What follows belongs to an exercise in optimizing a design on an open flow for small area; a production flow would make more cautious choices.
At most, simulation tests tie the RTL to the original design; equivalence was not proved.
Not every run is shown, and edits may drop behaviour that the tests do not exercise.
The RTL of runs 4 to 7 was laid out without a check of its function.

File: flow/design.v
`timescale 1ns / 1ps
module clockDivider
	#(parameter div = 25000000)
	(
		input clk,
		input rst,
		output reg slow_clk
    );
localparam nbits = clog2b(div);
reg [nbits-1:0] cnt;
wire comp;
assign comp = (cnt == (div - 1));
always @(posedge clk, posedge rst) begin
	if(rst)
		cnt <= {nbits{1'b0}};
	else if(comp)
		cnt <= {nbits{1'b0}};
	else
		cnt <= cnt + 1;
end
always @(posedge clk, posedge rst) begin
	if(rst) slow_clk <= 1'b0;
	else if(comp)
		slow_clk <= 1'b1;
	else 
		slow_clk <= 1'b0;
end
function integer clog2b;
input reg[31:0] val;
begin
val = val - 1;
for(clog2b=0; val > 0; clog2b = clog2b + 1)
	val = val >> 1;
end
endfunction
endmodule
`timescale 1ns / 1ps
module Decoder(
	 input clk,
	 input en,
	 input rst,
	 input [3:0] row,
	 output reg [3:0] Col,
	 output reg [4:0] DecodeOut
    );
reg [2:0] Column;
reg [2:0] nextColumn;
reg state;
reg [4:0] CurrentKey;
	always @(posedge clk, posedge rst) begin
			if(rst)
				begin
					Column <= 3'd0; 
					nextColumn <= 3'd0;
					state <= 1'b1;
					CurrentKey <= 16;
					Col <= 4'b1111;
					DecodeOut <= 16;
				end
			else if(en)
			begin
				if(state) begin
					Column <= nextColumn;
					case(nextColumn)
						3'd0: Col <= 4'b0111;
						3'd1: Col <= 4'b1011;
						3'd2: Col <= 4'b1101;
						3'd3: Col <= 4'b1110;
						3'd4: 
						begin
							DecodeOut <= CurrentKey;
							CurrentKey <= 16;
							Column <= 3'd0;
						end
					endcase
				end
				else begin
					case (Column)
						3'd0:
							case(row)
								4'b0111: CurrentKey <= 1;
								4'b1011: CurrentKey <= 4;
								4'b1101: CurrentKey <= 7;
								4'b1110: CurrentKey <= 0;
							endcase
						3'd1:
							case(row)
								4'b0111: CurrentKey <= 2;
								4'b1011: CurrentKey <= 5;
								4'b1101: CurrentKey <= 8;
								4'b1110: CurrentKey <= 15;
							endcase
						3'd2:
							case(row)
								4'b0111: CurrentKey <= 3;
								4'b1011: CurrentKey <= 6;
								4'b1101: CurrentKey <= 9;
								4'b1110: CurrentKey <= 14;
							endcase
						3'd3:
							case(row)
								4'b0111: CurrentKey <= 10;
								4'b1011: CurrentKey <= 11;
								4'b1101: CurrentKey <= 12;
								4'b1110: CurrentKey <= 13;
							endcase
					endcase
					nextColumn <= nextColumn + 1;
				end
				state <= ~state;
			end
	end
endmodule
`timescale 1ns / 1ps
module KeyLedDisplay(
		input [1:0] ST,
		input [2:0] ST_L,
		output reg [6:0] segOut
    );
always @*
	if(ST == 2'd0)
	begin
		if(ST_L == 3'd0)
			segOut <= 7'd1;
		else
			segOut <= 7'd3;
	end
	else
		segOut <= 7'd0;
endmodule
`timescale 1ns / 1ps
module StateMachine
#(parameter waiter = 32)
(
			input [4:0] key,
			input clk,
			input en,
			input rst,
			input end_obl,
			output reg [1:0] ST,
			output reg [1:0] index,
			output reg [2:0] ST_L
    );
localparam nbits = clog2b(waiter) + 1;
reg [nbits - 1:0] cnt;
wire comp;
assign comp = (cnt >= (waiter - 1));	 
always @(posedge clk, posedge rst)
begin
	if(rst) begin
		ST <= 2'd0;
		ST_L <= 3'd0;
		index <= 2'd0;
		cnt <= {nbits{1'b0}};
	end
	else if(en) begin		
	case(ST)
		2'd3: begin
			cnt <= cnt + 1;
			if(comp) begin
				ST <= key == 16 ? 2'd0 : 2'd3;
				cnt  <= cnt <= {nbits{1'b0}};
			end end
		2'd0:
			begin
				if(key == 10)
				begin
					ST <= 2'd3;
					ST_L <= ST_L == 3'd0 ? 3'd1 : 3'd0;
					index <= 2'd0;
				end
				else if(key >= 0 && key <= 9)
				begin
					ST <= 2'd3;
					index <= index + 1;
				end
				else if(key != 16)
				begin
				ST <= 2'd1;
				index <= 2'd0;
					case(key)
						11:
							ST_L <= 3'd0;
						12:
							ST_L <= 3'd1;
						13:
							ST_L <= 3'd4;
						14:
							ST_L <= 3'd3;
						15:
							ST_L <= 3'd2;
					endcase
				end	
			end
		2'd1: begin
			cnt <= cnt + 1;
			if(comp) begin
			ST <= key == 16 ? 2'd2 : 2'd1;
			cnt <= cnt <= {nbits{1'b0}};
			end end
		2'd2:
			if(key == 16 && end_obl) begin
				ST <= 2'd0;
				ST_L <= 3'd0;
			end
			else
			ST <= 2'd2;
	endcase
	end
end
function integer clog2b;
input reg[31:0] val;
begin
val = val - 1;
for(clog2b=0; val > 0; clog2b = clog2b + 1)
	val = val >> 1;
end
endfunction
endmodule
`timescale 1ns / 1ps
module enabler(
		input [1:0] ST,
		input [2:0] ST_L,
		output en
    );
assign en = ST == 2'd0 && (ST_L == 3'd0 || ST_L == 3'd1);
endmodule
`timescale 1ns / 1ps
module bcd2bin(
		input [3:0] N1, N2, N3, N4,
		output [13:0] out
    );
assign out = N1 * 1000 + N2 * 100 + N3 * 10 + N4;
endmodule
`timescale 1ns / 1ps
module bin2bcd(
	input [13:0] bin,
	output reg [3:0] thousands, hundreds, tens, ones
    );
integer i;
always @* begin
	thousands = 4'd0;
	hundreds = 4'd0;
	tens = 4'd0;
	ones = 4'd0;
	for(i = 13; i >= 0; i = i-1) begin
		if(thousands >= 5)
			thousands = thousands + 3;
		if(hundreds >= 5)
			hundreds = hundreds + 3;
		if(tens >= 5)
			tens = tens + 3;
		if(ones >= 5)
			ones = ones + 3;
		thousands = thousands << 1;
		thousands[0] = hundreds[3];
		hundreds = hundreds << 1;
		hundreds[0] = tens[3];
		tens = tens << 1;
		tens[0] = ones[3];
		ones = ones << 1;
		ones[0] = bin[i];
	end
end
endmodule
`timescale 1ns / 1ps
module Calkko(
		input [3:0] A1,A2,A3,A4,
		input [3:0] B1,B2,B3,B4,
		input [1:0] ST,
		input [2:0] ST_L,
		output set,
		output reg [15:0] number
    );
wire [13:0] binaryA, binaryB;
reg [13:0] binaryResult;
assign set = ST == 2'd2;
wire [3:0] BCD1, BCD2, BCD3, BCD4;
bcd2bin bikko( .N1(A1), .N2(A2), .N3(A3), .N4(A4), .out(binaryA));
bcd2bin akko( .N1(B1), .N2(B2), .N3(B3), .N4(B4), .out(binaryB));
bin2bcd resultto (.bin(binaryResult), 
.thousands(BCD1), .hundreds(BCD2), .tens(BCD3), .ones(BCD4));
always @* begin
	if(set) begin
		case(ST_L) 
			3'd0:
				binaryResult <= binaryA + binaryB;
			3'd1:
				binaryResult <= binaryA - binaryB;
			3'd2:
				binaryResult <= binaryA ^ binaryB;
			3'd4: 
				binaryResult <= binaryA & binaryB;
			3'd3: binaryResult <= binaryA | binaryB;
			default:
				binaryResult <= 14'd0;
		endcase
		number[15:12] <= BCD4;
				number[11:8] <= BCD3;
				number [7:4] <= BCD2;
				number[3:0] <= BCD1;
	end
	else 
	begin
		number <= 16'd0;
		binaryResult <= 14'd0;
	end
end
endmodule
`timescale 1ns / 1ps
module Numerator(
		input [1:0] index,
		input enabled,
		input [4:0] key,
		input [2:0] ST_L,
		input clk,
		input en,
		input rst,
		output reg [3:0] A1,A2,A3,A4,B1,B2,B3,B4
		,
		input set,
		input [15:0] setVal 
    );
always @(posedge clk, posedge rst)
begin
	if(rst)
	begin
		A1 <= 4'd0;
		A2 <= 4'd0;
		A3 <= 4'd0;
		A4 <= 4'd0;
		B1 <= 4'd0;
		B2 <= 4'd0;
		B3 <= 4'd0;
		B4 <= 4'd0;
	end
	else if(!en) begin
	end
	else if(set) begin
		A1 <= setVal[3:0];
		A2 <= setVal[7:4];
		A3 <= setVal[11:8];
		A4 <= setVal[15:12];
		B1 <= 4'd0;
		B2 <= 4'd0;
		B3 <= 4'd0;
		B4 <= 4'd0;
	end
	else if(enabled == 1'b1 && key >= 0 && key <= 9 && (ST_L == 3'd0 || ST_L == 3'd1))
	begin
		case(index)
			2'd0: if(ST_L == 3'd0) A1 <= key[3:0]; else B1 <= key[3:0];
			2'd1: if(ST_L == 3'd0) A2 <= key[3:0]; else B2 <= key[3:0];
			2'd2: if(ST_L == 3'd0) A3 <= key[3:0]; else B3 <= key[3:0];
			2'd3: if(ST_L == 3'd0) A4 <= key[3:0]; else B4 <= key[3:0];
		endcase	
	end	
end
endmodule
`timescale 1ns / 1ps
module  kikko
#(parameter div = 100, parameter waiter = 32)
(
		input clk,					 
		input rst,
		input [3:0] row ,
		output [3:0] col ,
		output [1:0] ST,
		output [2:0] ST_L,
		output [3:0] A1,A2,A3,A4,
							  B1,B2,B3,B4,
		output [6:0] leds,
		output [1:0] index
    );
	 wire [4:0] key;
	 wire [15:0] number;
	 wire slow_clk, enableWriting, set;
	 clockDivider #(.div(div)) clokko(
		.clk(clk),
		.rst(rst),
		.slow_clk(slow_clk)
	);
	Decoder C0(
			.clk(clk), .en(slow_clk),
			.rst(rst),
			.row(row),
			.Col(col),
			.DecodeOut(key)
	);
	KeyLedDisplay display(.ST(ST), .ST_L(ST_L),
	.segOut(leds));
	StateMachine #(.waiter(waiter)) stateMachine(
			.key(key),
			.clk(clk), .en(slow_clk),
			.rst(rst),
			.end_obl(1'b1),
			.ST(ST),
			.index(index),
			.ST_L(ST_L)
		);
		enabler enabled(
		.ST(ST),
		.ST_L(ST_L),
		.en(enableWriting)
		);
		Calkko Calkko(
		.A1(A1), .A2(A2), .A3(A3), .A4(A4),
		.B1(B1), .B2(B2), .B3(B3), .B4(B4),
		.ST(ST),
		.ST_L(ST_L),
		.set(set),
		.number(number)
		);
		Numerator Numerator(
			.index(index),
			.enabled(enableWriting),
			.key(key),
			.ST_L(ST_L),
			.clk(clk), .en(slow_clk),
			.rst(rst),
			.A1(A1), .A2(A2), .A3(A3), .A4(A4),
			.B1(B1), .B2(B2), .B3(B3), .B4(B4),
			.set(set),
			.setVal(number)
		);
endmodule
`timescale 1ns / 1ps
module main_controller(
			input rst, clk, en,
			input lcd_finish,
			output reg mode,
			output reg data_sel, db_sel, lcd_enable, reg_sel,
			output reg [1:0] lcd_cnt
    );
reg [2:0] st, nst;
localparam
idle = 3'd0,
init = 3'd1,
addr = 3'd2,
addr1 = 3'd3,
refr = 3'd4,
refr1 = 3'd5;
localparam
LCD_INIT = 1,
LCD_REF = 0,
REF_DATA_NO = 4;
always @(posedge clk, posedge rst)
begin
	if(rst)
	begin
		st <= idle;
	end
	else if(en)
	begin
		st <= nst;
	end
end
always @*
begin
lcd_enable = 1'b0;
db_sel = 1'b1;
lcd_cnt = 2'd3;
data_sel = 1'b0;
reg_sel = 1'b0;
data_sel = 1'b0; 
mode = LCD_INIT;
	case(st) 
	idle:
	begin
		lcd_enable = 1'b1;
	end
	init: begin
	end
	addr:
	begin
				lcd_enable = 1'b1;
				db_sel = 1'b0;
				lcd_cnt = 2'd0;
	end
	addr1:
	begin
		db_sel = 1'b0;
		lcd_cnt = 2'd0;
	end
	refr:
	begin
		lcd_enable = 1'b1;
		reg_sel = 1'b1;
		data_sel = 1'b1;
		mode = LCD_REF;
	end
	refr1:
	begin
		reg_sel = ~lcd_finish;
		data_sel = 1'b1;
		mode = LCD_REF;
	end
	endcase
end
always @* begin
	nst <= idle;
	case(st)
		idle: nst <= init;
		init: nst <= lcd_finish ? addr : init;
		addr: nst <= addr1;
		addr1: nst <= lcd_finish ? refr : addr1;
		refr: 	nst <= refr1;
		refr1: nst <= lcd_finish ? addr : refr1;
	endcase
end
endmodule
`timescale 1ns / 1ps
module LCD_init_refresh(
			input clk, rst, en,
			input wr_finish, input lcd_enable, input [1:0] lcd_cnt, input mode, 
			output reg lcd_finish, output reg wr_enable, output reg [1:0] init_sel, output reg [1:0] mux_sel
    );
reg [1:0] st, nst;
localparam
idle = 2'd0,
data = 2'd1,
data1 = 2'd2,
endlcd = 2'd3;	 
always @(posedge clk, posedge rst)
begin
	if(rst) begin
		st <= idle;
		init_sel <= 2'd0;
		mux_sel <= 2'd0;
	end
	else if(en)
		begin
			st <= nst;
			case(st)
				idle: 
					if(mode)
						init_sel <= lcd_cnt;
					else
						mux_sel <= lcd_cnt;
				endlcd:
					if(mode)
					begin
						if(init_sel != 2'd0)
							init_sel <= init_sel - 1;
					end
					else if (mux_sel != 2'd0)
						mux_sel <= mux_sel - 1;
			endcase
		end
end
always @*
begin
lcd_finish = 1'b0;
wr_enable = 0;
case(st)
	data:
		wr_enable = 1'b1;
	endlcd: begin
	if(mode == 1'b1)
	begin
		if( init_sel == 2'd0)
			lcd_finish = 1'b1; 
	end
	else if(mux_sel == 2'd0)
			lcd_finish = 1'b1;
	end
endcase
end
always @*
	case(st)
		idle:
			if(lcd_enable)
				begin
					nst <= data;
				end
			else
				nst <= idle;
		data:
			nst <= data1;
		data1:
			if(wr_finish) 
				nst <= endlcd;
			else
				nst <= data1;
		endlcd:
			case(mode)
			 1'b0:
			 begin
				if(mux_sel > 2'd0)
					nst <= data;
				else
					nst <= idle;
			 end
			 1'b1:
				if(init_sel > 2'd0)
					nst <= data;
				else
					nst <= idle;
			 endcase
	endcase
endmodule
`timescale 1ns / 1ps
module write_cycle(
		input rst, clk, en,
		input wr_enable, reg_sel,
		output reg e_out, wr_finish,
		output rs_out, rw_out
    );
reg [1:0] st, nst;
localparam
idle = 2'd0,
init = 2'd1,
eout = 2'd2,
endwr = 2'd3;
always @(posedge clk, posedge rst)
begin
	if(rst)
		st <= idle;
	else if(en)
		st <= nst;
end
always @*
	case(st)
		idle: if(wr_enable) nst = init; else nst = idle;
		init: nst =eout;
		eout: nst = endwr;
		endwr: nst = idle;
endcase
always @*
begin
wr_finish = 1'b0;
	case(st)
		idle: begin e_out = 1'b0; end
		init: begin e_out = 1'b1; end
		eout: begin e_out = 1'b1; end
		endwr: begin
			e_out = 1'b0;
			wr_finish = 1'b1;
		end
endcase
end
assign rw_out = 1'b0;
assign rs_out = reg_sel;
endmodule
`timescale 1ns / 1ps
module LCD_dp(
			input [1:0] init_sel, input data_sel, DB_sel,
			input [1:0] state, input [2:0] statelocal, input [1:0] index,
			input [3:0] A1, input [3:0] A2, input [3:0] A3, input [3:0] A4,
			input [3:0] B1, input [3:0] B2, input [3:0] B3, input [3:0] B4,
			input [1:0] inputIndex, input blink,
			output reg [7:0] DB_out
    );
localparam [5:0] clear = 6'd1;
localparam [5:0] displayOn = 6'b001110;
localparam [5:0] entryMode = 6'b000110;
localparam [5:0] functionSet = 6'b111000;
reg [5:0] init_out;
reg [7:0] mux_out;
reg [7:0] data_out;
reg [3:0] num_out;
reg [3:0] A_out;
reg [3:0] B_out;
reg [7:0] OP_out;
always @*
	case(init_sel)
	2'd0: init_out = clear;
	2'd1: init_out = displayOn;
	2'd2: init_out = entryMode;
	2'd3: init_out = functionSet;
	endcase
always @*
	case(state)
	2'd0: 
	begin
		if((2'd3 - index) == inputIndex && blink)
			mux_out = 8'h20;
		else
			mux_out = {4'h3, num_out};
	end
	2'd1: mux_out = OP_out;
	default: mux_out = 8'h20;
	endcase
always @*
	case(statelocal)
	3'd0: num_out = A_out;
	3'd1: num_out = B_out;
	default: num_out = A_out;
	endcase
always @*
	case(index)
	2'd0: begin A_out = A4; B_out = B4; end
	2'd1: begin A_out = A3; B_out = B3; end
	2'd2: begin A_out = A2; B_out = B2; end
	2'd3: begin A_out = A1; B_out = B1; end
	endcase
always @*
	case(statelocal)
	3'd0:
		case(index)
		2'd2: OP_out = 8'h41;
		2'd0, 2'd1: OP_out = 8'h44;
		default: OP_out = 8'h20;
		endcase
	3'd1:
		case(index)
		2'd2: OP_out = 8'h53;
		2'd1: OP_out = 8'h55;
		2'd0: OP_out = 8'h42;
		default: OP_out = 8'h20;
		endcase
	3'd4:
		case(index)
		2'd2: OP_out = 8'h41;
		2'd1: OP_out = 8'h4e;
		2'd0: OP_out = 8'h44;
		default: OP_out = 8'h20;
		endcase
	3'd3: 
		case(index)
		2'd1: OP_out = 8'h4f;
		2'd0: OP_out = 8'h52;
		default: OP_out = 8'h20;
		endcase
	3'd2: 
		case(index)
		2'd2: OP_out = 8'h58;
		2'd1: OP_out = 8'h4f;
		2'd0: OP_out = 8'h52;
		default: OP_out = 8'h20;
		endcase
	default: OP_out = 8'h20;
	endcase
always @*
	case(data_sel)
	1'b0: data_out = init_out;
	1'b1: data_out = mux_out;
	endcase
always @*
	case(DB_sel)
	1'b0: DB_out = 8'hcc;
	1'b1: DB_out = data_out;
	endcase
endmodule
`timescale 1ns / 1ps
module main
#(parameter div = 16)
( input rst, input clk,
input [3:0] row,
output [3:0] col,	
output rw_out, output rs_out, output e_out, output [7:0] db_out,
		output [6:0] leds
);
localparam bcd1 = 4'd0, bcd2 = 4'd1, bcd3 = 4'd2, bcd4 = 4'd3;
wire [1:0] lcd_cnt;
wire [1:0] init_sel, mux_sel;
wire [1:0] ST;
wire  [2:0] ST_L;
wire  [3:0] A1,A2,A3,A4,
				B1,B2,B3,B4;
wire [1:0] index;
reg blink;
wire blinkClock;
wire slow_clk;
wire lcd_finish, data_sel, db_sel, lcd_enable, mode, reg_sel;
wire wr_finish, wr_enable;
always @(posedge clk, posedge rst)
begin
	if(rst)
		blink <= 1'b0;
	else if(blinkClock)
	blink <= ~blink;
end
kikko #(.div(100), .waiter(32)) kikko(
	.clk(clk),
	.rst(rst),
	.row(row),
	.col(col),
	.ST(ST),
	.ST_L(ST_L),
	.A1(A1), .A2(A2), .A3(A3), .A4(A4),
	.B1(B1), .B2(B2), .B3(B3), .B4(B4),
	.leds(leds),
	.index(index)
);
clockDivider #(.div(div)) clokko 
(
.clk(clk),
.rst(rst),
.slow_clk(slow_clk)
);
clockDivider #(.div(5000)) blinkko 
(
.clk(clk),
.rst(rst),
.slow_clk(blinkClock)
);
main_controller main_controller(
.rst(rst), .clk(clk), .en(slow_clk),
.lcd_finish(lcd_finish),
.data_sel(data_sel),
.db_sel(db_sel),
.lcd_enable(lcd_enable),
.mode(mode),
.reg_sel(reg_sel),
.lcd_cnt(lcd_cnt)
);
LCD_init_refresh lir(
.clk(clk), .en(slow_clk), .rst(rst),
.wr_finish(wr_finish),
.lcd_enable(lcd_enable),
.lcd_cnt(lcd_cnt),
.mode(mode),
.lcd_finish(lcd_finish),
.wr_enable(wr_enable),
.init_sel(init_sel),
.mux_sel(mux_sel)
);
write_cycle wr(
	.rst(rst), .clk(clk), .en(slow_clk),
	.wr_enable(wr_enable),
	.reg_sel(reg_sel),
	.e_out(e_out),
	.wr_finish(wr_finish),
	.rs_out(rs_out),
	.rw_out(rw_out)
);
LCD_dp ldp(
.init_sel(init_sel),
.data_sel(data_sel),
.DB_sel(db_sel),
.state(ST),
.statelocal(ST_L),
.index(mux_sel),
.A1(A1), .A2(A2), .A3(A3), .A4(A4),
.B1(B1), .B2(B2), .B3(B3), .B4(B4),
.inputIndex(index), .blink(blink),
.DB_out(db_out)
);
endmodule
File: flow/run.sh
#!/bin/bash
# synth_recipe.tcl (not shown) runs the flow's synth.tcl, then flattens the netlist and writes it again
# the make line also repeats each setting of config.mk as NAME=value (left out here)
make -C /OpenROAD-flow-scripts/flow DESIGN_CONFIG=/design/flow/config.mk WORK_HOME=/design/flow/orfs CLKGATE_MAP_FILE= SYNTH_SCRIPT=/design/flow/synth_recipe.tcl finish
File: flow/config.mk
export PLATFORM = sky130hd
export DESIGN_NAME = main
export DESIGN_NICKNAME = main
export VERILOG_FILES = /design/flow/design.v
export SDC_FILE = /design/flow/constraint.sdc
export NUM_CORES = 4
export LEC_CHECK = 0
export CAP_MARGIN = 20
export CORE_MARGIN = 2
export CORE_UTILIZATION = 40
export SLEW_MARGIN = 20
File: flow/constraint.sdc
create_clock -name core_clock -period 20.0 [get_ports {clk}]
set_input_delay 4.0000 -clock core_clock [delete_from_list [all_inputs] [get_ports {clk}]]
set_output_delay 4.0000 -clock core_clock [all_outputs]
set_load 0.01 [all_outputs]
==> tab_implementation.tex, run 1 <==
\begin{tabular}{lr}
\hline
Metric & Value \\
\hline
\multicolumn{2}{l}{\textbf{Status}} \\
Status & complete, no violations \\
\multicolumn{2}{l}{\textbf{Timing}} \\
Slew headroom & 0.322 \\
Final setup vio count & 0 \\
Number of pins exceeding their max-slew limit in the final report & 0 \\
Tightest Pin Transition & 1.02 ns \\
Min Tclk post-route & 17.01 ns \\
Setup repair after global routing missed its margin & false \\
Clock skew & 0.0104 ns \\
Highest Clock Rate & 58.8 MHz \\
\multicolumn{2}{l}{\textbf{CTS}} \\
Clock-pin slew on the worst setup and hold paths & 0.09 ns \\
Number of clock sinks & 105 \\
Clock tree from TritonCTS & built \\
Post-CTS repair timing setup buffer count & 0 \\
\multicolumn{2}{l}{\textbf{Placement}} \\
Port Buf Inserts & 21 \\
DP HPWL & 29,600 um \\
Cell area after placement & 15,300 sq um \\
\multicolumn{2}{l}{\textbf{Synth}} \\
Syn. warnings & 14 \\
Number of distinct standard cells referenced by the synthesized netlist & 131 \\
Sequential fraction of the synthesis area & 0.180 \\
Count of flip-flops with a built-in enable after synthesis & 0 \\
Post-synthesis instance area & 14,600 sq um \\
Gate Count Post-Synth & 1,767 \\
Mean instance size in the synthesized netlist & 8.27 sq um \\
Most used flip-flop cell after synthesis & dfrtp\_1 \\
\multicolumn{2}{l}{\textbf{Layout}} \\
Post-layout nets & 2,022 \\
Final design area excluding fillers & 15,600 sq um \\
Most frequent standard cell in the layout excluding fill and tap cells & ha\_1 \\
\multicolumn{2}{l}{\textbf{Setup path}} \\
Maximum fanout encountered on the critical timing path & 7 \\
Setup Crit Path Kind & flop to flop \\
Required time of the critical path & 20.29 ns \\
Depth of the most critical reg-to-reg path & 73 \\
Type of origin of the critical path & flop \\
\multicolumn{2}{l}{\textbf{Floorplanning}} \\
Top-level I/O count & 28 \\
Initial standard-cell utilization of the core & 0.403 \\
FP Rows & 70 \\
Die Span X & 195 um \\
\multicolumn{2}{l}{\textbf{Global routing}} \\
Wire length of the first global-routing pass & 62,400 um \\
Largest net degree at the start of global routing & 60 \\
Antenna violations before repair & 0 \\
Overflow left after global routing & 0 \\
\multicolumn{2}{l}{\textbf{Route}} \\
Post-detailed-route via-to-cell ratio & 5.71 \\
Drt drc & 0 \\
\hline
\end{tabular}
run 1: per-stage QoR:
step                setup WS, ns   util  hold WS, ns  instances
finish                      2.99  0.430        0.446       2242
global placement            3.70  0.422        0.424       2226
global route                1.67  0.430        0.480       2242
floorplan                   4.80      -        0.417       1772
detailed placement          3.10  0.422        0.427       2226
CTS                         3.06  0.430        0.447       2242
run 1: area by class of cell:
class                   count  area, sq um
clock buffers               9          225
clock inverters             7         91.3
fillers                  3669        20700
inverters                 178          672
multi-input cells        1444        11100
flip-flops and latches    105         2640
well taps                 468          586
repair buffers             31          285
run 1: synth_stat cells (all sizes together) (21+ instances only):
master | count | area [sq um]
a211oi | 35 | 305
a21o | 26 | 198
a21oi | 109 | 568
a31oi | 26 | 178
clkbuf | 33 | 134
dfrtp | 98 | 2450
fa | 35 | 701
ha | 212 | 2650
inv | 176 | 661
mux2 | 23 | 263
mux2i | 22 | 224
nand2 | 146 | 553
nand3 | 34 | 170
nor2 | 153 | 577
nor2b | 27 | 169
nor3 | 33 | 170
o21a | 21 | 158
o21ai | 153 | 803
xnor2 | 55 | 497
xor2 | 32 | 307
run 1: critical path, delay by kind of cell, from the launching register on:
family,cells,cell delay [ns]
buffers and inverters,11,1.08
xor gates and xnor gates,1,0.15
adders and majority gates,17,5.12
AOI/OAI and AO/OA,30,7.37
and+or+nand+nor,14,2.74
DFF,1,0.50
run 1: sequential cells by signal (all words and copies together), names as in the netlist, 5 cells and up:
name                    cells
kikko.stateMachine.cnt      6
kikko.clokko.cnt            7
blinkko.cnt                13
kikko.C0.DecodeOut          5
kikko.C0.CurrentKey         5
run 1: path summary, 6_finish.rpt:
path | from | slack, ns | endpoint
max reg2reg | kikko.Numerator.B1[1] | 2.99 | kikko.Numerator.A3[0]
min in group asynchronous | rst | 4.07 | lir.init_sel[1]
min reg2reg | blinkko.slow_clk | 0.45 | blink
max in group asynchronous | rst | 14.74 | kikko.clokko.cnt[2]
max | kikko.Numerator.B1[1] | 2.99 | kikko.Numerator.A3[0]
min | blinkko.slow_clk | 0.45 | blink
run 1: layer usage:
metal,track usage,vias up,share of wire
li1,-,6375,-
met1,0.268,6111,0.48
met2,0.336,260,0.46
met3,0.0254,46,0.046
met4,0.0500,0,0.019
met5,0,-,0
run 1: cell families (layout without fill, tap and decap cells):
| logic type | Yosys count | after routing | synth area share |
|---|---|---|---|
| AO/OA/AOI/OAI | 551 | 551 | 0.270 |
| AND/OR/NAND/NOR | 503 | 503 | 0.164 |
| XOR/XNOR | 90 | 90 | 0.0597 |
| other | 1 | 6 | 0.000257 |
| flip-flops | 105 | 105 | 0.180 |
| buffers and inverters | 223 | 225 | 0.0607 |
| adder cells (fa/ha/maj) | 248 | 248 | 0.230 |
| multiplexers | 46 | 46 | 0.0348 |
Run 1, the metal 4 layer:
Bar = 50 um.
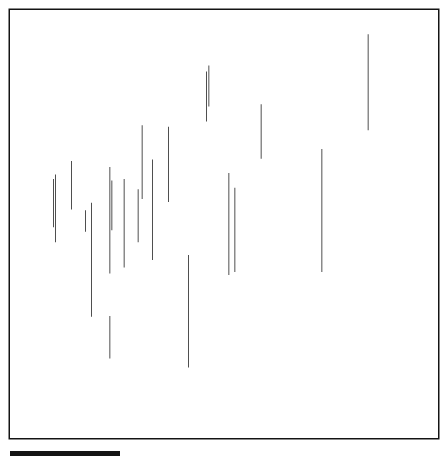
share of all routed wire: 1.9%
main direction: vertical
nets with wire on the layer: 18
total wirelength of the detailed-routed design: 37,500 um
vias post-DR: 12,800

Run 1, sequential cells colored by netlist name:
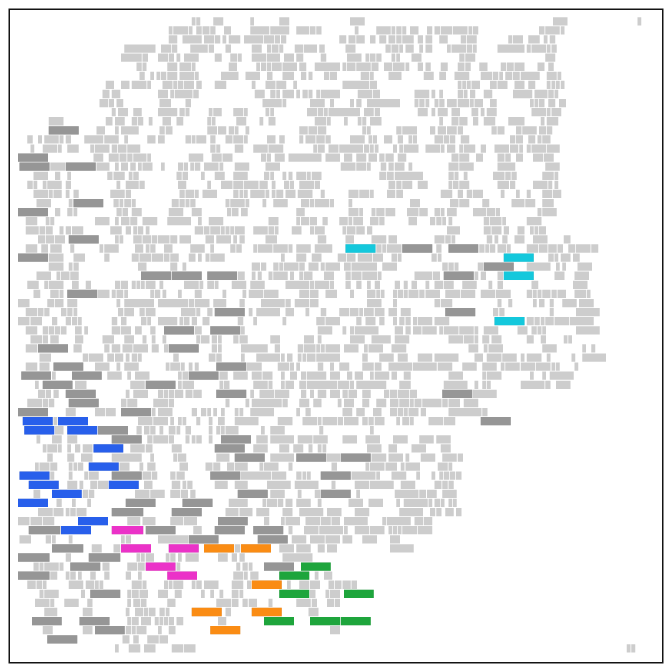
[kikko.clokko.cnt] green | flops: 7 | where: bottom center
[kikko.C0.CurrentKey] magenta | flops: 5 | where: lower left
[blinkko.cnt] blue | flops: 13
[kikko.Numerator.A1] cyan | flops: 4 | where: middle right
[kikko.stateMachine.cnt] orange | flops: 6
not colored: 70
utilization after layout: 0.430

Run 1, wiring heat map:
Bar = 50 um. The die is cut into 39 by 39 equal tiles; dark blue is low, red is high, scaled to the fullest tile. Values are wire area over tile area, all layers added.
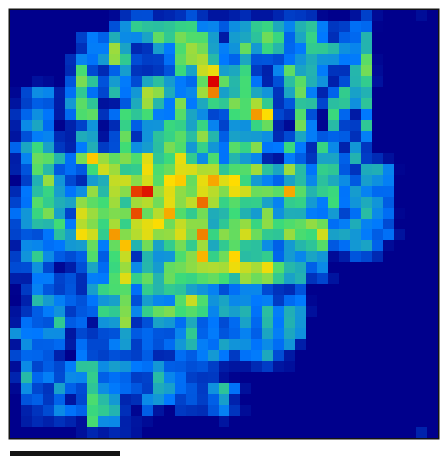
nearly empty tiles: 28%
emptiest ninth of the die: lower right
fullest tile: 0.64
tiles over half the peak: 15%
routed wirelength normalized by instance count: 16.7 um
global-route usage over all layers: 0.198

## Run 2: files that changed since run 1, shown whole
==> flow/design.v <==
`timescale 1ns / 1ps
module main
#(parameter div = 16)
( input rst, input clk,
  input [3:0] row,
  output [3:0] col,
  output rw_out, output rs_out, output e_out, output [7:0] db_out,
  output [6:0] leds
);
reg [6:0] c100;
reg [3:0] c16;
wire ktick = c100[6] & c100[5] & ~c100[2] & c100[1] & c100[0];    
wire t0 = c100[6] & c100[5] & c100[2];                            
wire ltick = (c16 == 4'd0) & ~t0;
always @(posedge clk, posedge rst)
	if (rst) begin
		c100 <= 7'h7f;
		c16 <= 4'd0;
	end else begin
		c100 <= ktick ? 7'd0 : c100 + 7'd1;
		c16 <= c16 + 4'd1;
	end
reg [3:0] p;
reg [4:0] c25;
reg blink;
wire fresh = c25[4] & c25[3] & c25[0];                           
wire c25wrap = c25[4] & c25[3] & ~c25[0];                        
wire c25is23 = c25[4] & ~c25[3] & c25[2] & c25[1] & c25[0];
always @(posedge clk, posedge rst)
	if (rst) begin
		p <= 4'd0;
		c25 <= 5'h1f;
		blink <= 1'b0;
	end else if (ktick) begin
		p <= p + 4'd1;
		c25 <= c25wrap ? 5'd0 : c25 + 5'd1;
		if (p[0] & c25is23)
			blink <= ~blink;
	end
reg [4:0] ck, key;
reg [4:0] samp;
always @* begin
	samp = ck;
	case (p)
	4'd1, 4'd9:
		case (row)
		4'b0111: samp = 1;
		4'b1011: samp = 4;
		4'b1101: samp = 7;
		4'b1110: samp = 0;
		endcase
	4'd3:
		case (row)
		4'b0111: samp = 2;
		4'b1011: samp = 5;
		4'b1101: samp = 8;
		4'b1110: samp = 15;
		endcase
	4'd5:
		case (row)
		4'b0111: samp = 3;
		4'b1011: samp = 6;
		4'b1101: samp = 9;
		4'b1110: samp = 14;
		endcase
	4'd7:
		case (row)
		4'b0111: samp = 10;
		4'b1011: samp = 11;
		4'b1101: samp = 12;
		4'b1110: samp = 13;
		endcase
	4'd8: samp = 16;
	default: ;
	endcase
end
always @(posedge clk, posedge rst)
	if (rst) begin
		ck <= 16;
		key <= 16;
	end else if (ktick) begin
		ck <= samp;
		if (p == 4'd8)
			key <= ck;
	end
assign col = fresh ? 4'b1111 :
             (p == 4'd1 || p == 4'd2) ? 4'b0111 :
             (p == 4'd3 || p == 4'd4) ? 4'b1011 :
             (p == 4'd5 || p == 4'd6) ? 4'b1101 : 4'b1110;
reg [1:0] ST;
reg [2:0] ST_L;
reg [1:0] index;
reg half;
wire key_none = (key == 16);
wire key_digit = (key <= 5'd9);
wire comp = (p == 4'd9) & half;
always @(posedge clk, posedge rst)
	if (rst) begin
		ST <= 2'd0;
		ST_L <= 3'd0;
		index <= 2'd0;
		half <= 1'b0;
	end else if (ktick) begin
		if ((ST == 2'd3 || ST == 2'd1) && p == 4'd9)
			half <= ~half;
		case (ST)
		2'd3:
			if (comp && key_none) ST <= 2'd0;
		2'd0:
			if (key == 10) begin
				ST <= 2'd3;
				ST_L <= (ST_L == 3'd0) ? 3'd1 : 3'd0;
				index <= 2'd0;
			end else if (key_digit) begin
				ST <= 2'd3;
				index <= index + 2'd1;
			end else if (!key_none) begin
				ST <= 2'd1;
				index <= 2'd0;
				case (key)
				11: ST_L <= 3'd0;
				12: ST_L <= 3'd1;
				13: ST_L <= 3'd4;
				14: ST_L <= 3'd3;
				15: ST_L <= 3'd2;
				default: ;
				endcase
			end
		2'd1:
			if (comp && key_none) ST <= 2'd2;
		2'd2:
			if (key_none) begin
				ST <= 2'd0;
				ST_L <= 3'd0;
			end
		endcase
	end
assign leds = {5'd0, (ST == 2'd0) && (ST_L != 3'd0), ST == 2'd0};
reg [15:0] A, B;         
reg carry;
wire obl = (ST == 2'd2);
wire ph1 = obl & (c100[6:4] == 3'b001);
wire ph2 = obl & (c100[6:4] == 3'b010);
wire [3:0] k = c100[3:0];
wire sub = (ST_L == 3'd1);
wire a = A[0];
wire b = B[0];
wire bb = b ^ sub;
wire sum = a ^ bb ^ carry;
reg rop;
always @*
	case (ST_L)
	3'd0, 3'd1: rop = sum;
	3'd2: rop = a ^ b;
	3'd3: rop = a | b;
	3'd4: rop = a & b;
	default: rop = 1'b0;
	endcase
wire r = rop & ~(k[3] & k[2] & k[1]);
function [3:0] sub3;     
	input [3:0] d;
	input en;
	sub3 = (en && d[3]) ? d - 4'd3 : d;
endfunction
function [3:0] add3;     
	input [3:0] d;
	add3 = (d >= 4'd5) ? d + 4'd3 : d;
endfunction
wire [15:0] Ash = {1'b0, A[15:1]};
wire [15:0] A1n = {Ash[15:12], sub3(Ash[11:8], 1'b1), sub3(Ash[7:4], 1'b1), sub3(Ash[3:0], 1'b1)};
wire [15:0] Bsh = {r, B[15:1]};
wire [15:0] B1n = {Bsh[15:12], sub3(Bsh[11:8], k[3:2] == 2'b00), sub3(Bsh[7:4], ~k[3]),
                   sub3(Bsh[3:0], ~(k[3] & k[2]))};
wire [15:0] Ac = {add3(A[15:12]), add3(A[11:8]), add3(A[7:4]), add3(A[3:0])};
wire [15:0] A2n = {Ac[14:0], B[15]};
wire [15:0] B2n = {B[14:0], 1'b0};
wire wr = ktick && ST == 2'd0 && key_digit && ST_L[2:1] == 2'b00;
wire wrA = wr & ~ST_L[0];
wire wrB = wr & ST_L[0];
always @(posedge clk, posedge rst)
	if (rst) begin
		A <= 16'd0;
		B <= 16'd0;
	end else if (ph1) begin
		A <= A1n;
		B <= B1n;
	end else if (ph2) begin
		A <= A2n;
		B <= B2n;
	end else begin
		if (wrA)
			case (index)
			2'd0: A[15:12] <= key[3:0];
			2'd1: A[11:8] <= key[3:0];
			2'd2: A[7:4] <= key[3:0];
			2'd3: A[3:0] <= key[3:0];
			endcase
		if (wrB)
			case (index)
			2'd0: B[15:12] <= key[3:0];
			2'd1: B[11:8] <= key[3:0];
			2'd2: B[7:4] <= key[3:0];
			2'd3: B[3:0] <= key[3:0];
			endcase
	end
always @(posedge clk)
	carry <= ph1 ? ((a & bb) | (a & carry) | (bb & carry)) : sub;
reg [1:0] g;
reg [2:0] s;
reg [1:0] jj;
wire s_last = s[2] & ~s[1];
wire g_end = s_last & (jj == 2'd0);
always @(posedge clk, posedge rst)
	if (rst) begin
		g <= 2'd0;
		s <= 3'b000;
		jj <= 2'd0;
	end else if (ltick) begin
		if (g_end) begin
			s <= 3'b000;
			g <= (g == 2'd1) ? 2'd2 : 2'd1;
			jj <= (g == 2'd1) ? 2'd0 : 2'd1;
		end else if (s_last) begin
			s <= 3'b001;
			jj <= jj - 2'd1;
		end else begin
			s <= {s[1:0], ~s[2]};
			if (s == 3'b000)
				jj <= jj - 2'd1;
		end
	end
assign e_out = s[1] & s[0];
assign rw_out = 1'b0;
assign rs_out = (g == 2'd2) & ~g_end;
reg [7:0] init_out, op_out, mux_out;
wire [15:0] N = ST_L[0] ? B : A;
reg [3:0] num;
always @*
	case (jj)
	2'd0: num = N[3:0];
	2'd1: num = N[7:4];
	2'd2: num = N[11:8];
	2'd3: num = N[15:12];
	endcase
always @*
	case (jj)
	2'd0: init_out = 8'h01;
	2'd1: init_out = 8'h0e;
	2'd2: init_out = 8'h06;
	2'd3: init_out = 8'h38;
	endcase
always @*
	case (ST_L)
	3'd0: op_out = (jj == 2'd2) ? 8'h41 : (jj == 2'd3) ? 8'h20 : 8'h44;
	3'd1: op_out = (jj == 2'd2) ? 8'h53 : (jj == 2'd1) ? 8'h55 :
	                  (jj == 2'd0) ? 8'h42 : 8'h20;
	3'd4: op_out = (jj == 2'd2) ? 8'h41 : (jj == 2'd1) ? 8'h4e :
	                  (jj == 2'd0) ? 8'h44 : 8'h20;
	3'd3:  op_out = (jj == 2'd1) ? 8'h4f : (jj == 2'd0) ? 8'h52 : 8'h20;
	3'd2: op_out = (jj == 2'd2) ? 8'h58 : (jj == 2'd1) ? 8'h4f :
	                  (jj == 2'd0) ? 8'h52 : 8'h20;
	default: op_out = 8'h20;
	endcase
always @*
	case (ST)
	2'd0: mux_out = (jj == ~index && blink) ? 8'h20 : {4'h3, num};
	2'd1: mux_out = op_out;
	default: mux_out = 8'h20;
	endcase
assign db_out = (g == 2'd1) ? 8'hcc : (g == 2'd0) ? init_out : mux_out;
endmodule
==> run 2 against run 1 <==
- routed wire length down 57%
- non-clock buffer count down 8
- area after synthesis down 59%
- critical path type is now flop to primary output
- via count down 59%
==> tab_implementation.tex, run 2 <==
\begin{tabular}{lr}
\hline
Metric & Value \\
\hline
\multicolumn{2}{l}{\textbf{Placement}} \\
Minimum setup slack after placement & 13.45 ns \\
Port Buf Inserts & 21 \\
DP HPWL & 11,200 um \\
\multicolumn{2}{l}{\textbf{Setup path}} \\
Depth of the most critical reg-to-reg path & 8 \\
Timing startpoint of the critical path & jj[1] \\
Startpoint of the lowest-slack register-to-register path & ST\_L[0] \\
Required time of the critical path & 16.00 ns \\
Setup Crit Path Kind & flop to primary output \\
Type of origin of the critical path & flop \\
Worst reg2reg setup slack & 17.12 ns \\
Capturing point of the worst reg2reg path & B[15] \\
Maximum fanout encountered on the critical timing path & 14 \\
\multicolumn{2}{l}{\textbf{Floorplanning}} \\
Vertical die dimension & 127 um \\
Top-level I/O count & 28 \\
Die Span X & 127 um \\
FP Rows & 44 \\
Area of the die & 16,000 sq um \\
Initial standard-cell utilization of the core & 0.411 \\
\multicolumn{2}{l}{\textbf{Synth}} \\
Top cells by instance count after synthesis & dfrtp\_1 (64), nand2\_1 (60), a21oi\_1 (48) \\
Mean instance size in the synthesized netlist & 8.88 sq um \\
Most used flip-flop cell after synthesis & dfrtp\_1 \\
Count of flip-flops with a built-in enable after synthesis & 0 \\
Sequential fraction of the synthesis area & 0.330 \\
Number of distinct standard cells referenced by the synthesized netlist & 74 \\
Gate Count Post-Synth & 678 \\
Post-synthesis instance area & 6020 sq um \\
Share of the synthesized area in the top cell type & 0.266 \\
Biggest area contributors in the synthesized netlist & dfrtp\_1 (27\%), ha\_1 (7.7\%), dfstp\_2 (6.1\%) \\
Proportion of synthesized flip-flops having asynchronous set or reset & 0.987 \\
Most numerous cell in the Yosys netlist & dfrtp\_1 \\
Syn. warnings & 1 \\
Dominant cell type by area after synthesis & dfrtp\_1 \\
\multicolumn{2}{l}{\textbf{Timing}} \\
PnR worst setup slack & 13.03 ns \\
Final setup vio count & 0 \\
Number of pins exceeding their max-slew limit in the final report & 0 \\
Count of final hold-check violations & 0 \\
Setup repair after global routing missed its margin & false \\
Slew headroom & 0.253 \\
Min Tclk post-route & 6.97 ns \\
Highest Clock Rate & 143 MHz \\
Tightest Pin Transition & 1.12 ns \\
Clock skew & 0.00900 ns \\
\multicolumn{2}{l}{\textbf{Layout}} \\
Biggest regs & A x16, B x16, c100 x7 \\
Post-layout nets & 715 \\
Most frequent standard cell in the layout excluding fill and tap cells & dfrtp\_1 \\
Area of the multi-input gates & 3720 sq um \\
Layout fillers & 1,422 \\
\multicolumn{2}{l}{\textbf{CTS}} \\
Post-CTS repair timing setup buffer count & 0 \\
Number of clock sinks & 79 \\
Clock latency on the worst-skew pair & 0.35 ns \\
Clock tree from TritonCTS & built \\
Number of buffers inserted during clock tree synthesis & 9 \\
Clock-pin slew on the worst setup and hold paths & 0.07 ns \\
Number of buffers on the longest clock path & 2 \\
\multicolumn{2}{l}{\textbf{Route}} \\
Total wirelength of the detailed-routed design & 16,200 um \\
Routed wirelength normalized by instance count & 18.8 um \\
Post-detailed-route via-to-cell ratio & 6.03 \\
Vias post-DR & 5,188 \\
Drt drc & 0 \\
ANT nets after route & 0 \\
\multicolumn{2}{l}{\textbf{Global routing}} \\
Antenna violations before repair & 0 \\
Overflow left after global routing & 0 \\
Via count of the first global-routing pass & 4,827 \\
Wire length of the first global-routing pass & 26,400 um \\
Largest net degree at the start of global routing & 79 \\
\multicolumn{2}{l}{\textbf{Status}} \\
Status & complete, no violations \\
\multicolumn{2}{l}{\textbf{Worst hold path}} \\
Worst Min Path Start & ck[4] \\
End point of the most critical hold path & ck[4] \\
Hold Crit Class & flop to flop \\
\hline
\end{tabular}
-- run 2: cell types whose count changed after synthesis, moves of 57 or more --
cell / before / now
o21ai_0: 125 / 43
nor2_1: 152 / 39
nand2_1: 144 / 60
inv_1: 173 / 31
ha_1: 212 / 37
a21oi_1: 105 / 48
-- run 2: worst max path at each step --
stage / to / slack, ns / cells past startpoint
after floorplan: A[0] / 14.03 / 1
after global placement: db_out[2] / 13.50 / 8
after detailed placement: db_out[1] / 13.45 / 8
after CTS: db_out[2] / 13.07 / 8
after global routing: db_out[2] / 12.82 / 8
final: db_out[2] / 13.03 / 8
-- run 2: logic make-up (layout without fill, tap and decap cells) --
family,Yosys count,after routing,synth area share
compound gates,201,201,0.225
xor+xnor,37,37,0.0538
fa+ha+maj,38,38,0.0802
buf+inv,77,70,0.0553
flops,79,79,0.330
mux,46,46,0.0854
other cells,1,6,0.000623
simple gates,199,199,0.169
-- run 2: area by class of cell --
| cell class | instances | share of cell area |
|---|---|---|
| Clock buffer | 9 | 0.0342 |
| Clock inverter | 7 | 0.0131 |
| Inverter | 31 | 0.0178 |
| Multi-Input combinational cell | 527 | 0.564 |
| Sequential cell | 79 | 0.302 |
| Tap cell | 184 | 0.0349 |
| Timing Repair Buffer | 23 | 0.0347 |
-- run 2: worst max-delay path: stages, from the launching register on --
cell and delay, ns:
dfrtp_1 0.46, inv_1 0.11, ha_1 0.47, a21oi_1 0.14, a221o_1 0.33, o21ai_0 0.10, a22oi_1 0.13, o32ai_1 0.29
clkdlybuf4s50_1 0.59
-- run 2: through the flow --
| stage | std cells | instance area [sq um] | util | hold slack [ns] |
|---|---|---|---|---|
| final | 860 | 6590 | 0.450 | 0.475 |
| after global routing | 860 | 6590 | 0.450 | 0.491 |
| after CTS | 860 | 6590 | 0.450 | 0.478 |
| after detailed placement | 844 | 6280 | 0.429 | 0.462 |
| after global placement | 844 | 6280 | 0.429 | 0.454 |
| after floorplan | 683 | 6040 | - | 0.440 |
-- run 2: per-layer routing --
metal  vias to the layer above  GRT usage  share of wire
met1                      2545      0.284           0.46
met3                        34     0.0456          0.052
met4                         0     0.0698          0.027
li1                       2443          -              -
met2                       166      0.325           0.46
met5                         -          0              0
Run 2, routing congestion map:
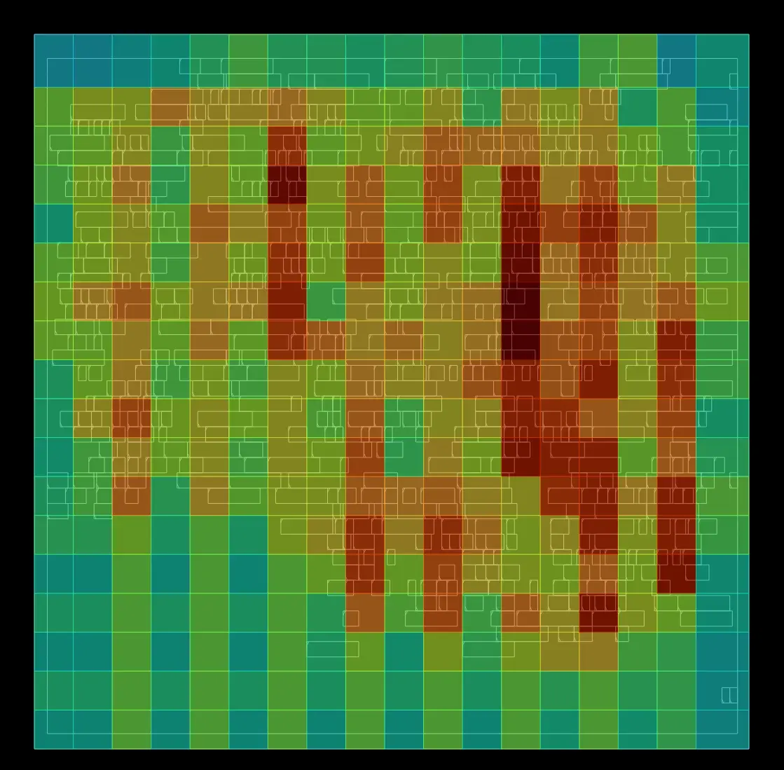
global-route usage over all layers: 0.207
met1 track utilization from global routing: 0.284
global routing usage on met3: 0.0456

Run 2, sequential cells colored by netlist name:
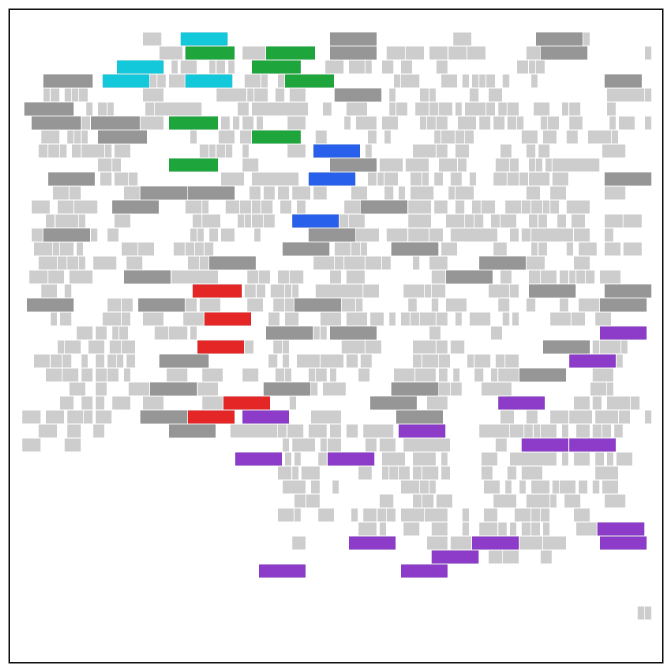
[ST_L] blue | flops: 3
[key] red | flops: 5
[c100] green | flops: 7 | where: top center
[A] purple | flops: 16
[c16] cyan | flops: 4 | where: upper left
not colored: 44
fraction of area in registers: 0.302
total area of sequential cells: 1990 sq um

--- run 3 (diff from run 2) ---
--- a/flow/design.v
+++ b/flow/design.v
@@ -136,15 +136,21 @@
 		endcase
 	end
 assign leds = {5'd0, (ST == 2'd0) && (ST_L != 3'd0), ST == 2'd0};
-reg [15:0] A, B;         
+reg [15:0] X, Y;         
 reg carry;
+reg pend;
 wire obl = (ST == 2'd2);
-wire ph1 = obl & (c100[6:4] == 3'b001);
-wire ph2 = obl & (c100[6:4] == 3'b010);
+wire win1 = (c100[6:4] == 3'b001);
+wire win2 = (c100[6:4] == 3'b010);
+wire ph1 = obl & win1;
+wire ph2 = obl & win2;
 wire [3:0] k = c100[3:0];
+wire rot = pend & win1;
+wire rot_wr = rot & key_digit;
+wire rot_sw = rot & ~key_digit;
 wire sub = (ST_L == 3'd1);
-wire a = A[0];
-wire b = B[0];
+wire a = X[0];
+wire b = Y[0];
 wire bb = b ^ sub;
 wire sum = a ^ bb ^ carry;
 reg rop;
@@ -157,54 +163,50 @@
 	default: rop = 1'b0;
 	endcase
 wire r = rop & ~(k[3] & k[2] & k[1]);
-function [3:0] sub3;     
+function [3:0] half4;
+	input in;
+	input [2:0] x;
+	input en;
+	half4 = (in & en) ? {x[2] | (x[1] & x[0]), ~(x[2] | (x[1] & x[0])), x[1] ^ x[0], ~x[0]}
+	                  : {in, x};
+endfunction
+function [3:0] dbl4;
 	input [3:0] d;
-	input en;
-	sub3 = (en && d[3]) ? d - 4'd3 : d;
+	input in;
+	dbl4 = {(d >= 4'd5) ? d[2:0] - 3'd5 : d[2:0], in};
 endfunction
-function [3:0] add3;     
-	input [3:0] d;
-	add3 = (d >= 4'd5) ? d + 4'd3 : d;
-endfunction
-wire [15:0] Ash = {1'b0, A[15:1]};
-wire [15:0] A1n = {Ash[15:12], sub3(Ash[11:8], 1'b1), sub3(Ash[7:4], 1'b1), sub3(Ash[3:0], 1'b1)};
-wire [15:0] Bsh = {r, B[15:1]};
-wire [15:0] B1n = {Bsh[15:12], sub3(Bsh[11:8], k[3:2] == 2'b00), sub3(Bsh[7:4], ~k[3]),
-                   sub3(Bsh[3:0], ~(k[3] & k[2]))};
-wire [15:0] Ac = {add3(A[15:12]), add3(A[11:8]), add3(A[7:4]), add3(A[3:0])};
-wire [15:0] A2n = {Ac[14:0], B[15]};
-wire [15:0] B2n = {B[14:0], 1'b0};
-wire wr = ktick && ST == 2'd0 && key_digit && ST_L[2:1] == 2'b00;
-wire wrA = wr & ~ST_L[0];
-wire wrB = wr & ST_L[0];
-always @(posedge clk, posedge rst)
-	if (rst) begin
-		A <= 16'd0;
-		B <= 16'd0;
-	end else if (ph1) begin
-		A <= A1n;
-		B <= B1n;
-	end else if (ph2) begin
-		A <= A2n;
-		B <= B2n;
+wire [1:0] q = {index[1] ^ index[0], index[0]};
+wire ins = (k[3:2] == q) ? key[k[1:0]] : X[0];
+wire xtop = ph1 ? 1'b0 : rot_sw ? Y[0] : ins;
+wire ytop = ph1 ? r : X[0];
+wire [15:0] Xr = {xtop, X[15:13], half4(X[12], X[11:9], ph1), half4(X[8], X[7:5], ph1),
+                  half4(X[4], X[3:1], ph1)};
+wire [15:0] Yr = {ytop, Y[15:13], half4(Y[12], Y[11:9], ph1 & (k[3:2] == 2'b00)),
+                  half4(Y[8], Y[7:5], ph1 & ~k[3]), half4(Y[4], Y[3:1], ph1 & ~(k[3] & k[2]))};
+wire [15:0] Xl = {dbl4(X[15:12], X[11] | X[10] & (X[9] | X[8])), dbl4(X[11:8], X[7] | X[6] & (X[5] | X[4])),
+                  dbl4(X[7:4], X[3] | X[2] & (X[1] | X[0])), dbl4(X[3:0], Y[15])};
+wire [15:0] Yl = {Y[14:0], 1'b0};
+always @(posedge clk, posedge rst)
+	if (rst) begin
+		X <= 16'd0;
+		Y <= 16'd0;
 	end else begin
-		if (wrA)
-			case (index)
-			2'd0: A[15:12] <= key[3:0];
-			2'd1: A[11:8] <= key[3:0];
-			2'd2: A[7:4] <= key[3:0];
-			2'd3: A[3:0] <= key[3:0];
-			endcase
-		if (wrB)
-			case (index)
-			2'd0: B[15:12] <= key[3:0];
-			2'd1: B[11:8] <= key[3:0];
-			2'd2: B[7:4] <= key[3:0];
-			2'd3: B[3:0] <= key[3:0];
-			endcase
+		if (ph1 | rot)
+			X <= Xr;
+		else if (ph2)
+			X <= Xl;
+		if (ph1 | rot_sw)
+			Y <= Yr;
+		else if (ph2)
+			Y <= Yl;
 	end
 always @(posedge clk)
 	carry <= ph1 ? ((a & bb) | (a & carry) | (bb & carry)) : sub;
+always @(posedge clk, posedge rst)
+	if (rst)
+		pend <= 1'b0;
+	else if (ktick)
+		pend <= (ST == 2'd0) & (key_digit | key == 10 | (~key_none & ST_L[0]));
 reg [1:0] g;
 reg [2:0] s;
 reg [1:0] jj;
@@ -233,7 +235,7 @@
 assign rw_out = 1'b0;
 assign rs_out = (g == 2'd2) & ~g_end;
 reg [7:0] init_out, op_out, mux_out;
-wire [15:0] N = ST_L[0] ? B : A;
+wire [15:0] N = X;
 reg [3:0] num;
 always @*
 	case (jj)
==> run 3 against run 2 <==
- still clean on timing, DRC and antenna
- design area is 5.5% lower
- non-clock buffer count grew 2
- routed wire length down 20%
- area after synthesis shrank 6.3%
- synthesized cell count down 6.0%
- maximum frequency grew 2.9%
- count of clock-buffer cells in the layout up 4
- register-to-register slack improved by 0.10 ns
- utilization barely moved
==> tab_implementation.tex, run 3 <==
\begin{tabular}{lr}
\hline
Metric & Value \\
\hline
\multicolumn{2}{l}{\textbf{Timing}} \\
Slew headroom & 0.462 \\
Min Tclk post-route & 6.77 ns \\
PnR worst setup slack & 13.23 ns \\
Final setup vio count & 0 \\
Highest Clock Rate & 148 MHz \\
Count of final hold-check violations & 0 \\
Clock skew & 0.00928 ns \\
Setup repair after global routing missed its margin & false \\
Number of pins exceeding their max-slew limit in the final report & 0 \\
\multicolumn{2}{l}{\textbf{Floorplanning}} \\
Area of the die & 15,100 sq um \\
Vertical die dimension & 123 um \\
Die Span X & 123 um \\
Initial standard-cell utilization of the core & 0.408 \\
\multicolumn{2}{l}{\textbf{Synth}} \\
Mean instance size in the synthesized netlist & 8.85 sq um \\
Sequential fraction of the synthesis area & 0.357 \\
Count of flip-flops with a built-in enable after synthesis & 0 \\
Dominant cell type by area after synthesis & dfrtp\_1 \\
Proportion of synthesized flip-flops having asynchronous set or reset & 0.988 \\
Top cells by instance count after synthesis & dfrtp\_1 (65), nand2\_1 (56), o21ai\_0 (49) \\
Number of distinct standard cells referenced by the synthesized netlist & 73 \\
Share of the synthesized area in the top cell type & 0.288 \\
Most numerous cell in the Yosys netlist & dfrtp\_1 \\
Most used flip-flop cell after synthesis & dfrtp\_1 \\
\multicolumn{2}{l}{\textbf{Route}} \\
Drt drc & 0 \\
Vias post-DR & 4,655 \\
Post-detailed-route via-to-cell ratio & 5.70 \\
ANT nets after route & 0 \\
\multicolumn{2}{l}{\textbf{Setup path}} \\
Worst reg2reg setup slack & 17.22 ns \\
Maximum fanout encountered on the critical timing path & 18 \\
Buffer and inverter count on the worst path & 2 \\
Largest stage delay on the critical path & 0.55 ns \\
Setup Crit Path Kind & flop to primary output \\
CP max-delay cell & clkdlybuf4s50\_1 \\
Critical-path cell list & inv\_1 -> ha\_1 -> o21ba\_2 -> a2bb2oi\_1 -> o22ai\_1 -> a22oi\_1 -> a21oi\_1 -> clkdlybuf4s50\_1 \\
Top cell family by delay on the critical path & compound AO/OA/AOI/OAI gates \\
Required time of the critical path & 16.00 ns \\
\multicolumn{2}{l}{\textbf{Layout}} \\
Layout fillers & 1,350 \\
\multicolumn{2}{l}{\textbf{Global routing}} \\
Antenna violations before repair & 0 \\
Largest net degree at the start of global routing & 80 \\
Global-route usage over all layers & 0.187 \\
\multicolumn{2}{l}{\textbf{Placement}} \\
DP HPWL & 9020 um \\
Minimum setup slack after placement & 13.61 ns \\
\multicolumn{2}{l}{\textbf{CTS}} \\
Clock-pin slew on the worst setup and hold paths & 0.06 ns \\
Number of buffers on the longest clock path & 2 \\
Number of clock sinks & 80 \\
Clock tree from TritonCTS & built \\
Number of buffers inserted during clock tree synthesis & 9 \\
Clock latency on the worst-skew pair & 0.35 ns \\
Post-CTS repair timing setup buffer count & 0 \\
\multicolumn{2}{l}{\textbf{Status}} \\
Status & complete, no violations \\
\multicolumn{2}{l}{\textbf{Worst hold path}} \\
Worst Min Path Start & ck[4] \\
\hline
\end{tabular}
## run 3: cell count changes after synthesis, moves of 8 or more
cell	delta
mux2_2	-13
nand3_1	+12
a21oi_1	-11
o22ai_1	-11
nor2b_1	-9
a22oi_1	-8
mux2i_1	+8
nor3_1	+8
## run 3: layout make-up
class                   instances  area [sq um]  area share
inverters                      35           133      0.0213
clock inverters                 3          65.1      0.0104
multi-input cells             480          3290       0.528
clock buffers                  13           260      0.0418
repair buffers                 25           244      0.0392
well taps                     180           225      0.0361
flip-flops and latches         80          2010       0.323
## run 3: path summary, 6_finish.rpt
check,to,cells past startpoint
hold reg to reg,ck[4],2
setup / recovery,db_out[1],8
setup reg to reg,Y[11],5
max in group asynchronous,ck[3],3
min in group asynchronous,Y[7],3
hold / removal,ck[4],2
## run 3: kinds of logic after synthesis
kind of cell / count (synthesis) / synth area share
XOR/XNOR: 27 / 0.0419
AO/OA/AOI/OAI: 176 / 0.205
multiplexers: 40 / 0.0774
buffers and inverters: 82 / 0.0639
AND/OR/NAND/NOR: 197 / 0.178
flip-flops: 80 / 0.357
other: 1 / 0.000665
adder cells (fa/ha/maj): 34 / 0.0768
## run 3: tightest hold or removal path: stages (launching register included)
cell and delay, ns:
dfstp_2 0.36, inv_1 0.04, mux2i_1 0.06
## run 3: stage by stage
| stage | cell area, sq um | hold slack [ns] | cells |
|---|---|---|---|
| after floorplan | 5660 | 0.441 | 642 |
| after global placement | 5900 | 0.455 | 800 |
| after detailed placement | 5900 | 0.460 | 800 |
| after CTS | 6230 | 0.471 | 816 |
| after global routing | 6230 | 0.486 | 816 |
| final | 6230 | 0.466 | 816 |
## run 3: routing by layer
metal | global-route usage | share of wire | up-vias
met5 | 0 | 0 | -
met4 | 0.0546 | 0.012 | 0
met3 | 0.0395 | 0.042 | 13
met2 | 0.298 | 0.47 | 106
met1 | 0.255 | 0.48 | 2256
li1 | - | - | 2280
Run 3, placed cells, one color a class:
Bar = 20 um.
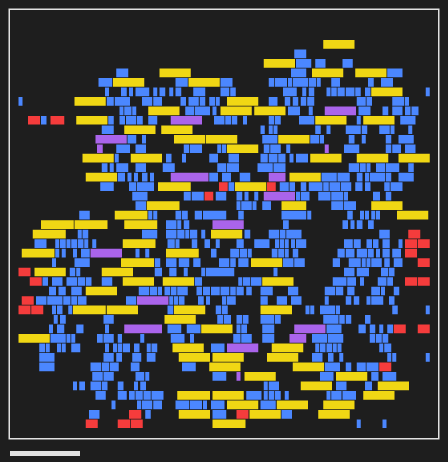
[clock drivers and dummy loads] purple | cells: 16 | share of their area: 5.4%
[registers] yellow | cells: 80 | share of their area: 34%
[remaining buffers and delay cells] red | cells: 25 | share of their area: 4.1%
[remaining logic cells] blue | cells: 515 | share of their area: 57%
FP Rows: 43
fraction of area in registers: 0.323

Run 3, sequential cells colored by netlist name:
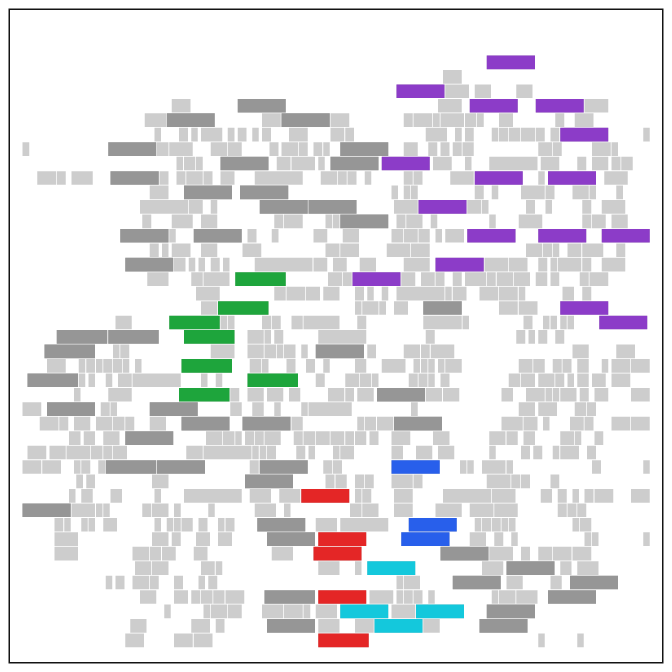
[c16] cyan | flops: 4 | where: bottom center
[c100] green | flops: 7
[key] red | flops: 5 | where: bottom center
[X] purple | flops: 16
[ST_L] blue | flops: 3
not colored: 45
total area of sequential cells: 2010 sq um
utilization after layout: 0.451

==> run 4: a larger rewrite; changed files in full <==
==> flow/design.v <==
`timescale 1ns / 1ps
module main
#(parameter div = 16)
( input rst, input clk,
  input [3:0] row,
  output [3:0] col,
  output rw_out, output rs_out, output e_out, output [7:0] db_out,
  output [6:0] leds
);
reg [6:0] c100;
reg [3:0] c16;
wire ktick = c100[6] & c100[5] & ~c100[2] & c100[1] & c100[0];    
wire t0 = c100[6] & c100[5] & c100[2];                            
wire ltick = (c16 == 4'd0) & ~t0;
wire win1 = (c100[6:4] == 3'b001);
wire win2 = (c100[6:4] == 3'b010);
wire [3:0] k = c100[3:0];
always @(posedge clk, posedge rst)
	if (rst) begin
		c100 <= 7'h7f;
		c16 <= 4'd0;
	end else begin
		c100 <= ktick ? 7'd0 : c100 + 7'd1;
		c16 <= c16 + 4'd1;
	end
reg [3:0] p;
reg [4:0] c25;
reg blink;
wire fresh = c25[4] & c25[3] & c25[0];                           
wire c25wrap = c25[4] & c25[3] & ~c25[0];                        
wire c25is23 = c25[4] & ~c25[3] & c25[2] & c25[1] & c25[0];
always @(posedge clk, posedge rst)
	if (rst) begin
		p <= 4'd0;
		c25 <= 5'h1f;
		blink <= 1'b0;
	end else if (ktick) begin
		p <= p + 4'd1;
		c25 <= c25wrap ? 5'd0 : c25 + 5'd1;
		if (p[0] & c25is23)
			blink <= ~blink;
	end
reg [4:0] K;
reg [2:0] Q;
wire rowv = (row == 4'b0111) | (row == 4'b1011) | (row == 4'b1101) | (row == 4'b1110);
wire [1:0] rowi = {~row[1] | ~row[0], ~row[2] | ~row[0]};
always @(posedge clk, posedge rst)
	if (rst) begin
		K <= 5'd0;
		Q <= 3'd0;
	end else if (ktick) begin
		case (p)
		4'd1, 4'd9: if (rowv) Q <= {1'b1, rowi};
		4'd3: K <= rowv ? {3'b101, rowi} : {Q[2], 2'b00, Q[1:0]};
		4'd5: if (rowv) K <= {3'b110, rowi};
		4'd7: if (rowv) K <= {3'b111, rowi};
		4'd8: Q <= 3'd0;
		default: ;
		endcase
	end
assign col = fresh ? 4'b1111 :
             (p == 4'd1 || p == 4'd2) ? 4'b0111 :
             (p == 4'd3 || p == 4'd4) ? 4'b1011 :
             (p == 4'd5 || p == 4'd6) ? 4'b1101 : 4'b1110;
wire [1:0] kc = K[3:2];
wire [1:0] kr = K[1:0];
wire key_none = ~K[4];
wire key_A = K[4] & (kc == 2'd3) & (kr == 2'd0);
wire key_digit = K[4] & (kc != 2'd3) & ~((kc != 2'd0) & (kr == 2'd3));
reg [3:0] kval;
always @*
	case ({kc, kr})
	4'h0: kval = 4'd1;  4'h1: kval = 4'd4;  4'h2: kval = 4'd7;  4'h3: kval = 4'd0;
	4'h4: kval = 4'd2;  4'h5: kval = 4'd5;  4'h6: kval = 4'd8;
	4'h8: kval = 4'd3;  4'h9: kval = 4'd6;  4'ha: kval = 4'd9;
	default: kval = 4'd0;
	endcase
reg [2:0] kop;
always @*
	case ({kc, kr})
	4'hd: kop = 3'd0;
	4'he: kop = 3'd1;
	4'hf: kop = 3'd4;
	4'hb: kop = 3'd3;
	4'h7: kop = 3'd2;
	default: kop = 3'd0;
	endcase
reg [1:0] ST;
reg [2:0] ST_L;
reg [1:0] index;
reg half;
wire p9 = (p == 4'd9);
wire comp = p9 & half;
always @(posedge clk, posedge rst)
	if (rst) begin
		ST <= 2'd0;
		ST_L <= 3'd0;
		index <= 2'd0;
		half <= 1'b0;
	end else if (ktick) begin
		if ((ST == 2'd3 || ST == 2'd1) && p9)
			half <= ~half;
		case (ST)
		2'd3:
			if (comp && key_none) ST <= 2'd0;
		2'd0:
			if (p9) begin
				if (key_A) begin
					ST <= 2'd3;
					ST_L <= {2'b00, ~ST_L[0]};
					index <= 2'd0;
				end else if (key_digit) begin
					ST <= 2'd3;
					index <= index + 2'd1;
				end else if (!key_none) begin
					ST <= 2'd1;
					index <= 2'd0;
					ST_L <= kop;
				end
			end
		2'd1:
			if (comp && key_none) ST <= 2'd2;
		2'd2:
			if (key_none) begin
				ST <= 2'd0;
				ST_L <= 3'd0;
			end
		endcase
	end
assign leds = {5'd0, (ST == 2'd0) && ST_L[0], ST == 2'd0};
reg [15:0] X, Y;         
reg carry;
reg pend;
wire obl = (ST == 2'd2);
wire ph1 = obl & win1;
wire ph2 = obl & win2;
wire rot = pend & win1;
wire rot_wr = rot & key_digit;
wire rot_sw = rot & ~key_digit;
wire sub = (ST_L == 3'd1);
wire a = X[0];
wire b = Y[0];
wire bb = b ^ sub;
wire sum = a ^ bb ^ carry;
reg rop;
always @*
	case (ST_L)
	3'd0, 3'd1: rop = sum;
	3'd2: rop = a ^ b;
	3'd3: rop = a | b;
	3'd4: rop = a & b;
	default: rop = 1'b0;
	endcase
wire r = rop & ~(k[3] & k[2] & k[1]);
function [3:0] half4;
	input in;
	input [2:0] x;
	input en;
	half4 = (in & en) ? {x[2] | (x[1] & x[0]), ~(x[2] | (x[1] & x[0])), x[1] ^ x[0], ~x[0]}
	                  : {in, x};
endfunction
function [3:0] dbl4;
	input [3:0] d;
	input in;
	dbl4 = {(d >= 4'd5) ? d[2:0] - 3'd5 : d[2:0], in};
endfunction
function ge5;
	input [3:0] d;
	ge5 = d[3] | d[2] & (d[1] | d[0]);
endfunction
wire [1:0] q = {index[1] ^ index[0], index[0]};
wire ins = (k[3:2] == q) ? kval[k[1:0]] : X[0];
wire xtop = ph1 ? 1'b0 : rot_sw ? Y[0] : ins;
wire ytop = ph1 ? r : X[0];
wire [15:0] Xr = {xtop, X[15:13], half4(X[12], X[11:9], ph1), half4(X[8], X[7:5], ph1),
                  half4(X[4], X[3:1], ph1)};
wire [15:0] Yr = {ytop, Y[15:13], half4(Y[12], Y[11:9], ph1 & (k[3:2] == 2'b00)),
                  half4(Y[8], Y[7:5], ph1 & ~k[3]), half4(Y[4], Y[3:1], ph1 & ~(k[3] & k[2]))};
wire [15:0] Xl = {dbl4(X[15:12], ge5(X[11:8])), dbl4(X[11:8], ge5(X[7:4])),
                  dbl4(X[7:4], ge5(X[3:0])), dbl4(X[3:0], Y[15])};
wire [15:0] Yl = {Y[14:0], 1'b0};
always @(posedge clk, posedge rst)
	if (rst) begin
		X <= 16'd0;
		Y <= 16'd0;
	end else begin
		if (ph1 | rot)
			X <= Xr;
		else if (ph2)
			X <= Xl;
		if (ph1 | rot_sw) Y <= Yr; else if (ph2) Y <= Yl;
	end
always @(posedge clk)
	carry <= ph1 ? ((a & bb) | (a & carry) | (bb & carry)) : sub;
always @(posedge clk, posedge rst)
	if (rst)
		pend <= 1'b0;
	else if (ktick)
		pend <= (ST == 2'd0) & p9 & (key_digit | key_A | (~key_none & ST_L[0]));
reg [1:0] g;
reg [2:0] s;
reg [1:0] jj;
wire s_last = s[2] & ~s[1];
wire g_end = s_last & (jj == 2'd0);
always @(posedge clk, posedge rst)
	if (rst) begin
		g <= 2'd0;
		s <= 3'b000;
		jj <= 2'd0;
	end else if (ltick) begin
		if (g_end) begin
			s <= 3'b000;
			g <= (g == 2'd1) ? 2'd2 : 2'd1;
			jj <= (g == 2'd1) ? 2'd0 : 2'd1;
		end else if (s_last) begin
			s <= 3'b001;
			jj <= jj - 2'd1;
		end else begin
			s <= {s[1:0], ~s[2]};
			if (s == 3'b000)
				jj <= jj - 2'd1;
		end
	end
assign e_out = s[1] & s[0];
assign rw_out = 1'b0;
assign rs_out = (g == 2'd2) & ~g_end;
reg [7:0] init_out, op_out, mux_out;
reg [3:0] num;
always @*
	case (jj)
	2'd0: num = X[3:0];
	2'd1: num = X[7:4];
	2'd2: num = X[11:8];
	2'd3: num = X[15:12];
	endcase
always @*
	case (jj)
	2'd0: init_out = 8'h01;
	2'd1: init_out = 8'h0e;
	2'd2: init_out = 8'h06;
	2'd3: init_out = 8'h38;
	endcase
always @*
	case (ST_L)
	3'd0: op_out = (jj == 2'd2) ? 8'h41 : (jj == 2'd3) ? 8'h20 : 8'h44;
	3'd1: op_out = (jj == 2'd2) ? 8'h53 : (jj == 2'd1) ? 8'h55 :
	                  (jj == 2'd0) ? 8'h42 : 8'h20;
	3'd4: op_out = (jj == 2'd2) ? 8'h41 : (jj == 2'd1) ? 8'h4e :
	                  (jj == 2'd0) ? 8'h44 : 8'h20;
	3'd3:  op_out = (jj == 2'd1) ? 8'h4f : (jj == 2'd0) ? 8'h52 : 8'h20;
	3'd2: op_out = (jj == 2'd2) ? 8'h58 : (jj == 2'd1) ? 8'h4f :
	                  (jj == 2'd0) ? 8'h52 : 8'h20;
	default: op_out = 8'h20;
	endcase
always @*
	case (ST)
	2'd0: mux_out = (jj == ~index && blink) ? 8'h20 : {4'h3, num};
	2'd1: mux_out = op_out;
	default: mux_out = 8'h20;
	endcase
assign db_out = (g == 2'd1) ? 8'hcc : (g == 2'd0) ? init_out : mux_out;
endmodule
==> flow/config.mk <==
export PLATFORM = sky130hd
export DESIGN_NAME = main
export DESIGN_NICKNAME = main
export VERILOG_FILES = /design/flow/design.v
export SDC_FILE = /design/flow/constraint.sdc
export NUM_CORES = 4
export LEC_CHECK = 0
export CAP_MARGIN = 20
export CORE_MARGIN = 2
export CORE_UTILIZATION = 40
export CTS_BUF_LIST = sky130_fd_sc_hd__clkbuf_8
export SLEW_MARGIN = 20
==> run 4 against run 3 <==
- still clean on timing, DRC and antenna
- maximum frequency shrank 2.6%
- count of clock-buffer cells in the layout shrank 2
- via count grew 1.2%
- register-to-register slack gained 0.24 ns
- design area shrank 0.84%
- hold slack gained 0.0078 ns
- critical path depth shrank 1
- global-route usage shrank 0.39 points
- worst setup slack lost 0.18 ns
- highest routed layer unchanged
==> tab_implementation.tex, run 4 <==
\begin{tabular}{lr}
\hline
Metric & Value \\
\hline
\multicolumn{2}{l}{\textbf{CTS}} \\
Master cell of the clock root buffer & clkbuf\_8 \\
Post-CTS repair timing setup buffer count & 0 \\
Number of clock sinks & 78 \\
Gates resized, CTS repair & 0 \\
Clock latency on the worst-skew pair & 0.37 ns \\
Clock tree from TritonCTS & built \\
Number of buffers inserted during clock tree synthesis & 9 \\
Count of hold buffers inserted by post-cts repair & 0 \\
Clock-pin slew on the worst setup and hold paths & 0.08 ns \\
Number of buffers on the longest clock path & 2 \\
Deepest level of the CTS H-tree & 3 \\
\multicolumn{2}{l}{\textbf{Synth}} \\
Dominant cell type by area after synthesis & dfrtp\_1 \\
Seq cells post-synth & 78 \\
Sequential fraction of the synthesis area & 0.347 \\
Mean instance size in the synthesized netlist & 8.62 sq um \\
Gate Count Post-Synth & 657 \\
Count of flip-flops with a built-in enable after synthesis & 0 \\
Most used flip-flop cell after synthesis & dfrtp\_1 \\
Most numerous cell in the Yosys netlist & nand2\_1 \\
Top cells by instance count after synthesis & nand2\_1 (73), dfrtp\_1 (65), o21ai\_0 (53) \\
Biggest area contributors in the synthesized netlist & dfrtp\_1 (29\%), ha\_1 (8.2\%), dfstp\_2 (5.6\%) \\
Number of distinct standard cells referenced by the synthesized netlist & 71 \\
Post-synthesis instance area & 5660 sq um \\
Share of the synthesized area in the top cell type & 0.287 \\
Syn. warnings & 1 \\
Proportion of synthesized flip-flops having asynchronous set or reset & 0.987 \\
\multicolumn{2}{l}{\textbf{Global routing}} \\
Most utilized layer in the global route result & met2 \\
Met1 track utilization from global routing & 0.245 \\
Global routing usage on met3 & 0.0424 \\
Largest net degree at the start of global routing & 78 \\
Antenna violations before repair & 0 \\
Global-route usage over all layers & 0.183 \\
Wire length of the first global-routing pass & 21,900 um \\
Met2 capacity usage during global routing & 0.298 \\
Via count of the first global-routing pass & 4,426 \\
Overflow left after global routing & 0 \\
\multicolumn{2}{l}{\textbf{Layout}} \\
\# diodes & 0 \\
Share of layout cells above drive strength 1 & 0.0890 \\
Layout fillers & 1,355 \\
Post-layout nets & 702 \\
Biggest regs & X x16, Y x16, c100 x7 \\
Commonest cells after routing, fill and taps aside & nand2\_1 (73), dfrtp\_1 (65), o21ai\_0 (52) \\
Most frequent standard cell in the layout excluding fill and tap cells & nand2\_1 \\
Area growth from synthesis to layout & 9.13\% \\
\multicolumn{2}{l}{\textbf{Setup path}} \\
Setup Crit Path Kind & flop to primary output \\
Maximum fanout encountered on the critical timing path & 18 \\
Worst reg2reg setup slack & 17.46 ns \\
Required time of the critical path & 16.00 ns \\
Arrival time worst endpoint & 2.95 ns \\
Type of origin of the critical path & flop \\
Critical Path Sink Type & primary output \\
\multicolumn{2}{l}{\textbf{Timing}} \\
Min Tclk post-route & 6.95 ns \\
Slew headroom & 0.292 \\
Number of pins exceeding their max-slew limit in the final report & 0 \\
Count of final hold-check violations & 0 \\
Highest Clock Rate & 144 MHz \\
Final setup vio count & 0 \\
Portion of the clock cycle consumed by the worst path in the final layout & 0.348 \\
Final hold slack & 0.474 ns \\
Setup repair after global routing missed its margin & false \\
Clock skew & 0.0126 ns \\
Aggregate negative setup slack & 0 ns \\
Tightest Pin Transition & 1.06 ns \\
\multicolumn{2}{l}{\textbf{Placement}} \\
Cell area after placement & 5940 sq um \\
Port Buf Inserts & 21 \\
Final Wtd Congestion & 0.853 \\
DP HPWL & 9240 um \\
\multicolumn{2}{l}{\textbf{Route}} \\
First-pass DRT Iterations & 6 \\
Post-detailed-route via-to-cell ratio & 5.59 \\
Vias post-DR & 4,711 \\
ANT nets after route & 0 \\
Drt drc & 0 \\
Routed wirelength normalized by instance count & 15.6 um \\
Total wirelength of the detailed-routed design & 13,100 um \\
Number of design-rule violations left by the first detailed-router iteration & 349 \\
\multicolumn{2}{l}{\textbf{Status}} \\
Status & complete, no violations \\
\multicolumn{2}{l}{\textbf{Job}} \\
Max-cap violations & 0 \\
\multicolumn{2}{l}{\textbf{Floorplanning}} \\
Initial standard-cell utilization of the core & 0.409 \\
Die Span X & 123 um \\
Vertical die dimension & 123 um \\
Top-level I/O count & 28 \\
Area of the die & 15,100 sq um \\
FP Rows & 43 \\
\multicolumn{2}{l}{\textbf{Worst hold path}} \\
Hold Crit Class & flop to flop \\
\hline
\end{tabular}
==> run 4: area by class of cell <==
type	instances	area, sq um	area share
clock buffer	11	151	0.0245
tap	180	225	0.0365
clock inverter	5	81.3	0.0132
inverter	38	143	0.0231
sequential	78	1960	0.318
multi-input combinational	507	3380	0.547
timing repair buffer	24	236	0.0383
==> run 4: final timing paths <==
kind	cells past startpoint	endpoint	from
max reg2reg	5	Y[15]	ST[1]
min in group asynchronous	3	Y[8]	rst
max	7	db_out[4]	jj[0]
min	2	c25[1]	c25[1]
min reg2reg	2	c25[1]	c25[1]
max in group asynchronous	3	g[0]	rst
==> run 4: logic make-up (layout without fill, tap and decap cells) <==
logic type,count (synthesis),count (layout),synth area share
adder cells (fa/ha/maj),39,39,0.0871
buffers and inverters,77,78,0.0608
AND/OR/NAND/NOR,232,232,0.209
AO/OA/AOI/OAI,174,174,0.199
flip-flops,78,78,0.347
other,1,6,0.000662
multiplexers,31,31,0.0577
XOR/XNOR,25,25,0.0387
==> run 4: routing by layer <==
metal | share of wire | routed length (um)
met5 | 0 | 0
met3 | 0.039 | 514
met4 | 0.013 | 166
met2 | 0.46 | 6080
met1 | 0.49 | 6380
==> run 4: worst max-delay path, cell delays in order (launching register included) <==
cell and delay, ns:
dfrtp_1 0.47, inv_1 0.14, ha_1 0.52, o21ai_0 0.18, a2111oi_0 0.49, o21ai_0 0.13
o21ai_0 0.11, clkdlybuf4s50_1 0.56
==> run 4: metrics by stage <==
step,util,setup WS [ns],std cells
floorplan,-,14.05,662
finish,0.447,13.05,843
global route,0.447,12.79,843
global placement,0.430,13.50,827
detailed placement,0.430,13.46,827
CTS,0.447,13.04,843
Run 4, sequential cells colored by netlist name:
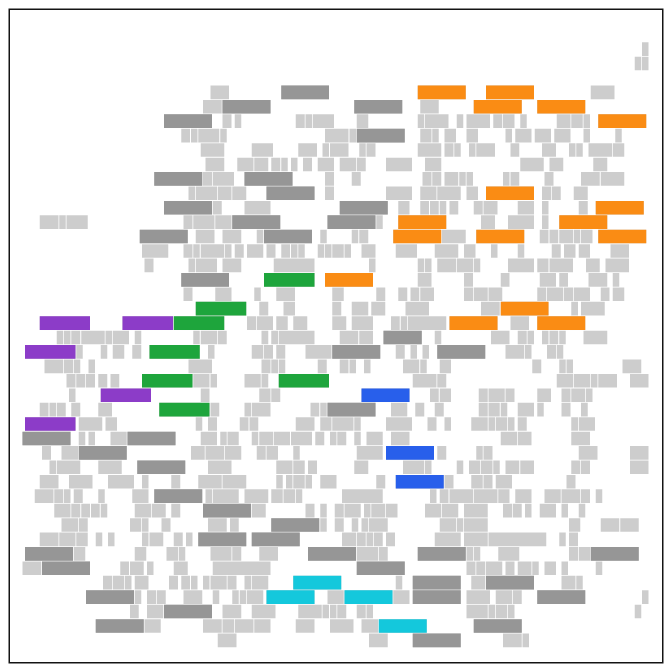
[c100] green | flops: 7
[c25] purple | flops: 5 | where: middle left
[c16] cyan | flops: 4 | where: bottom center
[X] orange | flops: 16
[ST_L] blue | flops: 3
not colored: 43
total area of sequential cells: 1960 sq um
utilization after layout: 0.447
fraction of area in registers: 0.318

Run 4, placed cells, one color a class:
Bar = 20 um.
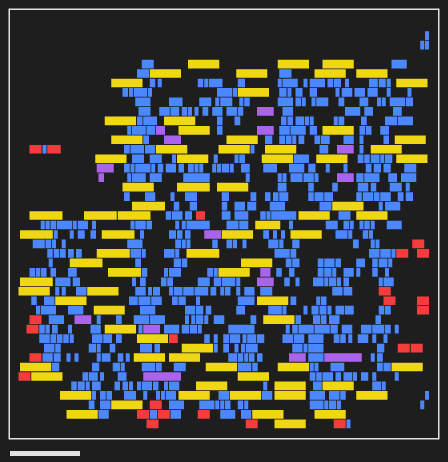
[clock drivers and dummy loads] purple | cells: 16 | share of their area: 3.9%
[registers] yellow | cells: 78 | share of their area: 33%
[remaining logic cells] blue | cells: 545 | share of their area: 59%
[remaining buffers and delay cells] red | cells: 24 | share of their area: 4.0%
final design area excluding fillers: 6180 sq um
placeable core region: 13,800 sq um

--- run 5 (diff from run 4) ---
==> flow/flow/run.sh (new file) <==
#!/bin/bash
# Layout flow: the standard synthesis with an area-oriented ABC mapping
# script in place of ORFS's delay-oriented one (flow/synth.tcl), then the standard flow's
# standard layout for every later step.  Each tool's output goes to a log here.
set -euo pipefail
W=$PWD
export MY_ABC_SCRIPT=$W/flow/area.abc
export FLOW_SYNTH_TCL=$W/synth_recipe.tcl
bash standard.sh SYNTH_SCRIPT=$W/flow/synth.tcl synth > $W/flow_synth.log 2>&1
# Clock tree: no dummy loads, mid-size buffers; every register is still
# clocked through the tree with balanced insertion delay.
bash standard.sh "CTS_ARGS=-sink_clustering_enable -repair_clock_nets -dont_use_dummy_load -buf_list sky130_fd_sc_hd__clkbuf_8" > $W/flow_layout.log 2>&1
==> flow/flow/area.abc (new file) <==
strash; &get -n; &st; &synch2; &dch -f; &nf -R 1000; &put
==> flow/flow/synth.tcl (new file) <==
# synth_recipe.tcl (the standard synthesis script) with one change: ORFS's
# synth.tcl is run with the ABC mapping script replaced by flow/area.abc.
# Everything before and after ABC, and so every register, is unchanged.
set f [open $::env(FLOW_SYNTH_TCL) r]; set bs [read $f]; close $f
set f [open $::env(SCRIPTS_DIR)/synth.tcl r]; set st [read $f]; close $f
set pre {source $::env(SCRIPTS_DIR)/synth_preamble.tcl}
set n [string first $pre $st]
if { $n < 0 } { error "synth_preamble not found in synth.tcl" }
set st [string map [list $pre "$pre\nset abc_args \[lreplace \$abc_args 1 1 \$::env(MY_ABC_SCRIPT)\]"] $st]
set src {source $::env(SCRIPTS_DIR)/synth.tcl}
if { [string first $src $bs] < 0 } { error "synth.tcl not sourced in synth_recipe.tcl" }
set bs [string map [list $src $st] $bs]
eval $bs
==> flow/standard.sh (new file) <==
#!/bin/bash
# synth_recipe.tcl (not shown) runs the flow's synth.tcl, then flattens the netlist and writes it again
# the make line also repeats each setting of config.mk as NAME=value (left out here)
make -C /OpenROAD-flow-scripts/flow DESIGN_CONFIG=/design/flow/config.mk WORK_HOME=/design/flow/orfs CLKGATE_MAP_FILE= SYNTH_SCRIPT=/design/flow/synth_recipe.tcl "${@:-finish}"
--- a/flow/config.mk
+++ b/flow/config.mk
@@ -8,5 +8,4 @@
 export CAP_MARGIN = 20
 export CORE_MARGIN = 2
 export CORE_UTILIZATION = 40
-export CTS_BUF_LIST = sky130_fd_sc_hd__clkbuf_8
 export SLEW_MARGIN = 20
removed: flow/run.sh
==> run 5 against run 4 <==
- critical path depth grew 1
- global-route usage increased by 0.68 points
- flip-flop and latch count stayed put
- synthesized cell count down 12%
- area after synthesis down 12%
- clock skew is 0.013 ns higher
- hold slack improved by 0.0047 ns
- maximum frequency up 2.6%
- design area shrank 10%
- first-iteration DRC count is 28% lower
==> tab_implementation.tex, run 5 <==
\begin{tabular}{lr}
\hline
Metric & Value \\
\hline
\multicolumn{2}{l}{\textbf{Job}} \\
Max-cap violations & 0 \\
\multicolumn{2}{l}{\textbf{Setup path}} \\
Timing startpoint of the critical path & jj[0] \\
Arrival time worst endpoint & 2.78 ns \\
Type of origin of the critical path & flop \\
Startpoint of the lowest-slack register-to-register path & ST[0] \\
Maximum fanout encountered on the critical timing path & 17 \\
Setup Crit Path Kind & flop to primary output \\
\multicolumn{2}{l}{\textbf{Synth}} \\
Multiplexer share of the synthesized area & 0.0305 \\
XOR/XNOR share of the synthesized area & 0.0385 \\
Seq cells post-synth & 78 \\
Syn. warnings & 1 \\
Mean instance size in the synthesized netlist & 8.68 sq um \\
Number of distinct standard cells referenced by the synthesized netlist & 50 \\
Synth Area in Compound Gates & 0.223 \\
Most numerous cell in the Yosys netlist & nand2\_1 \\
Gate Count Post-Synth & 576 \\
Most used flip-flop cell after synthesis & dfrtp\_1 \\
Post-synthesis instance area & 5000 sq um \\
Synthesized-area fraction occupied by and/or/nand/nor cells & 0.187 \\
Proportion of synthesized flip-flops having asynchronous set or reset & 0.987 \\
Sequential fraction of the synthesis area & 0.392 \\
Count of flip-flops with a built-in enable after synthesis & 0 \\
Top cells by instance count after synthesis & nand2\_1 (73), dfrtp\_1 (65), a21oi\_1 (62) \\
Area share of fa/ha/maj cells after synthesis & 0.0966 \\
Dominant cell type by area after synthesis & dfrtp\_1 \\
\multicolumn{2}{l}{\textbf{Floorplanning}} \\
Placeable core region & 12,100 sq um \\
Initial standard-cell utilization of the core & 0.413 \\
Die Span X & 116 um \\
Vertical die dimension & 116 um \\
Area of the die & 13,400 sq um \\
Top-level I/O count & 28 \\
FP Rows & 40 \\
\multicolumn{2}{l}{\textbf{Timing}} \\
Min Tclk post-route & 6.78 ns \\
Portion of the clock cycle consumed by the worst path in the final layout & 0.339 \\
Setup repair after global routing missed its margin & false \\
Tightest Pin Transition & 1.06 ns \\
Number of pins exceeding their max-slew limit in the final report & 0 \\
Slew headroom & 0.289 \\
Highest Clock Rate & 148 MHz \\
Final hold slack & 0.479 ns \\
Clock skew & 0.0257 ns \\
Count of final hold-check violations & 0 \\
Aggregate negative setup slack & 0 ns \\
PnR worst setup slack & 13.22 ns \\
Final setup vio count & 0 \\
\multicolumn{2}{l}{\textbf{Placement}} \\
Port Buf Inserts & 21 \\
DP HPWL & 8260 um \\
Final Wtd Congestion & 0.872 \\
\multicolumn{2}{l}{\textbf{Global routing}} \\
Antenna violations before repair & 0 \\
Via count of the first global-routing pass & 4,240 \\
Largest net degree at the start of global routing & 78 \\
Overflow left after global routing & 0 \\
Wire length of the first global-routing pass & 20,200 um \\
\multicolumn{2}{l}{\textbf{CTS}} \\
Number of buffers on the longest clock path & 2 \\
Number of clock sinks & 78 \\
Gates resized, CTS repair & 0 \\
Master cell of the clock root buffer & clkbuf\_8 \\
Count of hold buffers inserted by post-cts repair & 0 \\
Clock latency on the worst-skew pair & 0.37 ns \\
Number of buffers inserted during clock tree synthesis & 9 \\
Post-CTS repair timing setup buffer count & 0 \\
Deepest level of the CTS H-tree & 3 \\
Clock-pin slew on the worst setup and hold paths & 0.08 ns \\
Clock tree from TritonCTS & built \\
\multicolumn{2}{l}{\textbf{Route}} \\
First-pass DRT Iterations & 7 \\
Post-Route M1 WL & 5730 um \\
Number of design-rule violations left by the first detailed-router iteration & 252 \\
DR WL met2 & 5300 um \\
Amount of wire on met3 after detailed routing & 319 um \\
ANT nets after route & 0 \\
Post-detailed-route via-to-cell ratio & 5.59 \\
Uppermost routed layer & met4 \\
Drt drc & 0 \\
\multicolumn{2}{l}{\textbf{Status}} \\
Status & complete, no violations \\
\multicolumn{2}{l}{\textbf{Layout}} \\
Commonest cells after routing, fill and taps aside & nand2\_1 (73), dfrtp\_1 (65), a21oi\_1 (62) \\
Share of layout cells above drive strength 1 & 0.0443 \\
Area growth from synthesis to layout & 11.2\% \\
Biggest regs & X x16, Y x16, c100 x7 \\
\hline
\end{tabular}
## run 5: cell count changes in the layout (fill, tap and decap cells not counted), sizes merged, moves of 6 or more
cell	delta
nor3	+7
clkinv	+27
nand3	-18
inv	-38
xor2	-7
a221o	+6
mux2	-11
o211ai	-7
a21oi	+25
## run 5: path summary, 6_finish.rpt
| check | to | slack (ns) | depth (start not counted) |
|---|---|---|---|
| max | db_out[1] | 13.22 | 8 |
| min | c16[3] | 0.48 | 1 |
| max reg2reg | X[4] | 16.92 | 7 |
| min reg2reg | c16[3] | 0.48 | 1 |
| max in group asynchronous | g[1] | 15.36 | 3 |
| min in group asynchronous | Y[12] | 4.15 | 3 |
## run 5: layout make-up
type / instances / area (sq um)
clock buffers: 9 / 124
fillers: 1190 / 6550
inverters: 29 / 110
multi-input cells: 468 / 2910
flip-flops and latches: 78 / 1960
well taps: 168 / 210
repair buffers: 25 / 244
## run 5: logic make-up (layout without fill, tap and decap cells)
logic type      after synthesis  in the layout
simple gates                203            203
mux                          15             15
fa+ha+maj                    38             38
buf+inv                      35             63
compound gates              184            184
flops                        78             78
xor+xnor                     22             22
other cells                   1              6
## run 5: metrics by stage
step / instance area (sq um) / std cells / utilization
floorplan: 5020 / 581 / -
global placement: 5430 / 768 / 0.448
detailed placement: 5430 / 768 / 0.448
CTS: 5550 / 777 / 0.459
global route: 5560 / 777 / 0.459
finish: 5560 / 777 / 0.459
## run 5: worst max-delay path, cell delays in order (launching register included)
cell	delay (ns)
dfrtp_1	0.47
clkinv_1	0.20
ha_1	0.41
o21ai_0	0.30
nor3_1	0.08
a211oi_1	0.21
o21ai_0	0.10
a22o_1	0.18
clkdlybuf4s50_1	0.47
## run 5: per-layer routing
metal / up-vias / track usage
met2: 77 / 0.304
met5: - / 0
li1: 2147 / -
met4: 0 / 0.0849
met1: 2095 / 0.255
met3: 21 / 0.0303
Run 5, routing congestion map:
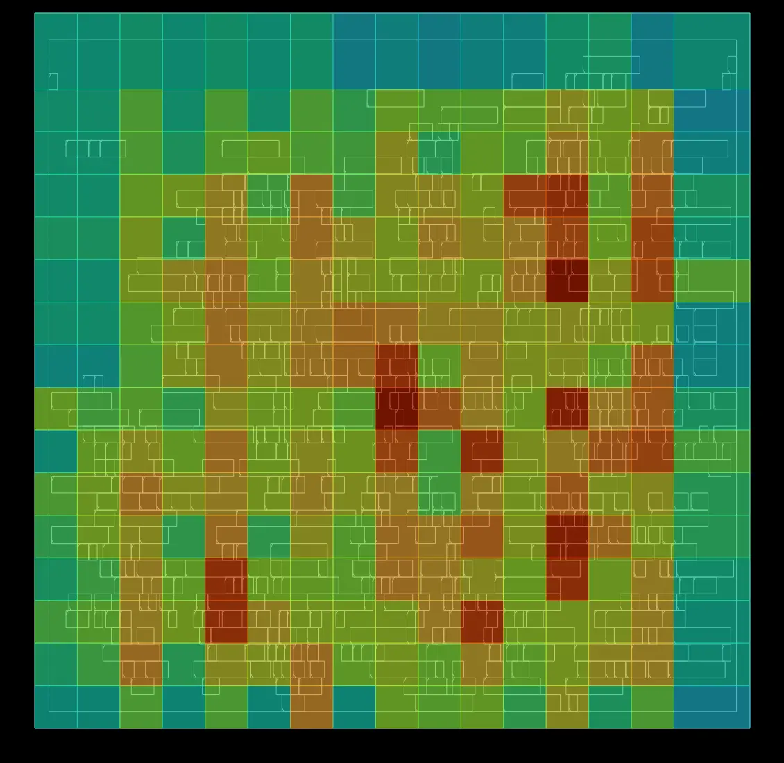
utilization after layout: 0.459
met1 track utilization from global routing: 0.255
met2 capacity usage during global routing: 0.304
global-route usage over all layers: 0.190

Run 5, wiring heat map:
Bar = 20 um. The die is cut into 23 by 23 equal tiles; dark blue is low, red is high, scaled to the fullest tile. Values are wire area over tile area, all layers added.
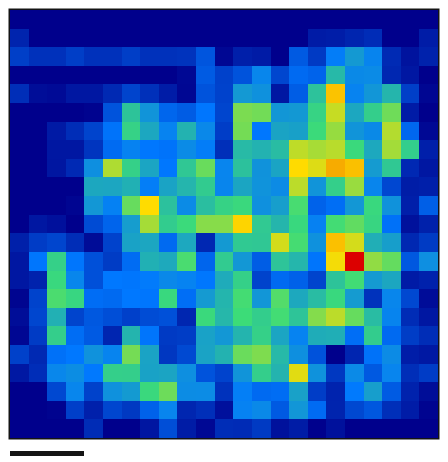
emptiest ninth of the die: upper left
mean over tiles: 0.14
nearly empty tiles: 19%
routed wirelength normalized by instance count: 15.0 um
total wirelength of the detailed-routed design: 11,600 um
vias post-DR: 4,340

--- run 6 (diff from run 5) ---
==> flow/flow/run.sh (replaced) <==
#!/bin/bash
# Layout flow: the standard synthesis with an area-oriented ABC mapping
# script in place of ORFS's delay-oriented one (flow/synth.tcl), then the standard flow's
# standard layout for every later step, with two changes:
#  - port buffers are the smallest buffer (every port still gets one);
#  - the clock tree uses mid-size buffers and no dummy loads (every register
#    is still clocked through the tree, insertion delay balanced by CTS).
# Each tool's output goes to a log file here.
set -euo pipefail
W=$PWD
export MY_ABC_SCRIPT=$W/flow/area.abc
export FLOW_SYNTH_TCL=$W/synth_recipe.tcl
CTS="$(cat $W/flow/cts_args)"
bash standard.sh SYNTH_SCRIPT=$W/flow/synth.tcl synth > $W/flow_synth.log 2>&1
bash standard.sh "BUFFER_PORTS_ARGS=-buffer_cell sky130_fd_sc_hd__buf_1" "CTS_ARGS=$CTS" > $W/flow_layout.log 2>&1
==> flow/flow/cts_args (new file) <==
-sink_clustering_enable -repair_clock_nets -dont_use_dummy_load -buf_list sky130_fd_sc_hd__clkbuf_8 -sink_clustering_size 30 -sink_clustering_max_diameter 150
--- a/flow/config.mk
+++ b/flow/config.mk
@@ -7,5 +7,5 @@
 export LEC_CHECK = 0
 export CAP_MARGIN = 20
 export CORE_MARGIN = 2
-export CORE_UTILIZATION = 40
+export CORE_UTILIZATION = 60
 export SLEW_MARGIN = 20
==> run 6 against run 5 <==
- still clean
- critical path depth unchanged
- flip-flop and latch count is the same
- register-to-register slack improved by 0.04 ns
- utilization is 20 points higher
- sequential share of layout area grew 1.4 points
- die area is 32% lower
- global-route usage is 6.8 points higher
- via count grew 0.53%
- critical path type unchanged
==> tab_implementation.tex, run 6 <==
\begin{tabular}{lr}
\hline
Metric & Value \\
\hline
\multicolumn{2}{l}{\textbf{Status}} \\
Status & complete, no violations \\
\multicolumn{2}{l}{\textbf{CTS}} \\
Clock tree from TritonCTS & built \\
Count of hold buffers inserted by post-cts repair & 0 \\
Clock latency on the worst-skew pair & 0.35 ns \\
Number of clock sinks & 78 \\
Clock-pin slew on the worst setup and hold paths & 0.08 ns \\
Number of buffers on the longest clock path & 2 \\
Gates resized, CTS repair & 0 \\
Post-CTS repair timing setup buffer count & 0 \\
\multicolumn{2}{l}{\textbf{Setup path}} \\
Type of origin of the critical path & flop \\
CP max-delay cell & dfrtp\_1 \\
Critical Path Sink Type & primary output \\
Capturing point of the worst reg2reg path & X[15] \\
Startpoint of the lowest-slack register-to-register path & ST[1] \\
Critical-path cell list & clkinv\_1 -> ha\_1 -> o21ai\_0 -> nor3\_1 -> a211oi\_1 -> o21ai\_0 -> a22o\_1 -> buf\_1 \\
Required time of the critical path & 16.00 ns \\
CP dominant cell by count & o21ai\_0 \\
Depth of the most critical reg-to-reg path & 7 \\
Maximum fanout encountered on the critical timing path & 17 \\
Setup Crit Path Kind & flop to primary output \\
\multicolumn{2}{l}{\textbf{Global routing}} \\
Antenna violations before repair & 0 \\
Global-route usage over all layers & 0.258 \\
Overflow left after global routing & 0 \\
Wire length of the first global-routing pass & 18,600 um \\
\multicolumn{2}{l}{\textbf{Floorplanning}} \\
Top-level I/O count & 28 \\
Die Span X & 95.3 um \\
Placeable core region & 8130 sq um \\
Vertical die dimension & 95.3 um \\
Area of the die & 9080 sq um \\
Initial standard-cell utilization of the core & 0.615 \\
\multicolumn{2}{l}{\textbf{Timing}} \\
Highest Clock Rate & 157 MHz \\
Count of final hold-check violations & 0 \\
Aggregate negative setup slack & 0 ns \\
Min Tclk post-route & 6.37 ns \\
Final setup vio count & 0 \\
Slew headroom & 0.321 \\
Portion of the clock cycle consumed by the worst path in the final layout & 0.319 \\
Tightest Pin Transition & 1.01 ns \\
Clock skew & 0.0348 ns \\
Number of pins exceeding their max-slew limit in the final report & 0 \\
\multicolumn{2}{l}{\textbf{Synth}} \\
Syn. warnings & 1 \\
Post-synthesis instance area & 5000 sq um \\
Share of the synthesized area in the top cell type & 0.325 \\
Biggest area contributors in the synthesized netlist & dfrtp\_1 (33\%), ha\_1 (9.3\%), dfstp\_2 (6.3\%) \\
Mean instance size in the synthesized netlist & 8.68 sq um \\
Proportion of synthesized flip-flops having asynchronous set or reset & 0.987 \\
Dominant cell type by area after synthesis & dfrtp\_1 \\
Most numerous cell in the Yosys netlist & nand2\_1 \\
Top cells by instance count after synthesis & nand2\_1 (73), dfrtp\_1 (65), a21oi\_1 (62) \\
Number of distinct standard cells referenced by the synthesized netlist & 50 \\
Count of flip-flops with a built-in enable after synthesis & 0 \\
Most used flip-flop cell after synthesis & dfrtp\_1 \\
\multicolumn{2}{l}{\textbf{Placement}} \\
DP HPWL & 7710 um \\
Port Buf Inserts & 21 \\
Final Wtd Congestion & 0.909 \\
\multicolumn{2}{l}{\textbf{Worst hold path}} \\
Hold Crit Class & flop to flop \\
Worst Hold Depth & 1 \\
Worst Min Path Start & c16[3] \\
\multicolumn{2}{l}{\textbf{Layout}} \\
Area growth from synthesis to layout & 6.93\% \\
Most frequent standard cell in the layout excluding fill and tap cells & nand2\_1 \\
Biggest regs & X x16, Y x16, c100 x7 \\
Post-layout nets & 655 \\
\multicolumn{2}{l}{\textbf{Route}} \\
ANT nets after route & 0 \\
DR WL met2 & 5020 um \\
Amount of wire on met3 after detailed routing & 400 um \\
Total wirelength of the detailed-routed design & 10,900 um \\
Number of design-rule violations left by the first detailed-router iteration & 245 \\
Vias post-DR & 4,363 \\
\multicolumn{2}{l}{\textbf{Job}} \\
Max-cap violations & 0 \\
\hline
\end{tabular}
-- run 6: cell counts after synthesis --
No cell type changed its count.
-- run 6: worst max-delay path, delay by kind of cell (launching register included) --
family | cells | cell delay, ns
compound gates | 4 | 0.79
fa+ha+maj | 1 | 0.41
buf+inv | 2 | 0.31
flops | 1 | 0.46
simple gates | 1 | 0.07
-- run 6: cell families (layout without fill, tap and decap cells) --
logic type / after synthesis / in the layout / synth area share
simple gates: 203 / 203 / 0.187
compound gates: 184 / 184 / 0.223
flops: 78 / 78 / 0.392
fa+ha+maj: 38 / 38 / 0.0966
buf+inv: 35 / 63 / 0.0308
xor+xnor: 22 / 22 / 0.0385
mux: 15 / 15 / 0.0305
other cells: 1 / 6 / 0.000750
-- run 6: through the flow --
stage	worst slack, ns	hold slack, ns	utilization	std cells	cell area (sq um)
after floorplan	14.31	0.439	-	581	5020
after detailed placement	14.01	0.465	0.642	705	5220
after global routing	13.34	0.500	0.657	714	5350
after global placement	14.10	0.463	0.642	705	5220
after CTS	13.64	0.480	0.657	714	5340
final	13.63	0.474	0.657	714	5350
-- run 6: area by class of cell --
cell class / count / area, sq um / area share
Multi-Input combinational cell: 468 / 2910 / 0.544
Sequential cell: 78 / 1960 / 0.367
Tap cell: 105 / 131 / 0.0246
Inverter: 29 / 109 / 0.0204
Clock buffer: 9 / 124 / 0.0232
Timing Repair Buffer: 25 / 113 / 0.0211
-- run 6: how the worst max path moves through the flow --
stage | start | end | slack [ns] | cells after the start
after floorplan | jj[0] | db_out[1] | 14.31 | 7
after global placement | jj[0] | db_out[1] | 14.10 | 8
after detailed placement | jj[0] | db_out[1] | 14.01 | 8
after CTS | jj[0] | db_out[1] | 13.64 | 8
after global routing | jj[0] | db_out[1] | 13.34 | 8
final | jj[0] | db_out[1] | 13.63 | 8
-- run 6: metal layers --
| metal | global-route usage | vias to the layer above |
|---|---|---|
| met2 | 0.407 | 99 |
| met5 | 0 | - |
| met3 | 0.0292 | 20 |
| met1 | 0.371 | 2089 |
| li1 | - | 2155 |
| met4 | 0.0894 | 0 |
Run 6, placed cells, one color a class:
Bar = 20 um.
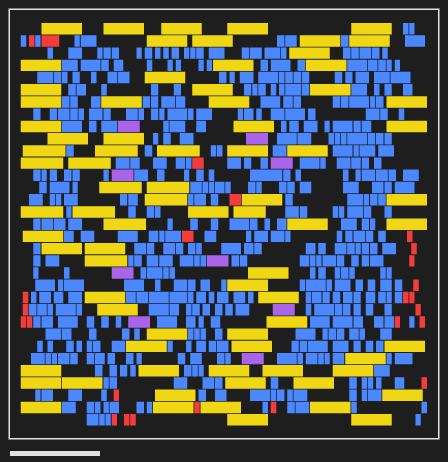
[registers] yellow | cells: 78 | share of their area: 38%
[clock-net drivers] purple | cells: 9 | share of their area: 2.4%
[remaining logic cells] blue | cells: 497 | share of their area: 58%
[remaining buffers and delay cells] red | cells: 25 | share of their area: 2.2%
fraction of area in registers: 0.367
utilization after layout: 0.657
FP Rows: 33

Run 6, routing congestion map:
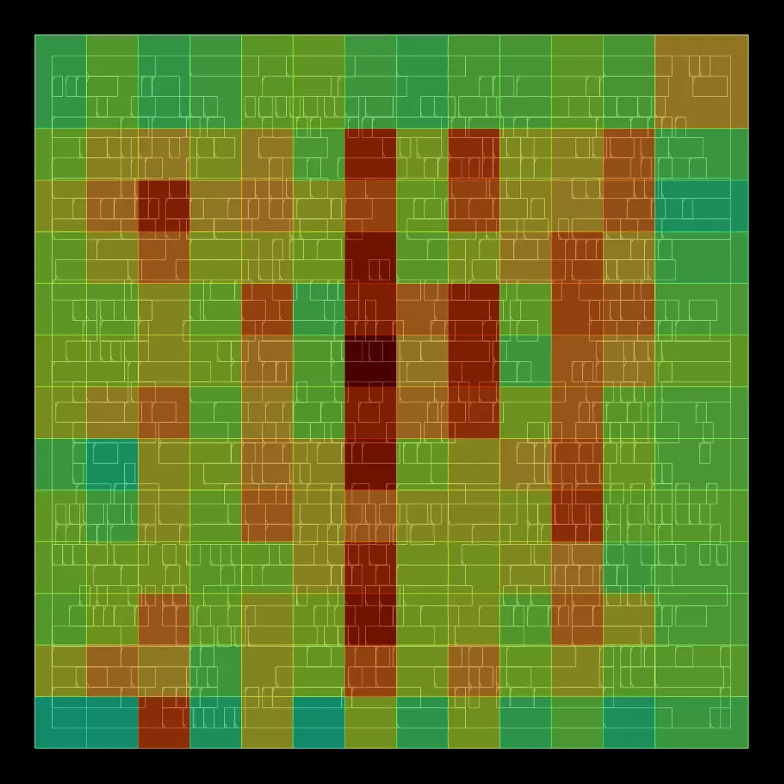
met2 capacity usage during global routing: 0.407
met1 track utilization from global routing: 0.371
routed wirelength normalized by instance count: 15.3 um

--- run 7 (diff from run 6) ---
--- a/flow/design.v
+++ b/flow/design.v
@@ -12,9 +12,6 @@
 wire ktick = c100[6] & c100[5] & ~c100[2] & c100[1] & c100[0];    
 wire t0 = c100[6] & c100[5] & c100[2];                            
 wire ltick = (c16 == 4'd0) & ~t0;
-wire win1 = (c100[6:4] == 3'b001);
-wire win2 = (c100[6:4] == 3'b010);
-wire [3:0] k = c100[3:0];
 always @(posedge clk, posedge rst)
 	if (rst) begin
 		c100 <= 7'h7f;
@@ -132,14 +129,21 @@
 reg carry;
 reg pend;
 wire obl = (ST == 2'd2);
-wire ph1 = obl & win1;
-wire ph2 = obl & win2;
-wire rot = pend & win1;
+wire w1 = (c100[6:4] == 3'd1);
+wire w2 = (c100[6:4] == 3'd2);
+wire w3 = (c100[6:4] == 3'd3);
+wire w4 = (c100[6:4] == 3'd4);
+wire [3:0] k = c100[3:0];
+wire rot = pend & w1;
 wire rot_wr = rot & key_digit;
 wire rot_sw = rot & ~key_digit;
+wire half_x = obl & (w1 | w3);           
+wire swap = obl & w2 | rot_sw;           
+wire calc = obl & w3;
+wire dd = obl & w4;
 wire sub = (ST_L == 3'd1);
-wire a = X[0];
-wire b = Y[0];
+wire a = Y[0];
+wire b = X[0];
 wire bb = b ^ sub;
 wire sum = a ^ bb ^ carry;
 reg rop;
@@ -170,12 +174,11 @@
 endfunction
 wire [1:0] q = {index[1] ^ index[0], index[0]};
 wire ins = (k[3:2] == q) ? kval[k[1:0]] : X[0];
-wire xtop = ph1 ? 1'b0 : rot_sw ? Y[0] : ins;
-wire ytop = ph1 ? r : X[0];
-wire [15:0] Xr = {xtop, X[15:13], half4(X[12], X[11:9], ph1), half4(X[8], X[7:5], ph1),
-                  half4(X[4], X[3:1], ph1)};
-wire [15:0] Yr = {ytop, Y[15:13], half4(Y[12], Y[11:9], ph1 & (k[3:2] == 2'b00)),
-                  half4(Y[8], Y[7:5], ph1 & ~k[3]), half4(Y[4], Y[3:1], ph1 & ~(k[3] & k[2]))};
+wire xtop = swap ? Y[0] : (obl & w1) ? X[0] : (obl & w3) ? 1'b0 : ins;
+wire ytop = calc ? r : X[0];
+wire [15:0] Xr = {xtop, X[15:13], half4(X[12], X[11:9], half_x & (k[3:2] == 2'b00)),
+                  half4(X[8], X[7:5], half_x & ~k[3]), half4(X[4], X[3:1], half_x & ~(k[3] & k[2]))};
+wire [15:0] Yr = {ytop, Y[15:1]};
 wire [15:0] Xl = {dbl4(X[15:12], ge5(X[11:8])), dbl4(X[11:8], ge5(X[7:4])),
                   dbl4(X[7:4], ge5(X[3:0])), dbl4(X[3:0], Y[15])};
 wire [15:0] Yl = {Y[14:0], 1'b0};
@@ -184,14 +187,17 @@
 		X <= 16'd0;
 		Y <= 16'd0;
 	end else begin
-		if (ph1 | rot)
+		if (half_x | swap | rot_wr)
 			X <= Xr;
-		else if (ph2)
+		else if (dd)
 			X <= Xl;
-		if (ph1 | rot_sw) Y <= Yr; else if (ph2) Y <= Yl;
+		if (swap | calc)
+			Y <= Yr;
+		else if (dd)
+			Y <= Yl;
 	end
 always @(posedge clk)
-	carry <= ph1 ? ((a & bb) | (a & carry) | (bb & carry)) : sub;
+	carry <= calc ? ((a & bb) | (a & carry) | (bb & carry)) : sub;
 always @(posedge clk, posedge rst)
 	if (rst)
 		pend <= 1'b0;
==> run 7 against run 6 <==
- via count fell by 0.21%
- worst setup slack got worse by 0.079 ns
- maximum frequency fell by 1.2%
- global-route usage increased by 0.85 points
- register-to-register slack got worse by 0.10 ns
- flip-flop and latch count did not move
- highest routed layer unchanged
==> tab_implementation.tex, run 7 <==
\begin{tabular}{lr}
\hline
Metric & Value \\
\hline
\multicolumn{2}{l}{\textbf{Global routing}} \\
Wire length of the first global-routing pass & 19,000 um \\
Via count of the first global-routing pass & 4,061 \\
Antenna violations before repair & 0 \\
Overflow left after global routing & 0 \\
\multicolumn{2}{l}{\textbf{Layout}} \\
Area growth from synthesis to layout & 7.53\% \\
Non-filler instance count after layout & 718 \\
Biggest regs & X x16, Y x16, c100 x7 \\
Share of layout cells above drive strength 1 & 0.0457 \\
\# diodes & 0 \\
Utilization after layout & 0.655 \\
Most frequent standard cell in the layout excluding fill and tap cells & nand2\_1 \\
Final design area excluding fillers & 5300 sq um \\
\multicolumn{2}{l}{\textbf{Worst hold path}} \\
End point of the most critical hold path & half \\
Hold Crit Class & flop to flop \\
Worst Hold Depth & 1 \\
\multicolumn{2}{l}{\textbf{Floorplanning}} \\
Vertical die dimension & 94.7 um \\
Top-level I/O count & 28 \\
Placeable core region & 8090 sq um \\
Die Span X & 94.7 um \\
FP Rows & 33 \\
\multicolumn{2}{l}{\textbf{Timing}} \\
Portion of the clock cycle consumed by the worst path in the final layout & 0.323 \\
Count of final hold-check violations & 0 \\
Slew headroom & 0.287 \\
Min Tclk post-route & 6.45 ns \\
Tightest Pin Transition & 1.07 ns \\
\multicolumn{2}{l}{\textbf{Synth}} \\
Seq cells post-synth & 78 \\
Mean instance size in the synthesized netlist & 8.52 sq um \\
Share of the synthesized area in the top cell type & 0.330 \\
Number of distinct standard cells referenced by the synthesized netlist & 49 \\
Biggest area contributors in the synthesized netlist & dfrtp\_1 (33\%), ha\_1 (8.6\%), dfstp\_2 (6.4\%) \\
Sequential fraction of the synthesis area & 0.398 \\
Count of flip-flops with a built-in enable after synthesis & 0 \\
Most numerous cell in the Yosys netlist & nand2\_1 \\
Top cells by instance count after synthesis & nand2\_1 (81), dfrtp\_1 (65), o21ai\_0 (56) \\
Post-synthesis instance area & 4930 sq um \\
\multicolumn{2}{l}{\textbf{CTS}} \\
Gates resized, CTS repair & 0 \\
Count of hold buffers inserted by post-cts repair & 0 \\
Master cell of the clock root buffer & clkbuf\_8 \\
Deepest level of the CTS H-tree & 3 \\
Clock latency on the worst-skew pair & 0.36 ns \\
Post-CTS repair timing setup buffer count & 0 \\
Clock tree from TritonCTS & built \\
Clock-pin slew on the worst setup and hold paths & 0.06 ns \\
Number of clock sinks & 78 \\
\multicolumn{2}{l}{\textbf{Status}} \\
Status & complete, no violations \\
\multicolumn{2}{l}{\textbf{Placement}} \\
Cell area after placement & 5150 sq um \\
DP HPWL & 7780 um \\
\multicolumn{2}{l}{\textbf{Setup path}} \\
Worst reg2reg setup slack & 16.86 ns \\
Startpoint of the lowest-slack register-to-register path & K[1] \\
Arrival time worst endpoint & 2.45 ns \\
\multicolumn{2}{l}{\textbf{Route}} \\
Number of design-rule violations left by the first detailed-router iteration & 191 \\
Drt drc & 0 \\
First-pass DRT Iterations & 5 \\
Post-detailed-route via-to-cell ratio & 6.06 \\
ANT nets after route & 0 \\
\multicolumn{2}{l}{\textbf{Job}} \\
Max-cap violations & 0 \\
\hline
\end{tabular}
run 7: changes by cell type after synthesis, sizes merged, moves of 5 or more:
cell,delta
o311ai,+6
nand3,+26
clkinv,+5
mux2i,-5
nand2,+8
a221o,-6
nor2,+8
nor3,-10
a21oi,-21
o211ai,+6
run 7: cells by family after synthesis:
logic type | Yosys count | share of synthesized area
multiplexers | 11 | 0.0231
AO/OA/AOI/OAI | 170 | 0.215
XOR/XNOR | 18 | 0.0320
adder cells (fa/ha/maj) | 35 | 0.0903
AND/OR/NAND/NOR | 226 | 0.206
buffers and inverters | 40 | 0.0350
other | 1 | 0.000760
flip-flops | 78 | 0.398
run 7: cell type report:
class / instances / area (sq um) / area share
inverters: 34 / 128 / 0.0241
multi-input cells: 466 / 2820 / 0.532
repair buffers: 26 / 136 / 0.0257
flip-flops and latches: 78 / 1960 / 0.370
well taps: 105 / 131 / 0.0248
clock buffers: 9 / 124 / 0.0234
run 7: how the worst max path moves through the flow:
| stage | startpoint | end | slack [ns] | cells after the start |
|---|---|---|---|---|
| after global placement | jj[0] | db_out[1] | 13.96 | 9 |
| final | jj[0] | db_out[1] | 13.55 | 9 |
| after floorplan | row[0] | K[4] | 14.01 | 6 |
| after CTS | jj[0] | db_out[1] | 13.56 | 9 |
| after detailed placement | jj[0] | db_out[1] | 13.93 | 9 |
| after global routing | jj[0] | db_out[1] | 13.29 | 9 |
run 7: per-stage QoR:
stage | setup WS, ns | hold slack, ns
2_1_floorplan | 14.01 | 0.439
6_report | 13.55 | 0.477
3_5_place_dp | 13.93 | 0.470
4_1_cts | 13.56 | 0.476
5_1_grt | 13.29 | 0.500
3_3_place_gp | 13.96 | 0.461
run 7: layer usage:
metal	vias to the layer above	global-route usage	part of all wire
met3	10	0.0447	0.042
li1	2160	-	-
met1	2081	0.374	0.48
met5	-	0	0
met4	0	0.0628	0.010
met2	103	0.434	0.47
run 7: worst max-delay path, cell delays in order, from the launching register on:
cell	delay (ns)
dfrtp_1	0.46
clkinv_1	0.11
ha_1	0.50
a21oi_1	0.07
a2111oi_0	0.43
a31oi_1	0.07
nor2_1	0.10
a21oi_1	0.05
o21ai_0	0.16
buf_1	0.17
Run 7, the metal 2 layer:
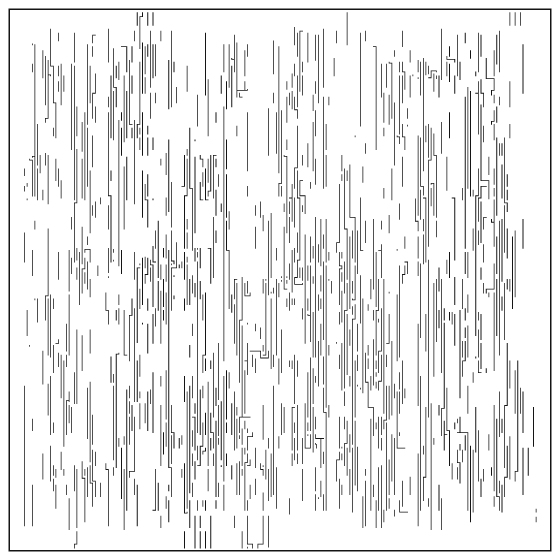
wire length on this layer: 5,180 um
nets with wire on the layer: 538
met2 capacity usage during global routing: 0.434
vias post-DR: 4,354
total wirelength of the detailed-routed design: 11,100 um

Run 7, wiring heat map:
Bar = 20 um. The die is cut into 19 by 19 equal tiles; dark blue is low, red is high, scaled to the fullest tile. Values are wire area over tile area, all layers added.
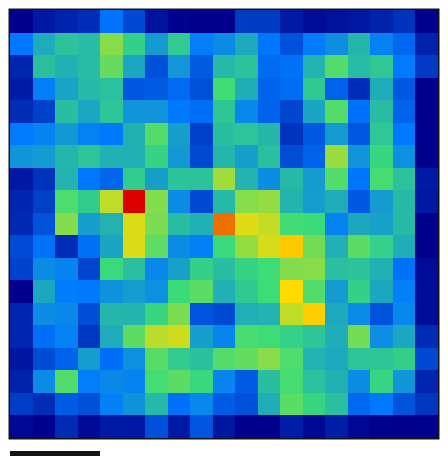
mean over tiles: 0.19
nearly empty tiles: 6.1%
tiles over half the peak: 16%
densest ninth of the die: center
fullest tile: 0.61
global-route usage over all layers: 0.267
routed wirelength normalized by instance count: 15.4 um

--- run 8: outline of the changes from run 7 ---
flow/design.v: 268 -> 284 lines; modules unchanged: 0
  main: edited, 267 -> 283 lines
--- a/flow/flow/run.sh
+++ b/flow/flow/run.sh
@@ -6,10 +6,25 @@
 #  - the clock tree uses mid-size buffers and no dummy loads (every register
 #    is still clocked through the tree, insertion delay balanced by CTS).
+# The standard synthesis is run first as a reference: if the registers of
+# the area-oriented synthesis (instance names and cell types) differ from
+# it in any way, the standard synthesis is used instead.
 # Each tool's output goes to a log file here.
 set -euo pipefail
 W=$PWD
+R=$W/orfs/results/${FLOW_PLATFORM}/main/base
 export MY_ABC_SCRIPT=$W/flow/area.abc
 export FLOW_SYNTH_TCL=$W/synth_recipe.tcl
 CTS="$(cat $W/flow/cts_args)"
+
+regs() { grep -E '^ *sky130_fd_sc_hd__(df|edf|sdf|dl)[a-z]*_[0-9]+ ' "$1" | awk '{print $1, $2}' | sort; }
+
+bash standard.sh synth > $W/flow_synth_std.log 2>&1
+cp $R/1_2_yosys.v $W/std_1_2_yosys.v
+rm -f $R/1_2_yosys.v $R/1_2_yosys.sdc $R/1_synth.odb $R/1_synth.sdc
 bash standard.sh SYNTH_SCRIPT=$W/flow/synth.tcl synth > $W/flow_synth.log 2>&1
+if ! diff <(regs $W/std_1_2_yosys.v) <(regs $R/1_2_yosys.v) > $W/flow_regs_diff.log 2>&1; then
+	echo "registers differ from the standard synthesis; using it" >> $W/flow_regs_diff.log
+	rm -f $R/1_2_yosys.v $R/1_2_yosys.sdc $R/1_synth.odb $R/1_synth.sdc
+	bash standard.sh synth > $W/flow_synth_fallback.log 2>&1
+fi
 bash standard.sh "BUFFER_PORTS_ARGS=-buffer_cell sky130_fd_sc_hd__buf_1" "CTS_ARGS=$CTS" > $W/flow_layout.log 2>&1
==> flow/flow/cts_args (replaced) <==
-sink_clustering_enable -repair_clock_nets -dont_use_dummy_load -buf_list sky130_fd_sc_hd__clkbuf_4 -sink_buffer_max_cap_derate 0.5
--- a/flow/config.mk
+++ b/flow/config.mk
@@ -8,4 +8,4 @@
 export CAP_MARGIN = 20
 export CORE_MARGIN = 2
-export CORE_UTILIZATION = 60
+export CORE_UTILIZATION = 70
 export SLEW_MARGIN = 20
==> run 8 against run 7 <==
- global-route usage is 0.92 points higher
- non-clock buffer count down 2
- still clean on timing, DRC and antenna
- die area decreased by 18%
- area after synthesis shrank 4.9%
- routed wire length decreased by 12%
- worst setup slack gained 0.021 ns
- critical endpoint is now db_out[3]
==> tab_implementation.tex, run 8 <==
\begin{tabular}{lr}
\hline
Metric & Value \\
\hline
\multicolumn{2}{l}{\textbf{Synth}} \\
Top cells by instance count after synthesis & nand2\_1 (84), dfrtp\_1 (68), o21ai\_0 (59) \\
Most numerous cell in the Yosys netlist & nand2\_1 \\
Biggest area contributors in the synthesized netlist & dfrtp\_1 (36\%), ha\_1 (6.9\%), nand2\_1 (6.7\%) \\
Number of distinct standard cells referenced by the synthesized netlist & 54 \\
Seq cells post-synth & 79 \\
\multicolumn{2}{l}{\textbf{Layout}} \\
Share of layout cells above drive strength 1 & 0.0408 \\
Post-layout nets & 599 \\
Commonest cells after routing, fill and taps aside & nand2\_1 (84), dfrtp\_1 (68), o21ai\_0 (59) \\
\multicolumn{2}{l}{\textbf{CTS}} \\
Master cell of the clock root buffer & clkbuf\_4 \\
Post-CTS repair timing setup buffer count & 0 \\
Clock-pin slew on the worst setup and hold paths & 0.10 ns \\
Clock latency on the worst-skew pair & 0.41 ns \\
Clock tree from TritonCTS & built \\
\multicolumn{2}{l}{\textbf{Floorplanning}} \\
Initial standard-cell utilization of the core & 0.730 \\
Die Span X & 85.8 um \\
Placeable core region & 6420 sq um \\
Vertical die dimension & 85.8 um \\
\multicolumn{2}{l}{\textbf{Timing}} \\
Final hold slack & 0.476 ns \\
Clock skew & 0.0260 ns \\
Final setup vio count & 0 \\
Number of pins exceeding their max-slew limit in the final report & 0 \\
Setup repair after global routing missed its margin & false \\
Tightest Pin Transition & 0.973 ns \\
\multicolumn{2}{l}{\textbf{Setup path}} \\
Required time of the critical path & 16.00 ns \\
Arrival time worst endpoint & 2.43 ns \\
Type of origin of the critical path & flop \\
\multicolumn{2}{l}{\textbf{Route}} \\
Number of design-rule violations left by the first detailed-router iteration & 275 \\
ANT nets after route & 0 \\
Post-detailed-route via-to-cell ratio & 6.31 \\
First-pass DRT Iterations & 10 \\
\multicolumn{2}{l}{\textbf{Global routing}} \\
Overflow left after global routing & 0 \\
\multicolumn{2}{l}{\textbf{Job}} \\
Max-cap violations & 0 \\
\multicolumn{2}{l}{\textbf{Placement}} \\
Minimum setup slack after placement & 14.00 ns \\
\multicolumn{2}{l}{\textbf{Status}} \\
Status & complete, no violations \\
\hline
\end{tabular}
-- run 8: cell types whose count changed in the layout (fill, tap and decap cells not counted), moves of 6 or more --
cell / previous run / this run
a21oi_1: 41 / 33
a22oi_1: 3 / 19
clkbuf_4: 0 / 9
clkbuf_8: 9 / 0
clkinv_1: 33 / 19
ha_1: 34 / 26
nand3_1: 43 / 18
o211ai_1: 7 / 0
o21a_1: 3 / 9
o311ai_0: 7 / 0
xnor2_1: 16 / 7
-- run 8: through the flow --
step           std cells  cell area (sq um)
3_5_place_dp         632               4850
5_1_grt              641               4920
3_3_place_gp         632               4850
2_1_floorplan        538               4710
4_1_cts              641               4920
6_report             641               4920
-- run 8: final timing paths --
path                       start   endpoint  slack [ns]
hold reg to reg             half       half        0.48
min in group asynchronous    rst       g[0]        3.85
hold / removal              half       half        0.48
setup reg to reg           wb[1]      X[13]       17.18
max in group asynchronous    rst      X[15]       15.53
setup / recovery           jj[0]  db_out[3]       13.57
-- run 8: cell families (layout without fill, tap and decap cells) --
logic type               count (synthesis)  count (layout)  share of synthesized area
other                                    1               6                   0.000800
XOR/XNOR                                14              14                     0.0262
multiplexers                             8               8                     0.0179
buffers and inverters                   27              53                     0.0272
adder cells (fa/ha/maj)                 28              28                     0.0758
flip-flops                              79              79                      0.423
AO/OA/AOI/OAI                          166             166                      0.223
AND/OR/NAND/NOR                        210             210                      0.206
-- run 8: routing by layer --
| layer | part of all wire | track usage | wire [um] | vias to the layer above |
|---|---|---|---|---|
| met4 | 0.023 | 0.115 | 222 | 0 |
| met2 | 0.48 | 0.457 | 4730 | 103 |
| met5 | 0 | 0 | 0 | - |
| met3 | 0.039 | 0.0327 | 379 | 21 |
| li1 | - | - | - | 1992 |
| met1 | 0.46 | 0.371 | 4460 | 1930 |
-- run 8: area by class of cell --
cell class              instances  area, sq um
flip-flops and latches         79         1980
well taps                      77         96.3
repair buffers                 24          101
inverters                      20         75.1
fillers                       495         1500
clock buffers                   9         67.6
multi-input cells             432         2590
-- run 8: critical path: stages (launching register included) --
cell and delay (ns):
dfrtp_1 0.52, clkinv_1 0.20, ha_1 0.34, a222oi_1 0.33, o21ai_0 0.12, a221oi_1 0.27
o21ai_0 0.12, buf_1 0.14
Run 8, wiring heat map:
Bar = 20 um. The die is cut into 17 by 17 equal tiles; dark blue is low, red is high, scaled to the fullest tile. Values are wire area over tile area, all layers added.
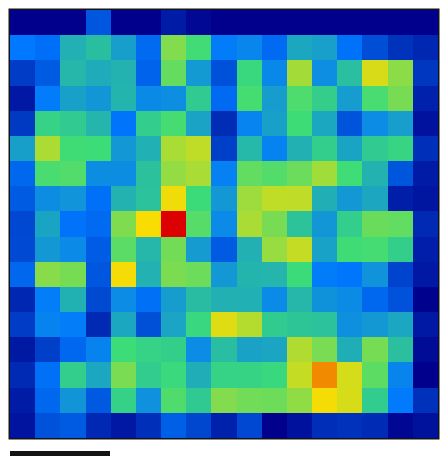
densest ninth of the die: center
fullest tile: 0.62
nearly empty tiles: 6.6%
tiles over half the peak: 23%
emptiest ninth of the die: lower left
global-route usage over all layers: 0.276
vias post-DR: 4,046

Run 8, routing congestion map:
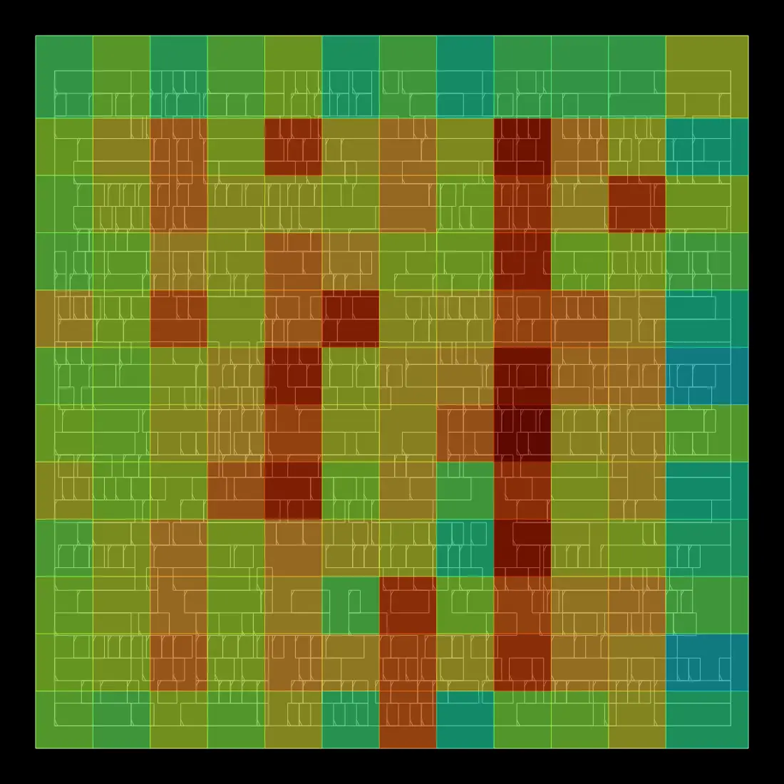
global routing usage on met3: 0.0327
met2 capacity usage during global routing: 0.457
most utilized layer in the global route result: met2
utilization after layout: 0.766

==> static timing again, ports no longer ideal <==
In the flow no input, the clock included, has a driving cell. The finished layouts below were timed again as built, in two steps.
Step 1: set_driving_cell puts a clkbuf_16 on clk and a buf_2 on each other input, an assumption about the parent block.
Step 2 moves the port delays by t, midway between the first and last clock arrival at a register: inputs arrive t later, outputs are due t later. That takes back most of the time a late clock gives input paths.
a / b / c = ideal / step 1 / step 2; a / b = the first two.
run	t (ns)	slack for setup (ns)	cell pins on the clock port's net
run 1	0.408	2.992 / 2.992 / 2.992	1
run 2	0.390	13.030 / 12.989 / 13.379	1
run 3	0.381	13.230 / 13.191 / 13.572	1
run 4	0.400	13.047 / 13.012 / 13.412	1
run 5	0.384	13.221 / 13.189 / 13.573	1
run 6	0.364	13.628 / 13.593 / 13.957	1
run 7	0.375	13.549 / 13.512 / 13.887	1
run 8	0.429	13.570 / 13.540 / 13.969	1
After both steps setup and hold are still met in every run listed.
